This is an optimization exercise on Yosys and OpenROAD, whose aim is small area, a short achievable clock period and few clock cycles, not a production implementation.
Where RTL was checked, it was by simulation tests only, not by an equivalence proof against the original.
Some runs may be left out. An edit can pass the tests and still lose a function that they never use.
Function not checked in run 2: the RTL went through the layout flow alone.

### flow/design.v
typedef enum logic[6:0] {
  OP      = 7'b0110011,
  OPIMM   = 7'b0010011,
  LOAD    = 7'b0000011,
  STORE   = 7'b0100011,
  BRANCH  = 7'b1100011,
  JAL     = 7'b1101111,
  JALR    = 7'b1100111,
  LUI     = 7'b0110111,
  AUIPC   = 7'b0010111
} opcode_t;
typedef enum logic[2:0] {
  BYTE  = 3'h0,
  HALF  = 3'h1,
  WORD  = 3'h2,
  BYTEU = 3'h4,
  HALFU = 3'h5,
  ADDRESS =  3'h6
} load_t;
typedef enum logic[1:0] {
  PCSEL_PC = 2'h0,
  PCSEL_PLUS4 = 2'h1,
  PCSEL_ALU = 2'h2
} pcsel_t;
typedef enum logic {
  IRSEL_IR = 1'b0,
  IRSEL_MEM = 1'b1
} irsel_t;
typedef enum logic[1:0] {
  REGSEL_ALU = 2'h0,
  REGSEL_MEM = 2'h1,
  REGSEL_PLUS4 = 2'h2
} regsel_t;
typedef enum logic {
  ALUSEL0_REG = 1'b0,
  ALUSEL0_PC = 1'b1
} alusel0_t;
typedef enum logic {
  ALUSEL1_REG = 1'b0,
  ALUSEL1_IR = 1'b1
} alusel1_t;
typedef enum logic {
  ADDRSEL_PC = 1'b0,
  ADDRSEL_ALU = 1'b1
} addrsel_t;
typedef struct packed {
  logic[6:0] funct7;
  logic[4:0] rs2;
  logic[4:0] rs1;
  logic[2:0] funct3;
  logic[4:0] rd;
  opcode_t  opcode;
} ir_R_t;
typedef struct packed {
  logic[11:0] imm;
  logic[4:0] rs1;
  logic[2:0] funct3;
  logic[4:0] rd;
  opcode_t  opcode;
} ir_I_t;
typedef struct packed {
  logic[6:0] imm1;
  logic[4:0] rs2;
  logic[4:0] rs1;
  logic[2:0] funct3;
  logic[4:0] imm0;
  opcode_t  opcode;
} ir_S_t;
typedef struct packed {
  logic[19:0] imm;
  logic[4:0] rd;
  opcode_t opcode;
} ir_U_t;
typedef enum logic[9:0] {
  ADD   = {3'h0, 7'h00},
  SUB   = {3'h0, 7'h20},
  XOR   = {3'h4, 7'h00},
  OR    = {3'h6, 7'h00},
  AND   = {3'h7, 7'h00},
  SLL   = {3'h1, 7'h00},
  SRL   = {3'h5, 7'h00},
  SRA   = {3'h5, 7'h20},
  SLT   = {3'h2, 7'h00},
  SLTU  = {3'h3, 7'h00}
} operation_t;
typedef enum logic {
  RS1 = 1'b0,
  RSD = 1'b1
} rs1sel_t;
typedef enum logic {
  TMPSEL_BYTE = 1'b0,
  TMPSEL_HALF = 1'b1
} tmpsel_t;
typedef enum logic[1:0] {
  DATAOUTSEL_TMP = 2'h0,
  DATAOUTSEL_REG = 2'h1
} dataoutsel_t;
typedef enum logic[2:0] {
  BEQ = 3'h0,
  BNE = 3'h1,
  BLT = 3'h4,
  BGE = 3'h5,
  BLTU = 3'h6,
  BGEU = 3'h7
} branch_t;
typedef enum logic[1:0] {
  FETCH = 2'h0,  
  PART1 = 2'h1,  
  PART2 = 2'h2,  
  HALT  = 2'h3   
} state_t;
`default_nettype none
module Cpu(
  input  logic        clock,
  input  logic        resetn,
  input  logic [31:0] rdata,
  output logic [31:0] wdata,
  output logic        read, write,
  output logic [31:0] address,
  output logic        halted
);
  logic s_f, s_e, s_m, s_r, s_w, s_h;
  logic [31:0] addr_q;    
  logic [31:0] pc;        
  logic [31:0] ir;
  logic [31:0] wd_q;      
  logic [4:0]  ld_rd;     
  logic        ld_byte, ld_word, ld_uns;
  logic        st_half;
  logic [31:1][31:0] rf;
  logic [6:0] opc;
  logic [2:0] f3;
  logic [6:0] f7;
  assign opc = ir[6:0];
  assign f3  = ir[14:12];
  assign f7  = ir[31:25];
  logic is_lui, is_auipc, is_jal, is_jalr, is_br, is_ld, is_st, is_opi, is_op;
  assign is_lui   = opc == 7'b0110111;
  assign is_auipc = opc == 7'b0010111;
  assign is_jal   = opc == 7'b1101111;
  assign is_jalr  = opc == 7'b1100111 && f3 == 3'd0;
  assign is_br    = opc == 7'b1100011 && f3[2:1] != 2'b01;
  assign is_ld    = opc == 7'b0000011 && (f3 == 3'd0 || f3 == 3'd1 || f3 == 3'd2 ||
                                          f3 == 3'd4 || f3 == 3'd5);
  assign is_st    = opc == 7'b0100011 && (f3 == 3'd0 || f3 == 3'd1 || f3 == 3'd2);
  assign is_opi   = opc == 7'b0010011 &&
                    (f3 == 3'd1 ? f7 == 7'h00 :
                     f3 == 3'd5 ? (f7 == 7'h00 || f7 == 7'h20) : 1'b1);
  assign is_op    = opc == 7'b0110011 &&
                    (f7 == 7'h00 || (f7 == 7'h20 && (f3 == 3'd0 || f3 == 3'd5)));
  logic legal;
  assign legal = is_lui | is_auipc | is_jal | is_jalr | is_br | is_ld | is_st |
                 is_opi | is_op;
  logic [31:0] rs1v, rs2v;
  always_comb begin
    rs1v = '0;
    rs2v = '0;
    for (int k = 1; k < 32; k++) begin
      rs1v = rs1v | ({32{ir[19:15] == 5'(k)}} & rf[k]);
      rs2v = rs2v | ({32{ir[24:20] == 5'(k)}} & rf[k]);
    end
  end
  logic        use_rs2;    
  logic        st_fmt;     
  logic [31:0] opb;
  assign use_rs2 = ir[5] & ~ir[2] & (ir[4] | ir[6]);
  assign st_fmt  = ~ir[6] & ir[5] & ~ir[4];
  assign opb = use_rs2 ? rs2v
                       : {{20{ir[31]}}, ir[31:25], st_fmt ? ir[11:7] : ir[24:20]};
  logic do_sub;
  assign do_sub = (ir[6:4] == 3'b110 & ~ir[2]) |
                  (ir[4] & f3[2:1] == 2'b01) |
                  (ir[4] & ir[5] & f3 == 3'd0 & ir[30]);
  logic [32:0] sum;
  assign sum = {1'b0, rs1v} + {1'b0, opb ^ {32{do_sub}}} + {32'd0, do_sub};
  logic eq, lt, ltu;
  assign eq  = rs1v == rs2v;
  assign lt  = (rs1v[31] ^ opb[31]) ? rs1v[31] : sum[31];
  assign ltu = ~sum[32];
  logic        sh_left;
  logic [31:0] sh_in, sh_rev, sh_out, sh_res;
  logic [32:0] sh_ext;
  assign sh_left = ~f3[2];
  always_comb
    for (int k = 0; k < 32; k++) sh_rev[k] = rs1v[31 - k];
  assign sh_in  = sh_left ? sh_rev : rs1v;
  assign sh_ext = $signed({ir[30] & rs1v[31] & ~sh_left, sh_in}) >>> opb[4:0];
  assign sh_out = sh_ext[31:0];
  always_comb
    for (int k = 0; k < 32; k++) sh_res[k] = sh_left ? sh_out[31 - k] : sh_out[k];
  logic [31:0] alu_res;
  always_comb
    case (f3)
      3'd0:    alu_res = sum[31:0];
      3'd1:    alu_res = sh_res;
      3'd2:    alu_res = {31'd0, lt};
      3'd3:    alu_res = {31'd0, ltu};
      3'd4:    alu_res = rs1v ^ opb;
      3'd5:    alu_res = sh_res;
      3'd6:    alu_res = rs1v | opb;
      default: alu_res = rs1v & opb;
    endcase
  logic cond;
  assign cond = (f3[2] ? (f3[1] ? ltu : lt) : eq) ^ f3[0];
  logic [31:0] tgt_imm, tgt_base, tgt;
  always_comb begin
    if (s_m | s_w)
      tgt_imm = 32'd4;
    else if (ir[2] & ir[4])    
      tgt_imm = {ir[31:12], 12'd0};
    else if (ir[3])            
      tgt_imm = {{12{ir[31]}}, ir[19:12], ir[20], ir[30:21], 1'b0};
    else                       
      tgt_imm = {{20{ir[31]}}, ir[7], ir[30:25], ir[11:8], 1'b0};
  end
  assign tgt_base = (is_lui & ~(s_m | s_w)) ? 32'd0 : pc;
  assign tgt = tgt_base + tgt_imm;
  logic [31:0] inc;
  assign inc = addr_q + 32'd4;
  logic taken_pc;    
  logic taken_alu;   
  logic mem_op;      
  logic is_sw;
  assign taken_pc  = is_jal | (is_br & cond);
  assign taken_alu = is_jalr;
  assign mem_op    = is_ld | is_st;
  assign is_sw     = is_st & f3[1];
  logic [31:0] res_e;
  always_comb begin
    if (ir[2] & ir[4])                      
      res_e = tgt;
    else if (ir[2])                         
      res_e = addr_q;
    else
      res_e = alu_res;
  end
  logic [31:0] ld_ext;
  logic        ld_sign;
  assign ld_sign = ~ld_uns & (ld_byte ? rdata[7] : rdata[15]);
  assign ld_ext = {ld_word ? rdata[31:16] : {16{ld_sign}},
                   ld_byte ? {8{ld_sign}} : rdata[15:8],
                   rdata[7:0]};
  logic        rf_we;
  logic [4:0]  rf_wa;
  logic [31:0] rf_wd;
  assign rf_we = s_m | (s_e & (is_op | is_opi | is_lui | is_auipc | is_jal | is_jalr));
  assign rf_wa = s_m ? ld_rd : ir[11:7];
  assign rf_wd = s_m ? ld_ext : res_e;
  always_ff @(posedge clock)
    for (int k = 1; k < 32; k++)
      if (rf_we && rf_wa == 5'(k)) rf[k] <= rf_wd;
  always_ff @(posedge clock, negedge resetn) begin
    if (~resetn) begin
      {s_f, s_e, s_m, s_r, s_w, s_h} <= 6'b100000;
      addr_q <= 32'd0;
    end else begin
      {s_f, s_e, s_m, s_r, s_w, s_h} <= 6'b000000;
      if (s_f) begin
        s_e    <= 1'b1;
        addr_q <= inc;
      end
      if (s_e) begin
        if (~legal)
          s_h <= 1'b1;
        else if (taken_pc) begin
          s_f    <= 1'b1;
          addr_q <= tgt;
        end else if (taken_alu) begin
          s_f    <= 1'b1;
          addr_q <= {sum[31:1], 1'b0};
        end else if (mem_op) begin
          s_m    <= is_ld;
          s_w    <= is_sw;
          s_r    <= is_st & ~f3[1];
          addr_q <= sum[31:0];
        end else begin
          s_e    <= 1'b1;
          addr_q <= inc;
        end
      end
      if (s_m | s_w) begin
        s_e    <= 1'b1;
        addr_q <= tgt;
      end
      if (s_r) s_w <= 1'b1;
      if (s_h) s_h <= 1'b1;
    end
  end
  always_ff @(posedge clock) begin
    if (s_f | s_e) begin
      ir <= rdata;
      pc <= addr_q;
    end
    if (s_e) begin
      ld_rd   <= ir[11:7];
      ld_byte <= f3[1:0] == 2'd0;
      ld_word <= f3[1];
      ld_uns  <= f3[2];
      st_half <= f3[0];
    end
    if (s_r)
      wd_q <= {rdata[31:16], st_half ? wd_q[15:8] : rdata[15:8], wd_q[7:0]};
    else
      wd_q <= rs2v;
  end
  assign address = addr_q;
  assign read    = ~s_w;
  assign write   = s_w;
  assign wdata   = wd_q;
  assign halted  = s_h;
endmodule
### flow/run.sh
#!/bin/bash
# synth_recipe.tcl (not shown) runs the flow's synth.tcl, then flattens the netlist and writes it again
# the make line also repeats each setting of config.mk as NAME=value (left out here)
make -C /OpenROAD-flow-scripts/flow DESIGN_CONFIG=/design/flow/config.mk WORK_HOME=/design/flow/orfs CLKGATE_MAP_FILE= SYNTH_SCRIPT=/design/flow/synth_recipe.tcl finish
### flow/config.mk
export PLATFORM = sky130hd
export DESIGN_NAME = Cpu
export DESIGN_NICKNAME = Cpu
export VERILOG_FILES = /design/flow/design.v
export SDC_FILE = /design/flow/constraint.sdc
export NUM_CORES = 4
export LEC_CHECK = 0
export CAP_MARGIN = 20
export CORE_MARGIN = 2
export CORE_UTILIZATION = 30
export SETUP_SLACK_MARGIN = 0.3
export SLEW_MARGIN = 20
### flow/constraint.sdc
create_clock -name core_clock -period 14.0 [get_ports {clock}]
set_input_delay 2.8000 -clock core_clock [delete_from_list [all_inputs] [get_ports {clock}]]
set_output_delay 2.8000 -clock core_clock [all_outputs]
set_load 0.01 [all_outputs]
==> summary.txt, run 1 <==
Timing
  • Period utilization: approximately 69%
  • Slew Limit Fails: 0
  • Relative slew slack: a little under a fifth
  • Worst slew pin tran: 1228 ps
  • Fmax achieved: between 100 and 150 MHz
  • Final hold vios: 0
  • Clk_skew: between 100 and 150 ps
  • Final setup fails: 0
  • RSZ-0062 raised after global routing: false

Global routing
  • Largest net degree at the start of global routing: 65
  • Total track usage: a little under a third
  • Initial antenna violation count: 30
  • Vias in the first global route: 51180
  • Total gr overflow: 0
  • Global-route wire length before repair: between 400000 and 500000 µm

Setup path
  • Required time worst endpoint: 14610 ps
  • Critical path class: reg2reg
  • Crit end category: register
  • Max FO, Critical Path: 37
  • WP data arrival: slightly above 10000 ps
  • Startpoint types: register

Yosys
  • Synth top area cells: edfxtp_1, a22oi_1, and3_1, ha_1, a2111oi_0
  • Post-synthesis sequential area ratio: between 50% and 60%
  • Post-Syn Area: between 60000 and 70000 µm²
  • Synth Area in XOR/XNOR: under 10%
  • Synth Net Count: between 5000 and 6000
  • Simple-gate share of the synthesized area: about 15%
  • Largest family of logic cells by synthesized area: compound AO/OA/AOI/OAI gates
  • Flops & latches, synth: around 1100
  • Yosys warning count: 1
  • Post-synth EDFFs: around 1100
  • Synth async-reset ratio: about 3.3%
  • Post-synthesis cell type count: 99
  • Post-synthesis mux area share: between 3 and 4%
  • Yosys top cell by area: edfxtp_1
  • Synth top area share: a little over half
  • Synth Area per Inst: roughly 12 µm²
  • Adder-Cell Fraction of Synth Area: under 10%
  • Top_reg_cell synth: edfxtp_1
  • Area fraction in compound gates after synthesis: around 17%
  • Mapped Cells: 5197

Floorplan
  • Core ar.: 200100 µm²
  • Die width: between 400 and 500 µm
  • # IOs: 101
  • Die height: 452.9 µm
  • # rows: 164
  • DIE AREA: about 210000 µm²
  • Starting Density: between 30% and 40%

Clock network
  • Post-CTS Resized: 0
  • Total setup buffers inserted after CTS: 0
  • Clock slew at reported path FFs: ~70 ps
  • Cts bufs inserted: around 110
  • Hold buffer count at CTS: 0
  • Clock latency on the worst-skew pair: between 800 and 900 ps
  • Clk root buf: clkbuf_16
  • CTS tree: built
  • Bufs on Longest Clock Path: 3
  • Sink Count: 1135
  • H-tree Lvls: 3

Finish
  • Area grow syn2layout: 14.83%
  • Layout cells sized above 1: between 10 and 15%
  • Post-route cell area: 69410 µm²
  • # fillers: between 15000 and 20000
  • Nets: about 5400
  • Multi-input gate area: 25440 µm²

Place
  • Dpl hpwl: approximately 200000 µm
  • Port Buf Inserts: 100
  • Final RePlAce weighted congestion: roughly 0.99
  • Dpl cell area: around 66000 µm²

Min path
  • Hold Crit Class: reg2reg

Routing
  • Vias per inst: around 7.1
  • # DRC: 0
  • DR iter-0 viols: 13730
  • Drt first pass iters: 13
  • ANT nets after route: 0
  • WL per Instance: between 40 and 50 µm

Run status
  • Status: no timing/DRC/antenna violations

Job
  • Max-cap violations: 0
Testbench counts for the RTL of run 1, summed over its fixed seeds: cycles 77,732.
-- run 1: routing by layer --
| layer | up-vias | share of wire (%) | GRT usage, % |
|---|---|---|---|
| met5 | - | 0.12 | 0.9562 |
| met4 | 22 | 9.3 | 22.26 |
| li1 | 20780 | - | - |
| met1 | 27430 | 34 | 37.94 |
| met2 | 6461 | 39 | 43.19 |
| met3 | 1952 | 17 | 14.61 |
-- run 1: final timing paths --
| path | startpoint | cells after the start | slack (ps) | to |
|---|---|---|---|---|
| max | ir[23]$_DFFE_PP_ | 27 | 4310 | addr_q[28]$_DFF_PN0_ |
| min | pc[0]$_DFFE_PP_ | 2 | 570 | addr_q[0]$_DFFE_PN0P_ |
| max reg2reg | ir[23]$_DFFE_PP_ | 27 | 4310 | addr_q[28]$_DFF_PN0_ |
| min reg2reg | pc[0]$_DFFE_PP_ | 2 | 570 | addr_q[0]$_DFFE_PN0P_ |
| max in group asynchronous | resetn | 1 | 11210 | addr_q[21]$_DFF_PN0_ |
| min in group asynchronous | resetn | 1 | 2180 | addr_q[14]$_DFF_PN0_ |
-- run 1: per-stage QoR --
step / worst slack, ps / utilization [%] / hold WS, ps / cells
3_5_place_dp: 4920 / 32.78 / 557.3 / 7761
2_1_floorplan: 6783 / - / 424.4 / 5197
5_1_grt: 4144 / 34.64 / 605.1 / 7971
6_report: 4311 / 34.69 / 570.5 / 8013
4_1_cts: 4799 / 34.62 / 569.9 / 7966
3_3_place_gp: 4986 / 32.78 / 543.2 / 7761
-- run 1: cell families (layout without fill, tap and decap cells) --
logic type | after synthesis | count (layout)
buffers and inverters | 527 | 641
multiplexers | 144 | 144
AO/OA/AOI/OAI | 1417 | 1417
adder cells (fa/ha/maj) | 128 | 128
XOR/XNOR | 176 | 176
flip-flops | 1135 | 1135
other | 0 | 46
AND/OR/NAND/NOR | 1670 | 1670
-- run 1: critical path: stages, from the launching register on --
cell and delay (ps):
edfxtp_1 320, buf_4 460, nand2b_1 550, nor2_2 780
buf_4 580, a22oi_1 130, nand3_1 110, or4_1 290
o21a_1 530, inv_2 510, xnor2_1 360, inv_1 90
fa_1 440, nor2b_1 160, o31a_1 220, o211ai_1 370
a311oi_1 540, o21ai_0 180, a31oi_1 290, o31a_1 190
nor3_1 60, nand3_1 140, a31oi_1 180, o31ai_4 270
buf_4 300, a21o_1 750, inv_2 270, o22a_1 280
-- run 1: flip-flops by register name (all words and copies together) (netlist names) --
name	cells
s_h	1
ld_rd	5
s_f	1
s_m	1
ld_uns	1
s_w	1
rf	992
addr_q	32
pc	32
ir	32
s_e	1
wd_q	32
st_half	1
s_r	1
ld_byte	1
ld_word	1
-- run 1: cells in the mapped netlist (30+ instances only) --
cell type and instances:
a22oi_1 515, buf_2 82, ha_1 126, mux4_2 31
inv_1 104, o22ai_1 31, and3_1 514, or4_1 52
nand3_1 195, nor3_1 39, dfrtp_1 37, mux2_2 35
a22o_1 35, nand4_1 120, mux2i_1 78, and2_1 46
a2111oi_0 138, clkbuf_1 281, edfxtp_1 1081, a221oi_1 69
o211ai_1 30, o21ai_0 134, xnor2_1 89, nand2_1 275
xor2_1 87, a21oi_1 209, nor2_1 256
-- run 1: cell type report --
type                       instances  share of cell area, %
antenna                           46                 0.1658
clock buffer                     134                  4.186
clock inverter                    71                  1.112
inverter                         111                 0.6003
multi-input combinational       3535                  36.65
sequential                      1135                  48.60
tap                             2656                  4.788
timing repair buffer             325                  3.897
-- run 1: cell usage in the layout (no fill, tap or decap), types with 103 or more instances in the layout --
cell,count
a21oi_1,208
and3_1,513
nor2_1,161
nand2_1,274
inv_1,103
a22oi_1,515
edfxtp_1,1081
o21ai_0,128
a2111oi_0,138
clkbuf_16,112
nand3_1,195
nand4_1,120
ha_1,126
buf_4,224
Run 1, the worst timing path:
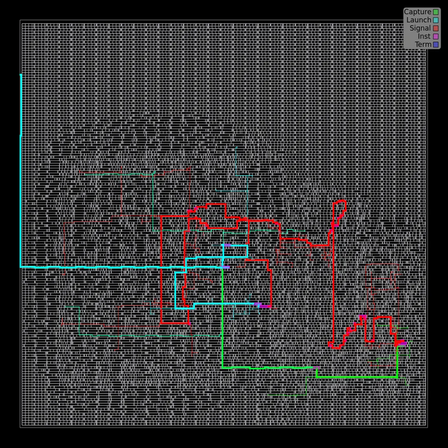
Non-Filler Instances: 8013
post-layout util: 34.69%
crit path time final: 9689 ps
setup TNS: 0 ps

Run 1, register map, names as in the netlist:
The bar under the picture is 100 µm long.
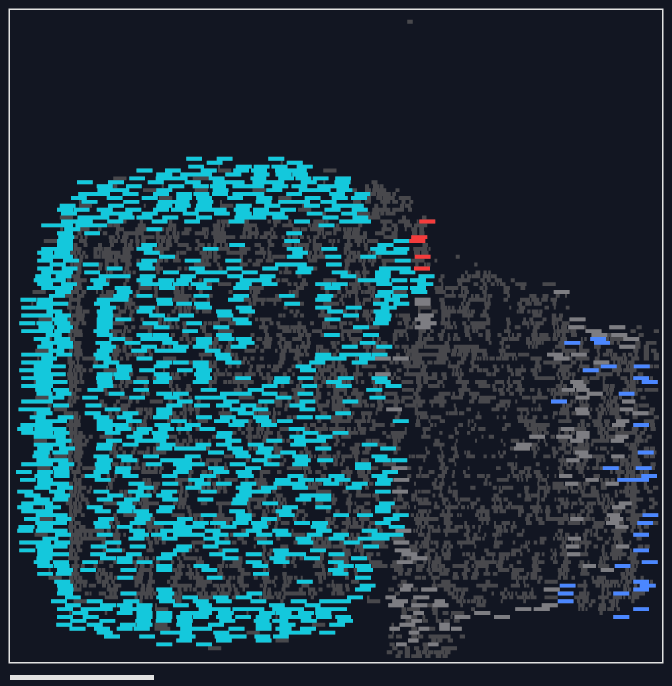
legend:
  red:
    netlist_name: ld_rd
    sequential_cells: 5
  blue:
    netlist_name: pc
    sequential_cells: 32
  cyan:
    netlist_name: rf
    sequential_cells: 992
not colored: 106
Seq/total area: 48.60%
flip-flop and latch area: 33730 µm²

Run 1, M3 wires:
Cells faint in the background.
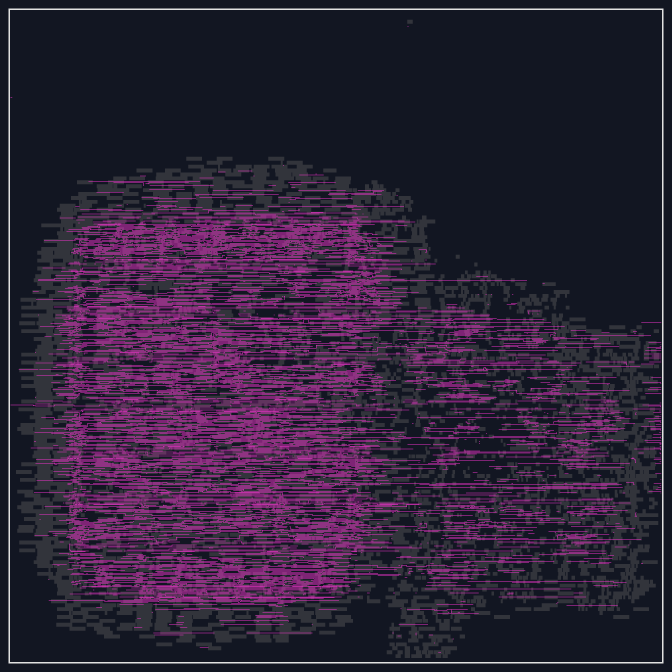
main direction: horizontal
nets with wire on the layer: 1195
share of all routed wire: 17%
longest straight run: 263 µm
DRT Wirelength: 334800 µm
met3 usage: 14.61%
DR vias: 56640

Run 1, routed metal per tile:
The bar under the picture is 100 µm long. The die is cut into 23 by 23 equal tiles; black is low, pale yellow is high, scaled to the fullest tile. Values are wire area over tile area, all layers added.
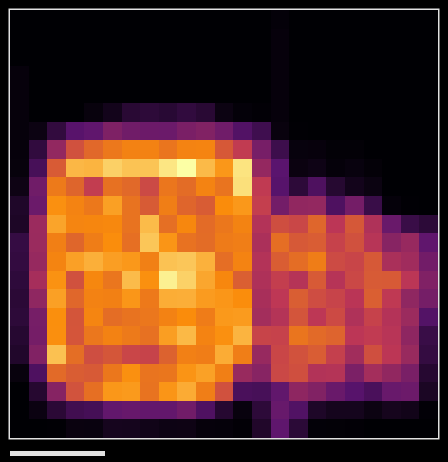

--- run 2 (diff from run 1) ---
--- a/flow/design.v
+++ b/flow/design.v
@@ -130,2 +130,3 @@
   logic [31:1][31:0] rf;
+  logic [31:1] rs1_oh, rs2_oh;    
   logic [6:0] opc;
@@ -158,4 +159,4 @@
     for (int k = 1; k < 32; k++) begin
-      rs1v = rs1v | ({32{ir[19:15] == 5'(k)}} & rf[k]);
-      rs2v = rs2v | ({32{ir[24:20] == 5'(k)}} & rf[k]);
+      rs1v = rs1v | ({32{rs1_oh[k]}} & rf[k]);
+      rs2v = rs2v | ({32{rs2_oh[k]}} & rf[k]);
     end
@@ -292,2 +293,6 @@
       pc <= addr_q;
+      for (int k = 1; k < 32; k++) begin
+        rs1_oh[k] <= rdata[19:15] == 5'(k);
+        rs2_oh[k] <= rdata[24:20] == 5'(k);
+      end
     end
==> flow/flow/run.sh (new file) <==
#!/bin/bash
set -uo pipefail
MARGIN=${MARGIN:-9}
bash standard.sh SETUP_SLACK_MARGIN=$MARGIN finish > flow_make.log 2>&1
==> flow/standard.sh (new file) <==
#!/bin/bash
# synth_recipe.tcl (not shown) runs the flow's synth.tcl, then flattens the netlist and writes it again
# the make line also repeats each setting of config.mk as NAME=value (left out here)
make -C /OpenROAD-flow-scripts/flow DESIGN_CONFIG=/design/flow/config.mk WORK_HOME=/design/flow/orfs CLKGATE_MAP_FILE= SYNTH_SCRIPT=/design/flow/synth_recipe.tcl "${@:-finish}"
--- a/flow/config.mk
+++ b/flow/config.mk
@@ -9,4 +9,3 @@
 export CORE_MARGIN = 2
-export CORE_UTILIZATION = 30
-export SETUP_SLACK_MARGIN = 0.3
+export CORE_UTILIZATION = 50
 export SLEW_MARGIN = 20
removed: flow/run.sh
Run 2, routed metal per tile:
The bar under the picture is 100 µm long. The die is cut into 35 by 35 equal tiles; black is low, pale yellow is high, scaled to the fullest tile. Values are wire area over tile area, all layers added.
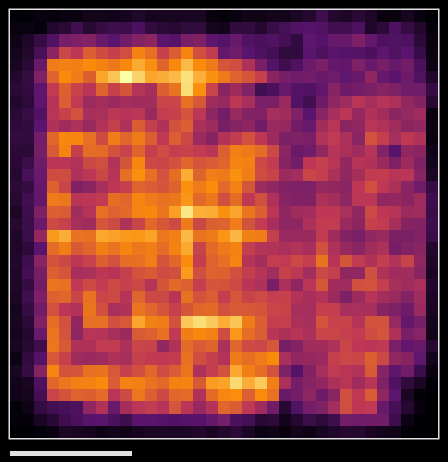
nearly empty tiles: 1.8%
mean over tiles: 0.53
densest ninth of the die: center
tiles over half the peak: 40%

Run 2, M3 wires:
Cells faint in the background.
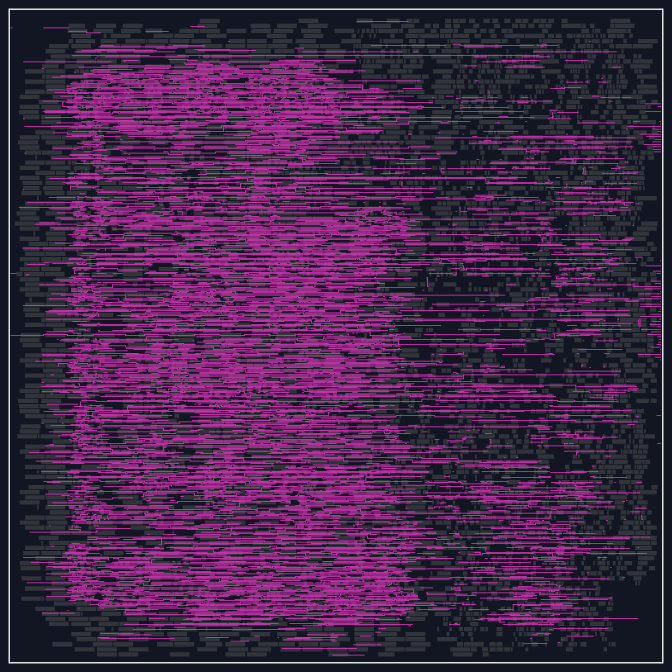
share of all routed wire: 18%
nets with wire on the layer: 1214
main direction: horizontal
longest straight run: 231 µm
wire length on this layer: 60.1 mm

==> run 2 against run 1 <==
Against the previous run: clock skew shrank 55 ps; via count down 0.41%; synthesized cell count down 5.9%; count of clock-buffer cells in the layout increased by 11; cell count decreased by 13%; routed wire length shrank 1.6%.
==> summary.txt, run 2 <==
Setup path
  • Levels on crit path: 24
  • Required time worst endpoint: around 15000 ps
  • Crit end category: register
  • Startpoint types: register
  • Worst setup path start: rs1_oh[20]$_DFFE_PP_
  • Worst r2r src: rs1_oh[20]$_DFFE_PP_
  • CP max-delay cell: or4_1
  • Worst r2r path cells: 24
  • R2r endpoint: addr_q[12]$_DFF_PN0_
  • Top delay family on crit path: compound AO/OA/AOI/OAI gates
  • Worst-path cell chain: buf_6, buf_8, a222oi_1, nand3_1, or4_1, buf_4, ha_1, a21o_1, o21bai_1, a21oi_2, o31ai_4, buf_4, nand2_1, a211oi_2, nor2_2, a311oi_2, buf_4, o21a_4, o31ai_4, buf_6, buf_4, buf_6, o31ai_1, a22oi_1
  • Worst Setup EP: addr_q[12]$_DFF_PN0_
  • R2R Setup Slk: approximately 8400 ps
  • Max FO, Critical Path: 17

Routing
  • DR iter-0 viols: between 10000 and 15000
  • Drt first pass iters: 17
  • Vias per inst: about 8.1
  • # DRC: 0
  • DRT Wirelength: approximately 330000 µm
  • WL per Instance: between 40 and 50 µm
  • DR vias: about 56000

Clock network
  • CTS tree: built
  • H-tree Lvls: 3
  • Cts bufs inserted: around 120
  • Bufs on Longest Clock Path: 3
  • Clock latency on the worst-skew pair: 800 ps
  • Sink Count: 1197
  • Hold buffer count at CTS: 0

Timing
  • Setup TNS: 0 ps
  • Final hold vios: 0
  • Relative slew slack: 20.68%
  • Worst slew pin tran: roughly 1200 ps
  • RSZ-0062 raised after global routing: true
  • Period utilization: 40.19%
  • Fmax achieved: roughly 180 MHz

Global routing
  • Initial antenna violation count: 16
  • Total gr overflow: 0
  • Global-route wire length before repair: about 430000 µm
  • Total track usage: 51.25%
  • Largest net degree at the start of global routing: 71
  • Global route hottest layer: met2
  • GRT met2 Usage: 70.73%

Finish
  • Most frequent cells in the layout: edfxtp_1, a22oi_1, buf_4
  • Most flops, register: rf
  • Non-Filler Instances: about 7000
  • Leading cell type in the layout, fill and taps excluded: edfxtp_1
  • Multi-input gate area: between 20000 and 30000 µm²
  • # fillers: 9055
  • Layout cells sized above 1: between 20% and 30%
  • Number of flip-flops in the largest register: 992
  • Area grow syn2layout: 24.27%
  • Nets: approximately 5400

Yosys
  • Flops & latches, synth: 1197
  • Yosys top cell by area: edfxtp_1
  • Post-Syn Area: approximately 60000 µm²
  • Cell with the most instances after synthesis: edfxtp_1
  • Top_reg_cell synth: edfxtp_1
  • Post-synthesis cell type count: 92
  • Synth Area per Inst: ~12 µm²
  • Post-synth EDFFs: about 1100
  • Synth Net Count: ~5100
  • Synth top area share: a little under three fifths
  • Post-synthesis sequential area ratio: between 50% and 60%
  • Commonest cells in the netlist: edfxtp_1, a22oi_1, clkbuf_1, nand2_1, nor2_1
  • Yosys warning count: 1
  • Synth async-reset ratio: approximately 3.2%

Min path
  • Hold Crit Class: reg2reg
  • Worst hold path depth: 1

Floorplan
  • Die height: around 350 µm
  • Core ar.: around 120000 µm²
  • # IOs: 101
  • DIE AREA: ~120000 µm²
  • # rows: approximately 130
  • Die width: 349.9 µm

Job
  • Max-cap violations: 0

Place
  • Port Buf Inserts: 100
  • Cell total after placement: 6422
  • Final RePlAce weighted congestion: approximately 1
  • Dpl hpwl: ~180000 µm

Run status
  • Status: no timing/DRC/antenna violations
==> run 2: cell count changes in the layout (fill, tap and decap cells not counted), sizes merged, moves of 48 or more <==
| cell | before | now |
|---|---|---|
| a2111oi | 150 | 2 |
| a222oi | 19 | 67 |
| a22oi | 515 | 801 |
| and3 | 515 | 25 |
| buf | 226 | 456 |
| edfxtp | 1081 | 1143 |
==> run 2: final cells by class <==
class | instances | share of cell area [%]
tap | 1600 | 2.693
multi-input combinational | 3224 | 34.20
antenna | 26 | 0.08753
timing repair buffer | 594 | 9.142
sequential | 1197 | 47.89
clock buffer | 145 | 4.208
clock inverter | 87 | 1.247
inverter | 104 | 0.5336
==> run 2: cells by family (layout without fill, tap and decap cells) <==
family          count (synthesis)  in the layout  share of synthesized area [%]
flops                        1197           1197                          59.51
compound gates               1671           1680                          20.46
mux                           124            124                          2.314
other cells                     0             26                              0
simple gates                 1116           1116                          9.292
fa+ha+maj                     128            128                          2.703
xor+xnor                      176            176                          2.577
buf+inv                       479            930                          3.140
==> run 2: timing repair <==
| item | in CTS | in global routing |
|---|---|---|
| cloned | 24 | 30 |
| endpoints found under the setup margin | 1026 | 1044 |
| pin swaps | 102 | 124 |
| resized for setup | 374 | 323 |
| setup buffers | 127 | 116 |
==> run 2: metrics by stage <==
stage               util, %  area (µm²)  worst slack, ps  hold slack [ps]
floorplan                 -       60280             8999            489.7
global placement      53.57       63420             6779            443.9
detailed placement    53.60       63460             6805            457.3
CTS                   59.91       70930             8527            473.1
global route          62.74       74280             8289            498.6
finish                62.78       74330             8373            475.3
==> run 2: per-layer routing <==
layer  wire length (µm)  up-vias
li1                   -    20560
met2             128000     6694
met1             102300    26890
met3              60140     2234
met4              38080       22
met5                915        -
==> run 2: how the worst min path moves through the flow <==
stage                    start            endpoint  slack [ps]
2_1_floorplan  ir[7]$_DFFE_PP_  ld_rd[0]$_DFFE_PP_         490
3_3_place_gp     s_h$_DFF_PN0_       s_h$_DFF_PN0_         440
3_5_place_dp     s_h$_DFF_PN0_       s_h$_DFF_PN0_         460
4_1_cts          s_h$_DFF_PN0_       s_h$_DFF_PN0_         470
5_1_grt          s_h$_DFF_PN0_       s_h$_DFF_PN0_         500
6_report         s_h$_DFF_PN0_       s_h$_DFF_PN0_         480
Run 2, the worst timing path:
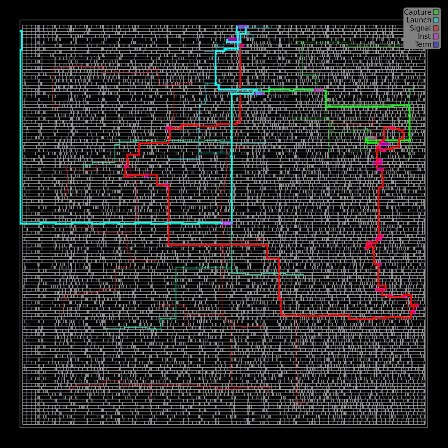

--- run 3 (diff from run 2) ---
--- a/flow/design.v
+++ b/flow/design.v
@@ -131,2 +131,6 @@
   logic [31:1] rs1_oh, rs2_oh;    
+  logic        fwd1, fwd2;        
+  logic [31:0] wb_q;
+  logic [4:0]  wb_rd;
+  logic        wb_en;
   logic [6:0] opc;
@@ -156,4 +160,4 @@
   always_comb begin
-    rs1v = '0;
-    rs2v = '0;
+    rs1v = {32{fwd1}} & wb_q;
+    rs2v = {32{fwd2}} & wb_q;
     for (int k = 1; k < 32; k++) begin
@@ -171,4 +175,3 @@
   logic do_sub;
-  assign do_sub = (ir[6:4] == 3'b110 & ~ir[2]) |
-                  (ir[4] & f3[2:1] == 2'b01) |
+  assign do_sub = (ir[4] & f3[2:1] == 2'b01) |
                   (ir[4] & ir[5] & f3 == 3'd0 & ir[30]);
@@ -203,4 +206,6 @@
     endcase
-  logic cond;
-  assign cond = (f3[2] ? (f3[1] ? ltu : lt) : eq) ^ f3[0];
+  logic bltu, blt, cond;
+  assign bltu = rs1v < rs2v;
+  assign blt  = (rs1v[31] ^ rs2v[31]) ? rs1v[31] : bltu;
+  assign cond = (f3[2] ? (f3[1] ? bltu : blt) : eq) ^ f3[0];
   logic [31:0] tgt_imm, tgt_base, tgt;
@@ -220,8 +225,4 @@
   assign inc = addr_q + 32'd4;
-  logic taken_pc;    
-  logic taken_alu;   
   logic mem_op;      
   logic is_sw;
-  assign taken_pc  = is_jal | (is_br & cond);
-  assign taken_alu = is_jalr;
   assign mem_op    = is_ld | is_st;
@@ -243,11 +244,31 @@
                    rdata[7:0]};
-  logic        rf_we;
-  logic [4:0]  rf_wa;
-  logic [31:0] rf_wd;
-  assign rf_we = s_m | (s_e & (is_op | is_opi | is_lui | is_auipc | is_jal | is_jalr));
-  assign rf_wa = s_m ? ld_rd : ir[11:7];
-  assign rf_wd = s_m ? ld_ext : res_e;
-  always_ff @(posedge clock)
+  logic writes_e;    
+  assign writes_e = is_op | is_opi | is_lui | is_auipc | is_jal | is_jalr;
+  always_ff @(posedge clock) begin
+    wb_en <= s_m | (s_e & writes_e);
+    wb_rd <= s_m ? ld_rd : ir[11:7];
+    wb_q  <= s_m ? ld_ext : res_e;
     for (int k = 1; k < 32; k++)
-      if (rf_we && rf_wa == 5'(k)) rf[k] <= rf_wd;
+      if (wb_en && wb_rd == 5'(k)) rf[k] <= wb_q;
+  end
+  logic fwd_src;
+  assign fwd_src = s_e & (writes_e | is_ld) & (ir[11:7] != 5'd0);
+  logic        br_taken;    
+  logic        use_sum;     
+  logic        use_tgt;     
+  logic [31:0] addr_pre, addr_d;
+  assign br_taken = s_e & is_br & cond;
+  assign use_sum  = s_e & (mem_op | is_jalr);
+  assign use_tgt  = (s_e & is_jal) | s_m | s_w;
+  always_comb begin
+    if (use_tgt)
+      addr_pre = tgt;
+    else if (s_r)
+      addr_pre = addr_q;
+    else
+      addr_pre = inc;
+    if (use_sum)
+      addr_pre = {sum[31:1], sum[0] & ~is_jalr};
+    addr_d = br_taken ? tgt : addr_pre;
+  end
   always_ff @(posedge clock, negedge resetn) begin
@@ -257,32 +278,10 @@
     end else begin
-      {s_f, s_e, s_m, s_r, s_w, s_h} <= 6'b000000;
-      if (s_f) begin
-        s_e    <= 1'b1;
-        addr_q <= inc;
-      end
-      if (s_e) begin
-        if (~legal)
-          s_h <= 1'b1;
-        else if (taken_pc) begin
-          s_f    <= 1'b1;
-          addr_q <= tgt;
-        end else if (taken_alu) begin
-          s_f    <= 1'b1;
-          addr_q <= {sum[31:1], 1'b0};
-        end else if (mem_op) begin
-          s_m    <= is_ld;
-          s_w    <= is_sw;
-          s_r    <= is_st & ~f3[1];
-          addr_q <= sum[31:0];
-        end else begin
-          s_e    <= 1'b1;
-          addr_q <= inc;
-        end
-      end
-      if (s_m | s_w) begin
-        s_e    <= 1'b1;
-        addr_q <= tgt;
-      end
-      if (s_r) s_w <= 1'b1;
-      if (s_h) s_h <= 1'b1;
+      addr_q <= addr_d;
+      s_f <= (s_e & legal & (is_jal | is_jalr)) | br_taken;
+      s_e <= s_f | s_m | s_w |
+             (s_e & legal & ~(is_jal | is_jalr | mem_op) & ~br_taken);
+      s_m <= s_e & is_ld;
+      s_r <= s_e & is_st & ~f3[1];
+      s_w <= s_r | (s_e & is_sw);
+      s_h <= s_h | (s_e & ~legal);
     end
@@ -293,5 +292,7 @@
       pc <= addr_q;
+      fwd1 <= fwd_src & (rdata[19:15] == ir[11:7]);
+      fwd2 <= fwd_src & (rdata[24:20] == ir[11:7]);
       for (int k = 1; k < 32; k++) begin
-        rs1_oh[k] <= rdata[19:15] == 5'(k);
-        rs2_oh[k] <= rdata[24:20] == 5'(k);
+        rs1_oh[k] <= rdata[19:15] == 5'(k) && !(fwd_src && rdata[19:15] == ir[11:7]);
+        rs2_oh[k] <= rdata[24:20] == 5'(k) && !(fwd_src && rdata[24:20] == ir[11:7]);
       end
==> flow/flow/run.sh (replaced) <==
#!/bin/bash
set -uo pipefail
MARGIN=${MARGIN:-9.5}
bash standard.sh SETUP_SLACK_MARGIN=$MARGIN finish > flow_make.log 2>&1
Run 3, the worst timing path:
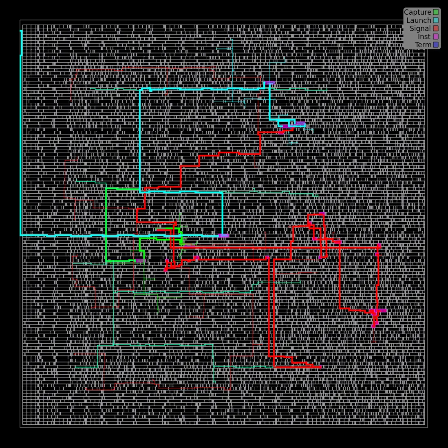
final worst-path setup slack: 8479 ps
crit path time final: 5521 ps
post-layout util: 62.82%

Run 3, register map, names as in the netlist:
The bar under the picture is 100 µm long.
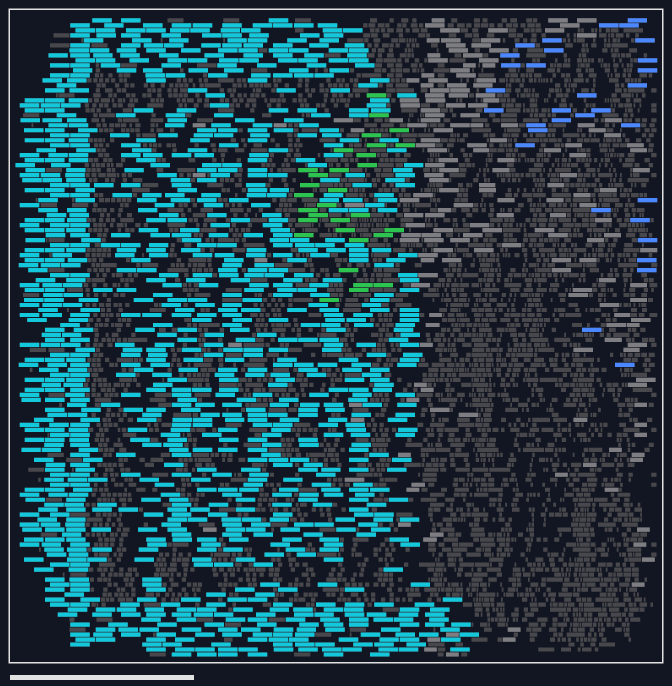
legend:
  green:
    netlist_name: rs2_oh
    sequential_cells: 31
  blue:
    netlist_name: pc
    sequential_cells: 32
    where: north-east
  cyan:
    netlist_name: rf
    sequential_cells: 992
not colored: 182
Seq/total area: 47.57%
flip-flop and latch area: 36470 µm²

==> run 3 against run 2 <==
Against the previous run: utilization hardly changed; non-clock buffer count increased by 50; routed wire length grew 5.2%; maximum frequency increased by 1.9%; critical path depth is 6 lower; via count rose by 4.6%; sequential share of layout area down 0.32 points; first-iteration DRC count increased by 12%; area after synthesis is 3.1% higher; critical endpoint is now wb_q[13]$_DFF_P_; clock skew shrank 9.0 ps; sequential cell count grew 40; largest cell class unchanged; still clean.
==> summary.txt, run 3 <==
Setup path
  • Bufs and invs on worst path: 5
  • Startpoint types: register
  • Crit path top cell by count: buf_6
  • Critical path class: reg2reg
  • Crit end category: register
  • Max FO, Critical Path: 32
  • Top delay family on crit path: compound AO/OA/AOI/OAI gates
  • CP max-delay cell: o211ai_1
  • Worst-path cell chain: buf_6, a22oi_1, nand4_1, nor4_2, buf_4, inv_1, ha_1, nand4_1, nor2_2, nand3_2, a21oi_4, buf_6, nor2_4, o21ai_2, buf_6, xor2_4, a21oi_2, o211ai_1
  • Required time worst endpoint: 14620 ps
  • WP data arrival: ~6100 ps
  • Slowest cell delay on critical path: ~900 ps

Floorplan
  • DIE AREA: between 100000 and 150000 µm²
  • Die width: around 360 µm
  • Starting Density: about half
  • # IOs: 101
  • Core ar.: approximately 120000 µm²
  • Die height: 355.2 µm
  • # rows: around 130

Job
  • Max-cap violations: 0

Timing
  • Fmax achieved: about 180 MHz
  • Final setup fails: 0
  • Relative slew slack: around a fifth
  • Clk_skew: slightly above 60 ps
  • RSZ-0062 raised after global routing: true
  • Slew Limit Fails: 0
  • Hold slack: between 400 and 500 ps
  • Setup TNS: 0 ps
  • Period utilization: between 30% and 40%
  • Worst slew pin tran: approximately 1200 ps

Yosys
  • Post-synthesis sequential area ratio: ~59%
  • Synth async-reset ratio: 3.072%
  • Post-synthesis mux area share: 3.114%
  • Synth top area share: around 56%
  • Synth top area cells: edfxtp_1, a22oi_1, ha_1, nand4_1, a21oi_1
  • Synth Area in XOR/XNOR: 1.676%
  • Yosys warning count: 1
  • Yosys top cell by area: edfxtp_1
  • Mapped Cells: 4973
  • Cell with the most instances after synthesis: edfxtp_1
  • Adder-Cell Fraction of Synth Area: 3.271%
  • Top_reg_cell synth: edfxtp_1
  • Synth Area per Inst: 12.40 µm²
  • Post-Syn Area: between 60000 and 70000 µm²
  • Area fraction in compound gates after synthesis: 20.55%
  • Synth Net Count: between 5000 and 6000
  • Post-synthesis cell type count: approximately 100
  • Commonest cells in the netlist: edfxtp_1, a22oi_1, nor2_1, nand4_1, a21oi_1
  • Post-synth EDFFs: 1145
  • Flops & latches, synth: approximately 1200
  • Largest family of logic cells by synthesized area: compound AO/OA/AOI/OAI gates
  • Simple-gate share of the synthesized area: 9.072%

Min path
  • Hold Crit Class: reg2reg

Routing
  • DR iter-0 viols: 15970
  • DRT Wirelength: ~350000 µm
  • ANT nets after route: 0
  • Drt first pass iters: 15
  • DR vias: between 50000 and 60000
  • # DRC: 0
  • Vias per inst: about 8

Global routing
  • Global-route wire length before repair: 457300 µm
  • Total track usage: a little over half
  • Vias in the first global route: 54070
  • Total gr overflow: 0
  • Largest net degree at the start of global routing: between 60 and 70
  • Initial antenna violation count: 25

Finish
  • Area grow syn2layout: 24.32%
  • Number of flip-flops in the largest register: 992
  • Leading cell type in the layout, fill and taps excluded: edfxtp_1
  • Most frequent cells in the layout: edfxtp_1, a22oi_1, buf_4
  • Nets: 5609
  • Layout cells sized above 1: 24.50%
  • Most flops, register: rf

Place
  • Port Buf Inserts: 100
  • Dpl hpwl: ~190000 µm
  • Worst slack, placed: around 7000 ps

Clock network
  • Clock slew at reported path FFs: roughly 70 ps
  • Clock latency on the worst-skew pair: roughly 860 ps
  • Clk root buf: clkbuf_16
  • H-tree Lvls: 4
  • Hold buffer count at CTS: 0
  • Bufs on Longest Clock Path: 3
  • CTS tree: built
  • Sink Count: between 1000 and 1500

Run status
  • Status: no timing/DRC/antenna violations
Testbench counts for the RTL of run 3, summed over its fixed seeds: cycles 77,732.
[run 3: final timing paths]
check | startpoint | endpoint | slack (ps) | cells after the start
hold / removal | ld_rd[3]$_DFFE_PP_ | wb_rd[3]$_DFF_P_ | 480 | 1
setup / recovery | rs1_oh[3]$_DFFE_PP_ | wb_q[13]$_DFF_P_ | 8480 | 18
min in group asynchronous | resetn | addr_q[0]$_DFFE_PN0P_ | 2050 | 2
hold reg to reg | ld_rd[3]$_DFFE_PP_ | wb_rd[3]$_DFF_P_ | 480 | 1
setup reg to reg | rs1_oh[3]$_DFFE_PP_ | wb_q[13]$_DFF_P_ | 8480 | 18
max in group asynchronous | resetn | addr_q[3]$_DFFE_PN0P_ | 11460 | 2
[run 3: cell families after synthesis]
logic type / after synthesis
AOI/OAI and AO/OA: 1761
xor gates and xnor gates: 118
muxes: 146
DFF: 1237
and+or+nand+nor: 1077
buffers and inverters: 474
adders and majority gates: 160
[run 3: layout make-up]
class / count / area (µm²)
diodes: 27 / 67.56
clock buffers: 171 / 3635
clock inverters: 71 / 805.8
fillers: 9413 / 45370
inverters: 133 / 584.3
multi-input cells: 3264 / 26020
flip-flops and latches: 1237 / 36470
well taps: 1625 / 2033
repair buffers: 644 / 7017
repair inverters: 3 / 26.28
[run 3: timing repair]
item                       in CTS  in global routing
cloned                         32                  3
pin swaps                     165                107
setup endpoints to repair     150                 97
gates resized for setup       798                171
buffers inserted              252                 60
[run 3: per-stage QoR]
stage               utilization (%)  cells  instance area (µm²)
floorplan                         -   4973                61720
global placement              53.24   6555                64970
detailed placement            53.28   6557                65020
CTS                           61.62   7083                75200
global route                  62.77   7151                76600
finish                        62.82   7175                76660
[run 3: per-layer routing]
layer	GRT usage (%)	share of wire [%]
met4	47.34	12
met1	59.25	30
met5	2.491	0.15
met2	72.87	40
met3	30.23	18
Run 3, M3 wires:
Cells faint in the background.
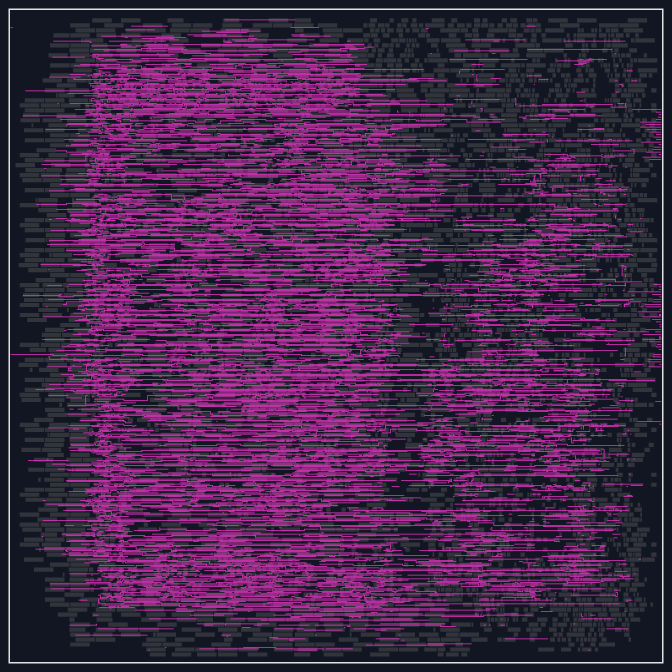

--- run 4 (diff from run 3) ---
--- a/flow/design.v
+++ b/flow/design.v
@@ -130,7 +130,11 @@
   logic [31:1][31:0] rf;
-  logic [31:1] rs1_oh, rs2_oh;    
-  logic        fwd1, fwd2;        
-  logic [31:0] wb_q;
+  logic [31:0] op1_q, op2_q;      
+  logic        fwd1_q, fwd2_q;    
+  logic        fwx1_q, fwx2_q;    
+  logic [31:0] res2_q;
+  logic [31:0] wb_q;              
   logic [4:0]  wb_rd;
   logic        wb_en;
+  logic        d_use_rs2, d_sub;    
+  logic [4:0]  imm_lo;              
   logic [6:0] opc;
@@ -158,21 +162,18 @@
                  is_opi | is_op;
-  logic [31:0] rs1v, rs2v;
+  logic [31:0] rd1, rd2;
   always_comb begin
-    rs1v = {32{fwd1}} & wb_q;
-    rs2v = {32{fwd2}} & wb_q;
+    rd1 = '0;
+    rd2 = '0;
     for (int k = 1; k < 32; k++) begin
-      rs1v = rs1v | ({32{rs1_oh[k]}} & rf[k]);
-      rs2v = rs2v | ({32{rs2_oh[k]}} & rf[k]);
+      rd1 = rd1 | ({32{rdata[19:15] == 5'(k)}} & rf[k]);
+      rd2 = rd2 | ({32{rdata[24:20] == 5'(k)}} & rf[k]);
     end
   end
-  logic        use_rs2;    
-  logic        st_fmt;     
+  logic [31:0] rs1v, rs2v;
+  assign rs1v = fwd1_q ? wb_q : fwx1_q ? res2_q : op1_q;
+  assign rs2v = fwd2_q ? wb_q : fwx2_q ? res2_q : op2_q;
   logic [31:0] opb;
-  assign use_rs2 = ir[5] & ~ir[2] & (ir[4] | ir[6]);
-  assign st_fmt  = ~ir[6] & ir[5] & ~ir[4];
-  assign opb = use_rs2 ? rs2v
-                       : {{20{ir[31]}}, ir[31:25], st_fmt ? ir[11:7] : ir[24:20]};
+  assign opb = d_use_rs2 ? rs2v : {{20{ir[31]}}, ir[31:25], imm_lo};
   logic do_sub;
-  assign do_sub = (ir[4] & f3[2:1] == 2'b01) |
-                  (ir[4] & ir[5] & f3 == 3'd0 & ir[30]);
+  assign do_sub = d_sub;
   logic [32:0] sum;
@@ -244,8 +245,16 @@
                    rdata[7:0]};
-  logic writes_e;    
-  assign writes_e = is_op | is_opi | is_lui | is_auipc | is_jal | is_jalr;
+  logic        rf_we;
+  logic [4:0]  rf_wa;
+  logic [31:0] rf_wd;
+  assign rf_we = s_m | (s_e & (is_op | is_opi | is_lui | is_auipc | is_jal | is_jalr));
+  assign rf_wa = s_m ? ld_rd : ir[11:7];
+  assign rf_wd = s_m ? ld_ext : res_e;
+  always_ff @(posedge clock, negedge resetn)
+    if (~resetn)
+      wb_en <= 1'b0;
+    else
+      wb_en <= rf_we & (rf_wa != 5'd0);
   always_ff @(posedge clock) begin
-    wb_en <= s_m | (s_e & writes_e);
-    wb_rd <= s_m ? ld_rd : ir[11:7];
-    wb_q  <= s_m ? ld_ext : res_e;
+    wb_q  <= rf_wd;
+    wb_rd <= rf_wa;
     for (int k = 1; k < 32; k++)
@@ -253,4 +262,27 @@
   end
-  logic fwd_src;
-  assign fwd_src = s_e & (writes_e | is_ld) & (ir[11:7] != 5'd0);
+  logic fwd_e1, fwd_e2, fwd_m1, fwd_m2;
+  assign fwd_e1 = s_e & rf_we & (ir[11:7] != 5'd0) & (rdata[19:15] == ir[11:7]);
+  assign fwd_e2 = s_e & rf_we & (ir[11:7] != 5'd0) & (rdata[24:20] == ir[11:7]);
+  assign fwd_m1 = (ld_rd != 5'd0) & (ir[19:15] == ld_rd);
+  assign fwd_m2 = (ld_rd != 5'd0) & (ir[24:20] == ld_rd);
+  always_ff @(posedge clock) begin
+    if (s_f | s_e) begin
+      op1_q <= rd1;
+      op2_q <= rd2;
+      d_use_rs2 <= rdata[5] & ~rdata[2] & (rdata[4] | rdata[6]);
+      imm_lo    <= (~rdata[6] & rdata[5] & ~rdata[4]) ? rdata[11:7] : rdata[24:20];
+      res2_q    <= wb_q;
+      fwx1_q    <= wb_en & (rdata[19:15] == wb_rd);
+      fwx2_q    <= wb_en & (rdata[24:20] == wb_rd);
+      d_sub     <= (rdata[4] & rdata[14:13] == 2'b01) |
+                   (rdata[4] & rdata[5] & rdata[14:12] == 3'd0 & rdata[30]);
+    end
+    if (s_f | s_e) begin
+      fwd1_q <= fwd_e1;
+      fwd2_q <= fwd_e2;
+    end else if (s_m) begin
+      fwd1_q <= fwd_m1;
+      fwd2_q <= fwd_m2;
+    end
+  end
   logic        br_taken;    
@@ -292,8 +324,2 @@
       pc <= addr_q;
-      fwd1 <= fwd_src & (rdata[19:15] == ir[11:7]);
-      fwd2 <= fwd_src & (rdata[24:20] == ir[11:7]);
-      for (int k = 1; k < 32; k++) begin
-        rs1_oh[k] <= rdata[19:15] == 5'(k) && !(fwd_src && rdata[19:15] == ir[11:7]);
-        rs2_oh[k] <= rdata[24:20] == 5'(k) && !(fwd_src && rdata[24:20] == ir[11:7]);
-      end
     end
Run 4, M3 wires:
Cells faint in the background.
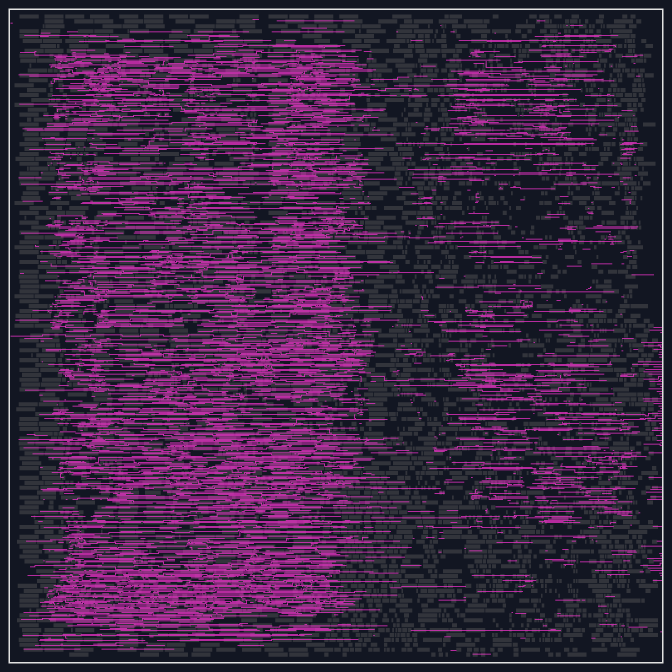
wire length on this layer: 50.5 mm
main direction: horizontal
met3 usage: 19.06%
DR vias: 57130
DRT Wirelength: 333600 µm

Run 4, the worst timing path:
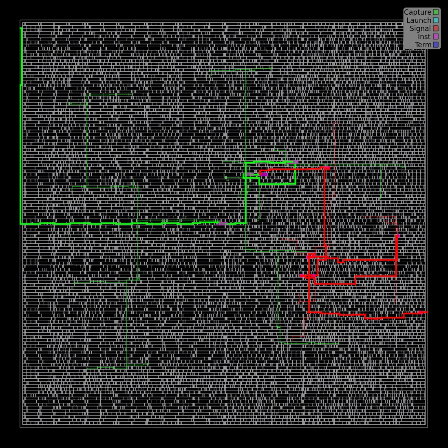
crit path time final: 4634 ps
Non-Filler Instances: 7185

==> run 4 against run 3 <==
Against the previous run: sequential cell count grew 43; sequential share of layout area rose by 2.1 points; clock skew fell by 14 ps; cell count grew 0.14%.
==> summary.txt, run 4 <==
Setup path
  • Worst-path cell chain: dlygate4sd2_1, nand2_1, a211o_2, nand2_2, a21o_1, o221ai_1, a31oi_2
  • Bufs and invs on worst path: 1
  • Required time worst endpoint: about 15000 ps
  • R2r endpoint: wb_q[0]$_DFF_P_
  • Crit end category: register
  • Worst r2r src: fwx2_q$_DFFE_PN_
  • WP data arrival: approximately 5300 ps
  • Worst r2r path cells: 17
  • CP max-delay cell: dlygate4sd2_1

Floorplan
  • DIE AREA: roughly 130000 µm²
  • Core ar.: between 100000 and 150000 µm²
  • # IOs: slightly above 100
  • Starting Density: between 50% and 60%
  • Die width: about 360 µm
  • Die height: between 300 and 400 µm
  • # rows: about 130

Routing
  • # DRC: 0
  • WL per Instance: between 40 and 50 µm
  • Vias per inst: 7.951
  • ANT nets after route: 0
  • Drt first pass iters: 17

Yosys
  • Top_reg_cell synth: edfxtp_1
  • Post-synthesis sequential area ratio: roughly three fifths
  • Post-Syn Area: approximately 64000 µm²
  • Post-synthesis cell type count: 88
  • Synth Net Count: 5366
  • Commonest cells in the netlist: edfxtp_1, a22oi_1, nor2_1, clkbuf_1, nand2_1
  • Synth top area share: about 56%
  • Cell with the most instances after synthesis: edfxtp_1
  • Post-synth EDFFs: about 1200
  • Mapped Cells: ~5200

Place
  • Final RePlAce weighted congestion: about 1.0
  • Worst slack, placed: approximately 7600 ps
  • Port Buf Inserts: 100

Timing
  • Clk_skew: between 40 and 50 ps
  • Final hold vios: 0
  • RSZ-0062 raised after global routing: true
  • Fmax achieved: about 220 MHz
  • Final setup fails: 0

Finish
  • Most frequent cells in the layout: edfxtp_1, a22oi_1, nand2_1
  • Area grow syn2layout: 19.10%
  • Post-layout util: 59.76%
  • Nets: between 5000 and 6000
  • Number of flip-flops in the largest register: about 1000
  • Leading cell type in the layout, fill and taps excluded: edfxtp_1

Global routing
  • GRT met1 Usage: about three fifths
  • Total gr overflow: 0
  • Total track usage: between 40 and 50%
  • Largest net degree at the start of global routing: 69

Clock network
  • H-tree Lvls: 4
  • Clk root buf: clkbuf_16
  • CTS tree: built

Min path
  • Hold Path Sink: pc[30]$_DFFE_PN_
  • Min-delay src: addr_q[30]$_DFFE_PN0P_

Run status
  • Status: no timing/DRC/antenna violations
Testbench counts for the RTL of run 4, summed over its fixed seeds: cycles 77,732.
[run 4: cell types whose count changed in the layout (fill, tap and decap cells not counted), moves of 84 or more]
| cell | delta |
|---|---|
| a22oi_1 | -295 |
| a22o_1 | +108 |
| nand3_1 | +84 |
| nand4_1 | -101 |
| a221oi_1 | +98 |
| buf_4 | -113 |
[run 4: worst register-to-register path: stages (launching register included)]
cell	delay [ps]
edfxtp_1	410
buf_6	170
buf_12	160
mux2i_4	210
o221a_4	250
buf_12	170
xnor2_1	140
ha_1	360
o21a_1	210
o211ai_1	210
o31a_1	380
a2111oi_2	130
or3_4	440
a21oi_4	260
o21ai_1	150
xor2_2	280
a21oi_1	130
o32ai_2	400
[run 4: how the worst max path moves through the flow]
stage                      from             endpoint  slack (ps)  cells after the start
3_3_place_gp   fwx2_q$_DFFE_PN_     wb_q[30]$_DFF_P_        7240                     18
2_1_floorplan         rdata[21]  op2_q[13]$_DFFE_PN_        9460                      7
6_report               rdata[7]     wb_q[16]$_DFF_P_        9370                      7
4_1_cts        fwd2_q$_DFFE_PP_      wb_q[0]$_DFF_P_        9440                     18
5_1_grt        fwx2_q$_DFFE_PN_      wb_q[0]$_DFF_P_        9370                     20
3_5_place_dp          rdata[24]   op2_q[5]$_DFFE_PN_        7590                      8
[run 4: layout make-up]
class | count | area, µm²
Timing Repair Buffer | 439 | 4589
Multi-Input combinational cell | 3422 | 26660
Sequential cell | 1280 | 37760
Clock inverter | 68 | 708.2
Fill cell | 10160 | 51180
Antenna cell | 21 | 52.55
Clock buffer | 184 | 3719
Tap cell | 1662 | 2079
Timing Repair inverter | 1 | 8.758
Inverter | 108 | 440.4
[run 4: routing by layer]
metal,wire length (µm),vias to the layer above
met2,138700,6068
met5,297,-
met3,50540,1954
li1,-,21420
met1,108400,27670
met4,35680,16
[run 4: cells by family (layout without fill, tap and decap cells)]
group / count (synthesis) / in the layout / synth area share (%)
fa+ha+maj: 160 / 160 / 3.160
simple gates: 1202 / 1202 / 9.163
mux: 197 / 197 / 3.993
other cells: 0 / 21 / 0
buf+inv: 471 / 800 / 2.927
compound gates: 1720 / 1721 / 19.72
flops: 1280 / 1280 / 59.09
xor+xnor: 142 / 142 / 1.949
[run 4: metrics by stage]
step	instances	hold WS [ps]	cell area, µm²
4_1_cts	7130	531.3	74860
6_report	7185	533.2	76010
3_3_place_gp	6755	545.8	67730
3_5_place_dp	6756	547.8	67740
2_1_floorplan	5172	420.6	64830
5_1_grt	7166	561.9	75970
[run 4: timing repair]
action,in CTS,in global routing
endpoints found under the setup margin,176,117
gates cloned,13,5
pin swaps,46,47
gates resized for setup,451,161
buffers inserted,109,27
Run 4, register map, names as in the netlist:
The bar under the picture is 100 µm long.
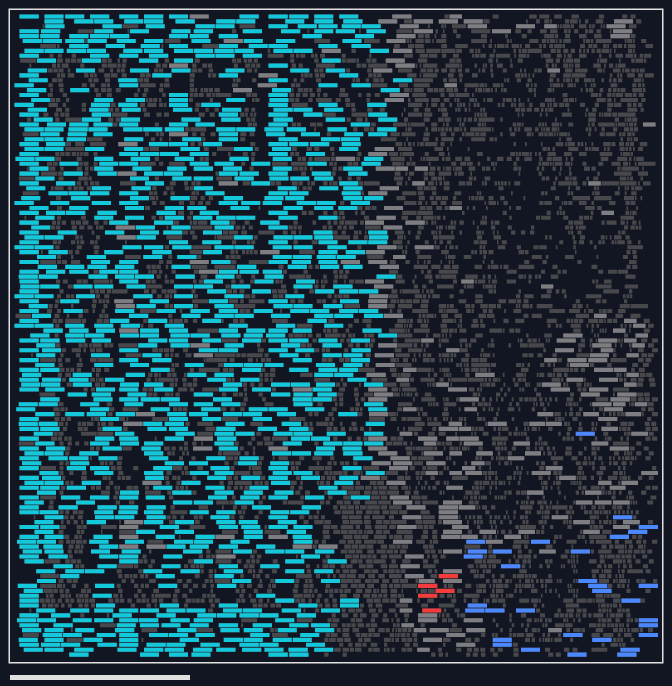

--- run 5 (diff from run 4) ---
--- a/flow/design.v
+++ b/flow/design.v
@@ -131,4 +131,5 @@
   logic [31:0] op1_q, op2_q;      
-  logic        fwd1_q, fwd2_q;    
-  logic        fwx1_q, fwx2_q;    
+  logic        s1_wb, s1_r2, s1_op;           
+  logic        s2_wb, s2_r2, s2_op;           
+  logic        b_wb, b_r2, b_op, b_imm;       
   logic [31:0] res2_q;
@@ -172,6 +173,7 @@
   logic [31:0] rs1v, rs2v;
-  assign rs1v = fwd1_q ? wb_q : fwx1_q ? res2_q : op1_q;
-  assign rs2v = fwd2_q ? wb_q : fwx2_q ? res2_q : op2_q;
+  assign rs1v = ({32{s1_wb}} & wb_q) | ({32{s1_r2}} & res2_q) | ({32{s1_op}} & op1_q);
+  assign rs2v = ({32{s2_wb}} & wb_q) | ({32{s2_r2}} & res2_q) | ({32{s2_op}} & op2_q);
   logic [31:0] opb;
-  assign opb = d_use_rs2 ? rs2v : {{20{ir[31]}}, ir[31:25], imm_lo};
+  assign opb = ({32{b_wb}} & wb_q) | ({32{b_r2}} & res2_q) | ({32{b_op}} & op2_q) |
+               ({32{b_imm}} & {{20{ir[31]}}, ir[31:25], imm_lo});
   logic do_sub;
@@ -262,3 +264,6 @@
   end
-  logic fwd_e1, fwd_e2, fwd_m1, fwd_m2;
+  logic fwd_e1, fwd_e2, fwd_m1, fwd_m2, fwx1, fwx2, use_rs2_d;
+  assign fwx1 = wb_en & (rdata[19:15] == wb_rd);
+  assign fwx2 = wb_en & (rdata[24:20] == wb_rd);
+  assign use_rs2_d = rdata[5] & ~rdata[2] & (rdata[4] | rdata[6]);
   assign fwd_e1 = s_e & rf_we & (ir[11:7] != 5'd0) & (rdata[19:15] == ir[11:7]);
@@ -271,7 +276,5 @@
       op2_q <= rd2;
-      d_use_rs2 <= rdata[5] & ~rdata[2] & (rdata[4] | rdata[6]);
+      d_use_rs2 <= use_rs2_d;
       imm_lo    <= (~rdata[6] & rdata[5] & ~rdata[4]) ? rdata[11:7] : rdata[24:20];
       res2_q    <= wb_q;
-      fwx1_q    <= wb_en & (rdata[19:15] == wb_rd);
-      fwx2_q    <= wb_en & (rdata[24:20] == wb_rd);
       d_sub     <= (rdata[4] & rdata[14:13] == 2'b01) |
@@ -280,7 +283,16 @@
     if (s_f | s_e) begin
-      fwd1_q <= fwd_e1;
-      fwd2_q <= fwd_e2;
+      s1_wb <= fwd_e1;
+      s1_r2 <= ~fwd_e1 & fwx1;
+      s1_op <= ~fwd_e1 & ~fwx1;
+      s2_wb <= fwd_e2;
+      s2_r2 <= ~fwd_e2 & fwx2;
+      s2_op <= ~fwd_e2 & ~fwx2;
+      b_wb  <= use_rs2_d & fwd_e2;
+      b_r2  <= use_rs2_d & ~fwd_e2 & fwx2;
+      b_op  <= use_rs2_d & ~fwd_e2 & ~fwx2;
+      b_imm <= ~use_rs2_d;
     end else if (s_m) begin
-      fwd1_q <= fwd_m1;
-      fwd2_q <= fwd_m2;
+      if (fwd_m1) {s1_wb, s1_r2, s1_op} <= 3'b100;
+      if (fwd_m2) {s2_wb, s2_r2, s2_op} <= 3'b100;
+      if (fwd_m2) {b_wb, b_r2, b_op} <= {d_use_rs2, 2'b00};
     end
Run 5, register map, names as in the netlist:
The bar under the picture is 100 µm long.
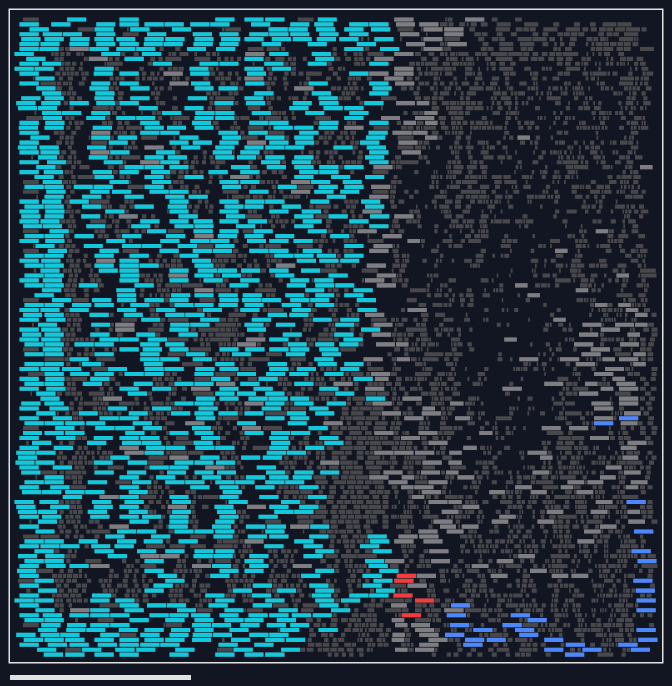
legend:
  red:
    netlist_name: ld_rd
    sequential_cells: 5
    where: south
  cyan:
    netlist_name: rf
    sequential_cells: 992
  blue:
    netlist_name: pc
    sequential_cells: 32
    where: south-east

Run 5, routed metal per tile:
The bar under the picture is 100 µm long. The die is cut into 36 by 36 equal tiles; black is low, pale yellow is high, scaled to the fullest tile. Values are wire area over tile area, all layers added.
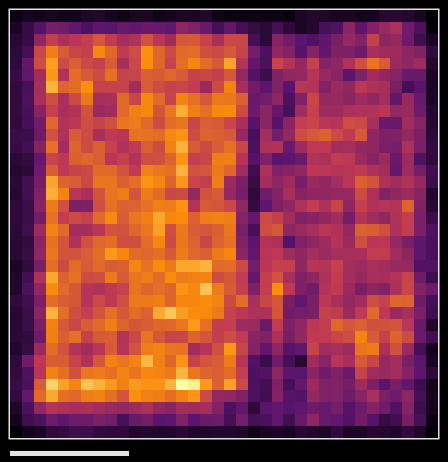
nearly empty tiles: 0.40%
fullest tile: 1.1
mean over tiles: 0.50

==> run 5 against run 4 <==
Against the previous run: area after synthesis shrank 0.61%; count of clock-buffer cells in the layout is 12 lower; sequential cell count grew 6; routed wire length rose by 1.4%; final area is 0.21% lower; first-iteration DRC count grew 5.7%.
==> summary.txt, run 5 <==
Setup path
  • Critical path class: reg2reg
  • Startpoint types: register
  • Worst setup path start: s1_wb$_SDFFCE_PP1P_
  • Crit end category: register
  • Required time worst endpoint: around 15000 ps
  • WP data arrival: roughly 5400 ps
  • Worst r2r src: s1_wb$_SDFFCE_PP1P_
  • Worst r2r path cells: 17
  • Max FO, Critical Path: 8
  • R2R Setup Slk: 9330 ps
  • R2r endpoint: addr_q[28]$_DFFE_PN0P_

Yosys
  • Commonest cells in the netlist: edfxtp_1, a22oi_1, clkbuf_1, nor2_1, nand3_1
  • Synth Area per Inst: around 13 µm²
  • Post-synthesis sequential area ratio: between 50% and 60%
  • Post-synth EDFFs: 1194
  • Cell with the most instances after synthesis: edfxtp_1
  • Yosys warning count: 1
  • Mapped Cells: just over 5000
  • Area fraction in compound gates after synthesis: 20.85%
  • Synth top area cells: edfxtp_1, a22oi_1, ha_1, a22o_1, a221oi_1
  • Post-Syn Area: approximately 63000 µm²
  • Synth Net Count: 5240
  • Top_reg_cell synth: edfxtp_1
  • Yosys top cell by area: edfxtp_1
  • Flops & latches, synth: 1286
  • Synth async-reset ratio: 3.033%
  • Adder-Cell Fraction of Synth Area: between 3 and 4%
  • Post-synthesis mux area share: roughly 3.1%
  • Simple-gate share of the synthesized area: under 10%
  • Synth top area share: 56.52%
  • Synth Area in XOR/XNOR: under 10%
  • Largest family of logic cells by synthesized area: compound AO/OA/AOI/OAI gates
  • Post-synthesis cell type count: 96

Run status
  • Status: no timing/DRC/antenna violations

Floorplan
  • DIE AREA: roughly 130000 µm²
  • Die height: about 360 µm
  • # IOs: between 100 and 150
  • Core ar.: 125700 µm²
  • Die width: around 360 µm
  • Starting Density: roughly half
  • # rows: between 100 and 150

Global routing
  • Global-route wire length before repair: between 400000 and 500000 µm
  • Total track usage: 50.63%
  • Total gr overflow: 0
  • Largest net degree at the start of global routing: 62
  • Vias in the first global route: 52950
  • Initial antenna violation count: 21

Place
  • Worst slack, placed: roughly 7800 ps
  • Final RePlAce weighted congestion: about 1.0
  • Dpl hpwl: approximately 180000 µm
  • Port Buf Inserts: 100

Clock network
  • Hold buffer count at CTS: 0
  • H-tree Lvls: 4
  • Cts bufs inserted: ~140
  • Clock latency on the worst-skew pair: about 830 ps
  • Bufs on Longest Clock Path: 3
  • Sink Count: approximately 1300
  • Clk root buf: clkbuf_16
  • Clock slew at reported path FFs: 60 ps
  • CTS tree: built

Timing
  • RSZ-0062 raised after global routing: true
  • Period utilization: between 30% and 40%
  • Crit path time final: roughly 4700 ps
  • Fmax achieved: approximately 210 MHz
  • Setup TNS: 0 ps
  • Final setup fails: 0
  • Hold slack: ~490 ps
  • Relative slew slack: between 10% and 20%
  • Worst slew pin tran: ~1300 ps
  • Slew Limit Fails: 0
  • Final hold vios: 0
  • Final worst-path setup slack: about 9300 ps
  • Clk_skew: 45.93 ps

Finish
  • Layout cells sized above 1: 17.93%
  • # fillers: approximately 10000
  • Post-layout util: 60.33%
  • Most flops, register: rf
  • Number of flip-flops in the largest register: around 1000
  • Area grow syn2layout: 19.57%
  • Most frequent cells in the layout: edfxtp_1, a22oi_1, buf_4
  • Leading cell type in the layout, fill and taps excluded: edfxtp_1
  • Nets: 5510

Min path
  • Worst hold path depth: 1
  • Hold Crit Class: reg2reg
  • Min-delay src: s_h$_DFF_PN0_
  • Hold Path Sink: s_h$_DFF_PN0_

Routing
  • Drt first pass iters: 13
  • DRT Wirelength: around 340000 µm
  • DR vias: about 58000
  • # DRC: 0
  • DR iter-0 viols: roughly 14000
  • ANT nets after route: 0
  • WL per Instance: between 40 and 50 µm
  • Vias per inst: around 8.2

Job
  • Max-cap violations: 0
Testbench counts for the RTL of run 5, summed over its fixed seeds: cycles 77,732.
-- run 5: cell types whose count changed in the layout (fill, tap and decap cells not counted), sizes merged, moves of 16 or more --
cell    previous run  this run
mux2              55        39
nand3            196       231
buf              330       366
nor2             307       255
a21oi            231       184
o21bai            31        15
a222oi            66       131
o21ai            178       136
a22oi            593       645
xnor2             92        65
nand2            275       227
nor3              56        33
xor2              50        69
mux2i            111        92
-- run 5: how the worst max path moves through the flow --
stage                                         to  slack (ps)
final                     addr_q[28]$_DFFE_PN0P_        9330
after global routing            wb_q[22]$_DFF_P_        9400
after CTS                       wb_q[22]$_DFF_P_        9370
after detailed placement     op2_q[31]$_DFFE_PN_        7820
after global placement       op2_q[31]$_DFFE_PN_        7910
after floorplan              op1_q[29]$_DFFE_PN_        9480
-- run 5: worst max-delay path: stages (launching register included) --
cell and delay, ps:
edfxtp_1 440, buf_12 190, buf_4 130, a222oi_1 520, buf_4 320, inv_1 210
ha_1 370, a2111oi_0 420, o21a_1 180, a221o_1 240, nand3_1 250, a221oi_4 370
nand3_2 170, buf_8 200, nor2_4 190, buf_8 200, nand2_1 70, o31ai_1 60
-- run 5: cell type report --
| type | instances | area [µm²] | share of cell area (%) |
|---|---|---|---|
| clock buffer | 172 | 3685 | 4.858 |
| multi-input combinational | 3293 | 25500 | 33.62 |
| inverter | 115 | 488.0 | 0.6433 |
| tap | 1650 | 2064 | 2.722 |
| antenna | 27 | 67.56 | 0.08908 |
| clock inverter | 78 | 945.9 | 1.247 |
| sequential | 1286 | 37950 | 50.03 |
| timing repair buffer | 484 | 5150 | 6.790 |
-- run 5: kinds of logic after synthesis --
| logic type | after synthesis |
|---|---|
| compound gates | 1754 |
| xor+xnor | 134 |
| fa+ha+maj | 160 |
| buf+inv | 468 |
| flops | 1286 |
| mux | 156 |
| simple gates | 1088 |
-- run 5: timing repair --
action / 4_1_cts / 5_1_grt
cloned: 20 / 5
gates resized for setup: 349 / 142
pin swaps: 48 / 45
setup buffers: 107 / 34
setup endpoints to repair: 177 / 100
hold endpoints to repair: 0 / 0
-- run 5: stage by stage --
stage | std cells | instance area (µm²)
after floorplan | 5046 | 63820
after global placement | 6657 | 67550
after detailed placement | 6662 | 67590
after CTS | 7039 | 74820
after global routing | 7080 | 75790
final | 7105 | 75850
-- run 5: routing by layer --
layer	vias up	share of wire (%)	global-route usage [%]	wire length (µm)
li1	21360	-	-	-
met1	28000	32	59.95	108000
met2	6815	41	71.52	137700
met3	2028	17	22.31	56030
met4	16	11	39.96	36120
met5	-	0.092	1.628	312
Run 5, the worst timing path:
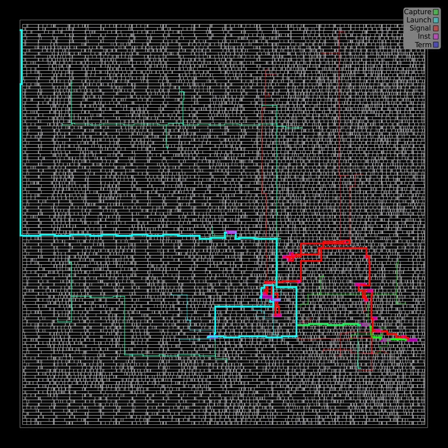

--- run 6 (diff from run 5) ---
--- a/flow/config.mk
+++ b/flow/config.mk
@@ -10,2 +10,4 @@
 export CORE_UTILIZATION = 50
+export CTS_CLUSTER_DIAMETER = 60
+export CTS_CLUSTER_SIZE = 28
 export SLEW_MARGIN = 20
Run 6, the worst timing path:
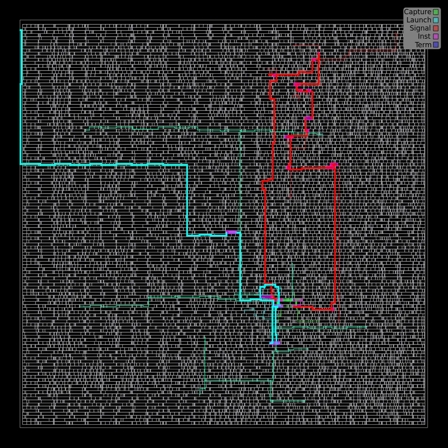
Non-Filler Instances: 7063
post-layout util: 60.06%
crit path time final: 4665 ps
final worst-path setup slack: 9335 ps

Run 6, M3 wires:
Cells faint in the background.
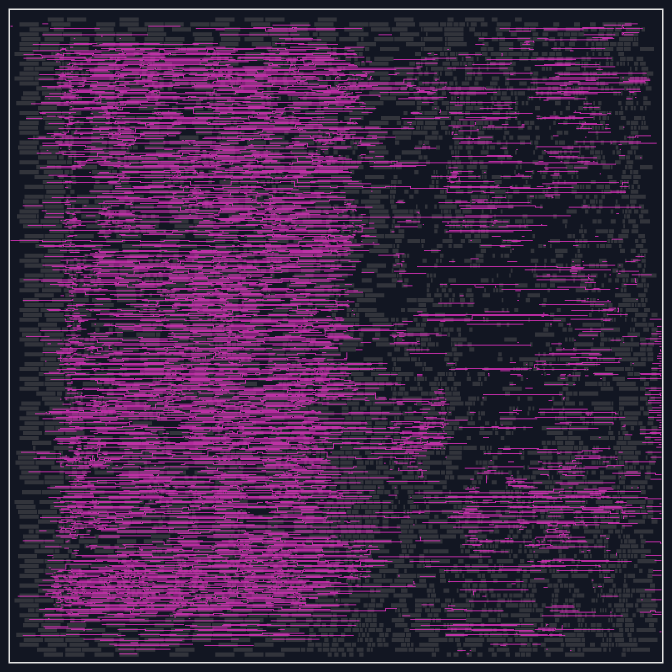
nets with wire on the layer: 1208
wire length on this layer: 54.9 mm
longest straight run: 155 µm

==> run 6 against run 5 <==
Against the previous run: non-clock buffer count up 13; critical path type unchanged; cell count down 0.59%; highest routed layer unchanged; hold slack better by 15 ps; global-route usage down 0.46 points; synthesized cell count unchanged; critical path depth down 2; sequential share of layout area up 0.22 points; final area down 0.45%.
==> summary.txt, run 6 <==
Yosys
  • Post-Syn Area: about 63000 µm²
  • Yosys top cell by area: edfxtp_1
  • Cell with the most instances after synthesis: edfxtp_1
  • Post-synth EDFFs: ~1200
  • Post-synthesis cell type count: 96
  • Synth Area per Inst: 12.57 µm²
  • Commonest cells in the netlist: edfxtp_1, a22oi_1, clkbuf_1, nor2_1, nand3_1
  • Synth async-reset ratio: under 10%
  • Synth top area cells: edfxtp_1, a22oi_1, ha_1, a22o_1, a221oi_1
  • Mapped Cells: just over 5000

Timing
  • Worst slew pin tran: 1261 ps
  • Period utilization: approximately a third
  • Relative slew slack: roughly 15%
  • Setup TNS: 0 ps
  • Hold slack: approximately 500 ps
  • Clk_skew: slightly above 90 ps
  • Final hold vios: 0
  • Final setup fails: 0

Finish
  • Area grow syn2layout: 19.04%
  • Flip-flop and latch area: between 30000 and 40000 µm²
  • Most flops, register: rf
  • Leading cell type in the layout, fill and taps excluded: edfxtp_1
  • Layout cells sized above 1: 18.30%
  • Most frequent cells in the layout: edfxtp_1, a22oi_1, buf_4
  • Number of flip-flops in the largest register: between 900 and 1000
  • # fillers: between 9000 and 10000
  • Multi-input gate area: approximately 26000 µm²

Setup path
  • WP data arrival: about 5300 ps
  • Required time worst endpoint: between 10000 and 15000 ps
  • Startpoint types: register
  • Crit end category: register
  • Critical path class: reg2reg

Floorplan
  • Core ar.: approximately 130000 µm²
  • Die height: 360.2 µm
  • # IOs: around 100
  • Die width: between 300 and 400 µm
  • DIE AREA: 129700 µm²

Clock network
  • Sink Count: 1286
  • Bufs on Longest Clock Path: 3
  • H-tree Lvls: 3
  • Clock latency on the worst-skew pair: ~800 ps
  • Cts bufs inserted: 103
  • Clock slew at reported path FFs: 80 ps
  • CTS tree: built

Global routing
  • Total track usage: 50.16%
  • Vias in the first global route: 52640
  • Global-route wire length before repair: 444700 µm
  • Total gr overflow: 0
  • Largest net degree at the start of global routing: slightly above 60

Routing
  • DRT Wirelength: about 340000 µm
  • DR vias: around 57000
  • ANT nets after route: 0
  • DR iter-0 viols: 13680
  • # DRC: 0
  • Vias per inst: between 8 and 9

Run status
  • Status: no timing/DRC/antenna violations

Place
  • Worst slack, placed: between 7000 and 8000 ps
  • Port Buf Inserts: 100
  • Final RePlAce weighted congestion: 1.024

Job
  • Max-cap violations: 0

Min path
  • Hold Crit Class: reg2reg
-- run 6: cell types whose count changed in the layout (fill, tap and decap cells not counted), sizes merged --
cell / delta
clkinv: -17
clkbuf: -63
clkinvlp: -6
clkdlybuf4s50: +13
buf: +11
dlymetal6s2s: +2
diode: -1
dlygate4sd2: -15
bufinv: -7
inv: +41
-- run 6: kinds of logic (layout without fill, tap and decap cells) --
group | after synthesis | count (layout) | synth area share, %
AOI/OAI and AO/OA | 1754 | 1754 | 20.85
DFF | 1286 | 1286 | 59.73
and+or+nand+nor | 1088 | 1089 | 8.485
buffers and inverters | 468 | 808 | 2.838
adders and majority gates | 160 | 160 | 3.179
muxes | 156 | 156 | 3.069
xor gates and xnor gates | 134 | 134 | 1.850
other | 0 | 26 | 0
-- run 6: metal layers --
metal / GRT usage [%] / part of all wire (%) / vias to the layer above / wire (µm)
met5: 3.330 / 0.19 / - / 642
met4: 40.02 / 11 / 18 / 35720
met3: 22.33 / 16 / 1977 / 54890
met2: 70.72 / 41 / 6338 / 137100
met1: 59.04 / 32 / 27770 / 107500
li1: - / - / 21330 / -
-- run 6: cell type report --
type	count	share of cell area, %
multi-input cells	3293	33.85
clock buffers	107	3.489
inverters	115	0.6346
clock inverters	89	1.892
repair buffers	497	7.062
well taps	1650	2.734
flip-flops and latches	1286	50.25
diodes	26	0.08616
-- run 6: metrics by stage --
step           instance area [µm²]  std cells
2_1_floorplan                63820       5046
3_3_place_gp                 67550       6657
3_5_place_dp                 67590       6662
4_1_cts                      74250       6986
5_1_grt                      75460       7042
6_report                     75510       7063
-- run 6: path summary, 6_finish.rpt --
| kind | from | to | slack [ps] | depth (start not counted) |
|---|---|---|---|---|
| max | s1_wb$_SDFFCE_PP1P_ | wb_q[22]$_DFF_P_ | 9340 | 15 |
| min | s_h$_DFF_PN0_ | s_h$_DFF_PN0_ | 510 | 1 |
| max reg2reg | s1_wb$_SDFFCE_PP1P_ | wb_q[22]$_DFF_P_ | 9340 | 15 |
| min reg2reg | s_h$_DFF_PN0_ | s_h$_DFF_PN0_ | 510 | 1 |
| max in group asynchronous | resetn | addr_q[3]$_DFFE_PN0P_ | 11480 | 1 |
| min in group asynchronous | resetn | addr_q[28]$_DFFE_PN0P_ | 2030 | 1 |
-- run 6: worst max-delay path, cell delays in order (launching register included) --
cell and delay, ps:
edfxtp_1 450, buf_12 190, a222oi_1 530, buf_4 260
inv_1 120, ha_2 430, o211ai_1 130, o211ai_1 310
a41oi_2 210, buf_4 200, a211oi_4 320, nand3_2 190
a21oi_4 320, a221oi_1 150, a211o_1 440, a31oi_1 280
-- run 6: what timing repair did --
action	CTS	global route
hold buffers	0	0
setup buffers	109	45
setup endpoints to repair	166	111
pin swaps	44	64
gates cloned	19	6
resized for setup	330	156
Run 6, register map, names as in the netlist:
The bar under the picture is 100 µm long.
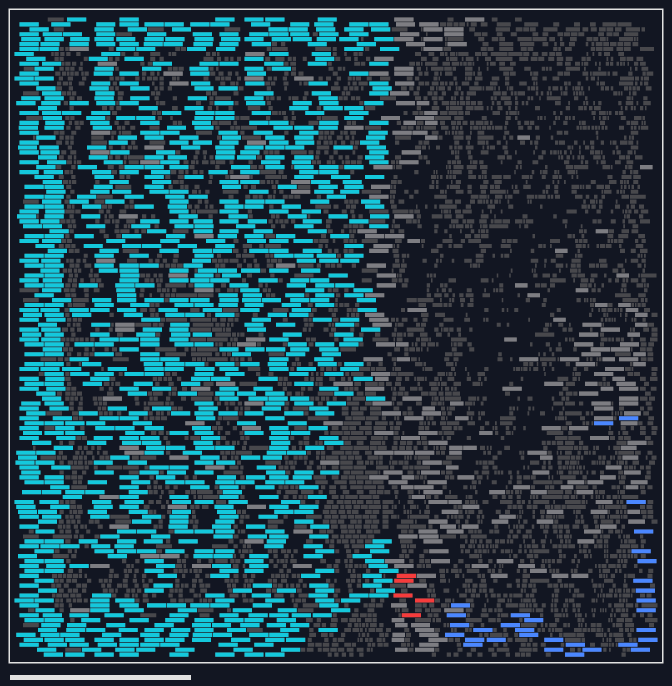

--- run 7 (diff from run 6) ---
--- a/flow/design.v
+++ b/flow/design.v
@@ -134,2 +134,3 @@
   logic        b_wb, b_r2, b_op, b_imm;       
+  logic        r_add, r_sh, r_slt, r_sltu, r_xor, r_or, r_and, r_tgt, r_link;
   logic [31:0] res2_q;
@@ -197,14 +198,2 @@
     for (int k = 0; k < 32; k++) sh_res[k] = sh_left ? sh_out[31 - k] : sh_out[k];
-  logic [31:0] alu_res;
-  always_comb
-    case (f3)
-      3'd0:    alu_res = sum[31:0];
-      3'd1:    alu_res = sh_res;
-      3'd2:    alu_res = {31'd0, lt};
-      3'd3:    alu_res = {31'd0, ltu};
-      3'd4:    alu_res = rs1v ^ opb;
-      3'd5:    alu_res = sh_res;
-      3'd6:    alu_res = rs1v | opb;
-      default: alu_res = rs1v & opb;
-    endcase
   logic bltu, blt, cond;
@@ -233,10 +222,11 @@
   logic [31:0] res_e;
-  always_comb begin
-    if (ir[2] & ir[4])                      
-      res_e = tgt;
-    else if (ir[2])                         
-      res_e = addr_q;
-    else
-      res_e = alu_res;
-  end
+  assign res_e = ({32{r_add}}  & sum[31:0]) |
+                 ({32{r_sh}}   & sh_res) |
+                 ({32{r_slt}}  & {31'd0, lt}) |
+                 ({32{r_sltu}} & {31'd0, ltu}) |
+                 ({32{r_xor}}  & (rs1v ^ opb)) |
+                 ({32{r_or}}   & (rs1v | opb)) |
+                 ({32{r_and}}  & (rs1v & opb)) |
+                 ({32{r_tgt}}  & tgt) |             
+                 ({32{r_link}} & addr_q);           
   logic [31:0] ld_ext;
@@ -277,2 +267,11 @@
       d_use_rs2 <= use_rs2_d;
+      r_add  <= rdata[4] & ~rdata[2] & rdata[14:12] == 3'd0;
+      r_sh   <= rdata[4] & ~rdata[2] & rdata[13:12] == 2'd1;
+      r_slt  <= rdata[4] & ~rdata[2] & rdata[14:12] == 3'd2;
+      r_sltu <= rdata[4] & ~rdata[2] & rdata[14:12] == 3'd3;
+      r_xor  <= rdata[4] & ~rdata[2] & rdata[14:12] == 3'd4;
+      r_or   <= rdata[4] & ~rdata[2] & rdata[14:12] == 3'd6;
+      r_and  <= rdata[4] & ~rdata[2] & rdata[14:12] == 3'd7;
+      r_tgt  <= rdata[4] & rdata[2];
+      r_link <= ~rdata[4] & rdata[2];
       imm_lo    <= (~rdata[6] & rdata[5] & ~rdata[4]) ? rdata[11:7] : rdata[24:20];
--- a/flow/config.mk
+++ b/flow/config.mk
@@ -10,4 +10,2 @@
 export CORE_UTILIZATION = 50
-export CTS_CLUSTER_DIAMETER = 60
-export CTS_CLUSTER_SIZE = 28
 export SLEW_MARGIN = 20
Run 7, register map, names as in the netlist:
The bar under the picture is 100 µm long.
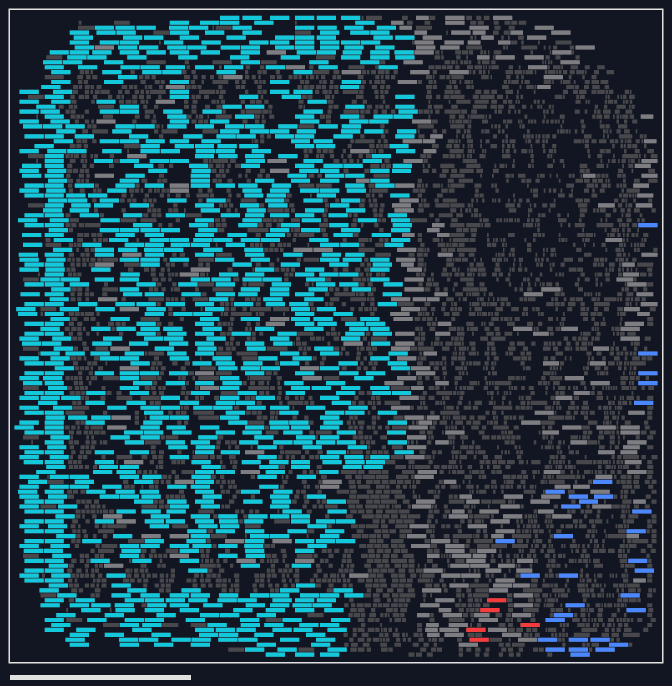
legend:
  red:
    netlist_name: ld_rd
    sequential_cells: 5
    where: south-east
  cyan:
    netlist_name: rf
    sequential_cells: 992
  blue:
    netlist_name: pc
    sequential_cells: 32
    where: south-east
not colored: 266

==> run 7 against run 6 <==
Against the previous run: routed wire length is 3.5% lower; global-route usage is 1.6 points lower; register-to-register slack better by 130 ps; via count down 1.9%.
==> summary.txt, run 7 <==
Run status
  • Status: no timing/DRC/antenna violations

Clock network
  • Sink Count: 1295
  • Cts bufs inserted: ~140
  • CTS tree: built
  • Bufs on Longest Clock Path: 3
  • Clk root buf: clkbuf_16
  • Clock latency on the worst-skew pair: 810 ps
  • Clock slew at reported path FFs: approximately 60 ps
  • H-tree Lvls: 4

Yosys
  • Synth async-reset ratio: 3.012%
  • Flops & latches, synth: around 1300
  • Post-synthesis sequential area ratio: between 60% and 70%
  • Yosys top cell by area: edfxtp_1
  • Synth Net Count: 5210
  • Post-synth EDFFs: around 1200
  • Synth top area cells: edfxtp_1, a22oi_1, ha_1, a221oi_1, a22o_1
  • Post-synthesis cell type count: 84
  • Commonest cells in the netlist: edfxtp_1, a22oi_1, clkbuf_1, nand2_1, nor2_1
  • Top_reg_cell synth: edfxtp_1
  • Yosys warning count: 1
  • Synth top area share: around 57%

Timing
  • Final setup fails: 0
  • Final hold vios: 0
  • Clk_skew: ~26 ps
  • Worst slew pin tran: roughly 1200 ps
  • Relative slew slack: 17.53%
  • Slew Limit Fails: 0
  • Setup TNS: 0 ps
  • Period utilization: between 30 and 40%
  • Fmax achieved: 216.9 MHz
  • Crit path time final: 4610 ps
  • Final worst-path setup slack: about 9400 ps

Floorplan
  • # IOs: roughly 100
  • Core ar.: approximately 130000 µm²
  • Starting Density: between 50% and 60%
  • DIE AREA: approximately 130000 µm²
  • Die width: 359.3 µm
  • Die height: approximately 360 µm
  • # rows: 130

Routing
  • # DRC: 0
  • DR iter-0 viols: roughly 14000
  • WL per Instance: between 40 and 50 µm
  • ANT nets after route: 0
  • DRT Wirelength: between 300000 and 400000 µm
  • DR vias: between 50000 and 60000

Setup path
  • WP data arrival: 5200 ps
  • Worst r2r path cells: 17
  • Crit end category: register
  • Startpoint types: primary input
  • Critical path class: in2reg
  • Required time worst endpoint: around 15000 ps
  • Max FO, Critical Path: 9

Place
  • Dpl cell area: between 60000 and 70000 µm²
  • Port Buf Inserts: 100
  • Dpl hpwl: about 180000 µm
  • Final RePlAce weighted congestion: between 1 and 1.5
  • Worst slack, placed: roughly 8000 ps

Global routing
  • Initial antenna violation count: 31
  • Total track usage: about half
  • Total gr overflow: 0
  • Largest net degree at the start of global routing: 122
  • Vias in the first global route: between 50000 and 60000
  • Global-route wire length before repair: between 400000 and 500000 µm

Finish
  • Most frequent cells in the layout: edfxtp_1, a22oi_1, nand2_1
  • Most flops, register: rf
  • Nets: between 5000 and 6000
  • Post-route cell area: ~74000 µm²
  • Layout cells sized above 1: between 10% and 20%
  • Number of flip-flops in the largest register: roughly 1000
  • Area grow syn2layout: 17.45%
  • Leading cell type in the layout, fill and taps excluded: edfxtp_1

Min path
  • Hold Crit Class: reg2reg
  • Worst hold path depth: 2

Job
  • Max-cap violations: 0
Testbench counts for the RTL of run 7, summed over its fixed seeds: cycles 77,732.
Run 7, M3 wires:
Cells faint in the background.
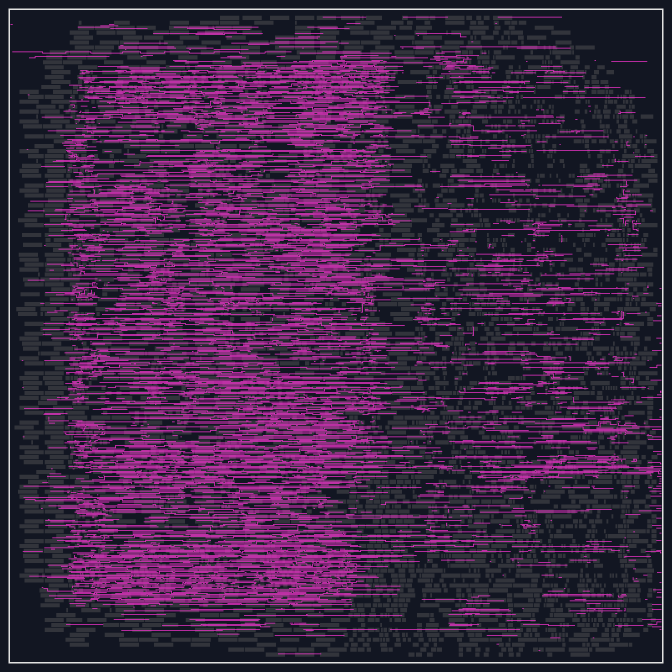
share of all routed wire: 16%
longest straight run: 155 µm
nets with wire on the layer: 1191

[run 7: cell types whose count changed in the layout (fill, tap and decap cells not counted), moves of 30 or more]
cell	delta
a221oi_1	+42
and2_1	-30
buf_4	-66
clkbuf_16	+31
nand2_1	+63
xnor2_1	+35
[run 7: cell families after synthesis]
kind of cell,share of synthesized area (%)
AOI/OAI and AO/OA,20.36
xor gates and xnor gates,1.984
adders and majority gates,3.196
buffers and inverters,2.777
DFF,60.47
muxes,2.377
and+or+nand+nor,8.840
[run 7: what timing repair did]
action                                  in CTS  in global routing
endpoints found under the setup margin     173                100
gates resized for setup                    291                 75
pin swaps                                   25                 19
cloned                                      13                  1
buffers inserted                            66                 16
[run 7: final cells by class]
type / instances / area [µm²]
timing repair buffer: 409 / 4199
inverter: 119 / 459.2
fill: 10040 / 51280
clock buffer: 169 / 3632
antenna: 16 / 40.04
sequential: 1295 / 38210
tap: 1650 / 2064
multi-input combinational: 3262 / 24560
clock inverter: 78 / 959.7
[run 7: stage by stage]
stage | hold slack [ps] | util (%)
CTS | 528.3 | 58.70
global placement | 513.8 | 53.69
detailed placement | 513.9 | 53.70
finish | 523.0 | 59.11
floorplan | 420.6 | -
global route | 554.2 | 59.08
[run 7: worst paths after layout]
| kind | from | end | slack, ps |
|---|---|---|---|
| max | rdata[7] | wb_q[21]$_DFF_P_ | 9390 |
| min | d_use_rs2$_DFFE_PN_ | b_wb$_DFFE_PP_ | 520 |
| max reg2reg | ir[0]$_DFFE_PN_ | wb_q[21]$_DFF_P_ | 9470 |
| min reg2reg | d_use_rs2$_DFFE_PN_ | b_wb$_DFFE_PP_ | 520 |
| max in group asynchronous | resetn | addr_q[30]$_DFFE_PN0P_ | 11350 |
| min in group asynchronous | resetn | s_h$_DFF_PN0_ | 2100 |
[run 7: critical path, cell delays in order]
cell             delay, ps
clkdlybuf4s50_1        610
a21oi_1                340
o31ai_4                150
buf_4                  260
a21oi_1                790
a21oi_1                250
[run 7: layer usage]
layer	vias up	part of all wire, %	track usage (%)
met5	-	0.065	0.5919
met4	20	11	40.58
met3	1954	16	20.94
met2	6319	40	68.68
met1	27010	32	56.92
li1	21070	-	-

## separate check: timing with driven ports
How much do the figures lean on ideal ports? The routed layouts below were timed once more, with nothing changed but the port constraints. Step 1 sets driving cells, clkbuf_16 on the clock port and buf_2 on the other inputs (assumed; they add their load-dependent delay and slew). Step 2 adds t to the input delays and takes it off the output delays; t is the mean of the earliest and latest rising clock arrival at the registers after step 1. Input paths then give back, and output paths get back, about the clock's delay inside the block. Slacks: ideal ports / drivers / drivers and shift; pairs: ideal ports / drivers.
run | t (ns) | setup slack, ns | hold slack, ns
run 1 | 0.863 | 4.311 / 4.311 / 4.311 | 0.571 / 0.571 / 0.571
run 2 | 0.837 | 8.373 / 8.373 / 8.028 | 0.475 / 0.475 / 0.475
run 3 | 0.905 | 8.479 / 8.479 / 8.393 | 0.482 / 0.482 / 0.482
run 4 | 0.867 | 9.366 / 9.418 / 8.556 | 0.533 / 0.533 / 0.533
run 5 | 0.883 | 9.334 / 9.334 / 8.630 | 0.491 / 0.491 / 0.491
run 6 | 0.839 | 9.335 / 9.335 / 8.609 | 0.506 / 0.506 / 0.506
run 7 | 0.881 | 9.390 / 9.433 / 8.563 | 0.523 / 0.523 / 0.523
After both steps every run listed still meets setup and hold. For run 7, which loses most, drivers alone change the setup slack by +0.043 ns; drivers and shift together by -0.827 ns.
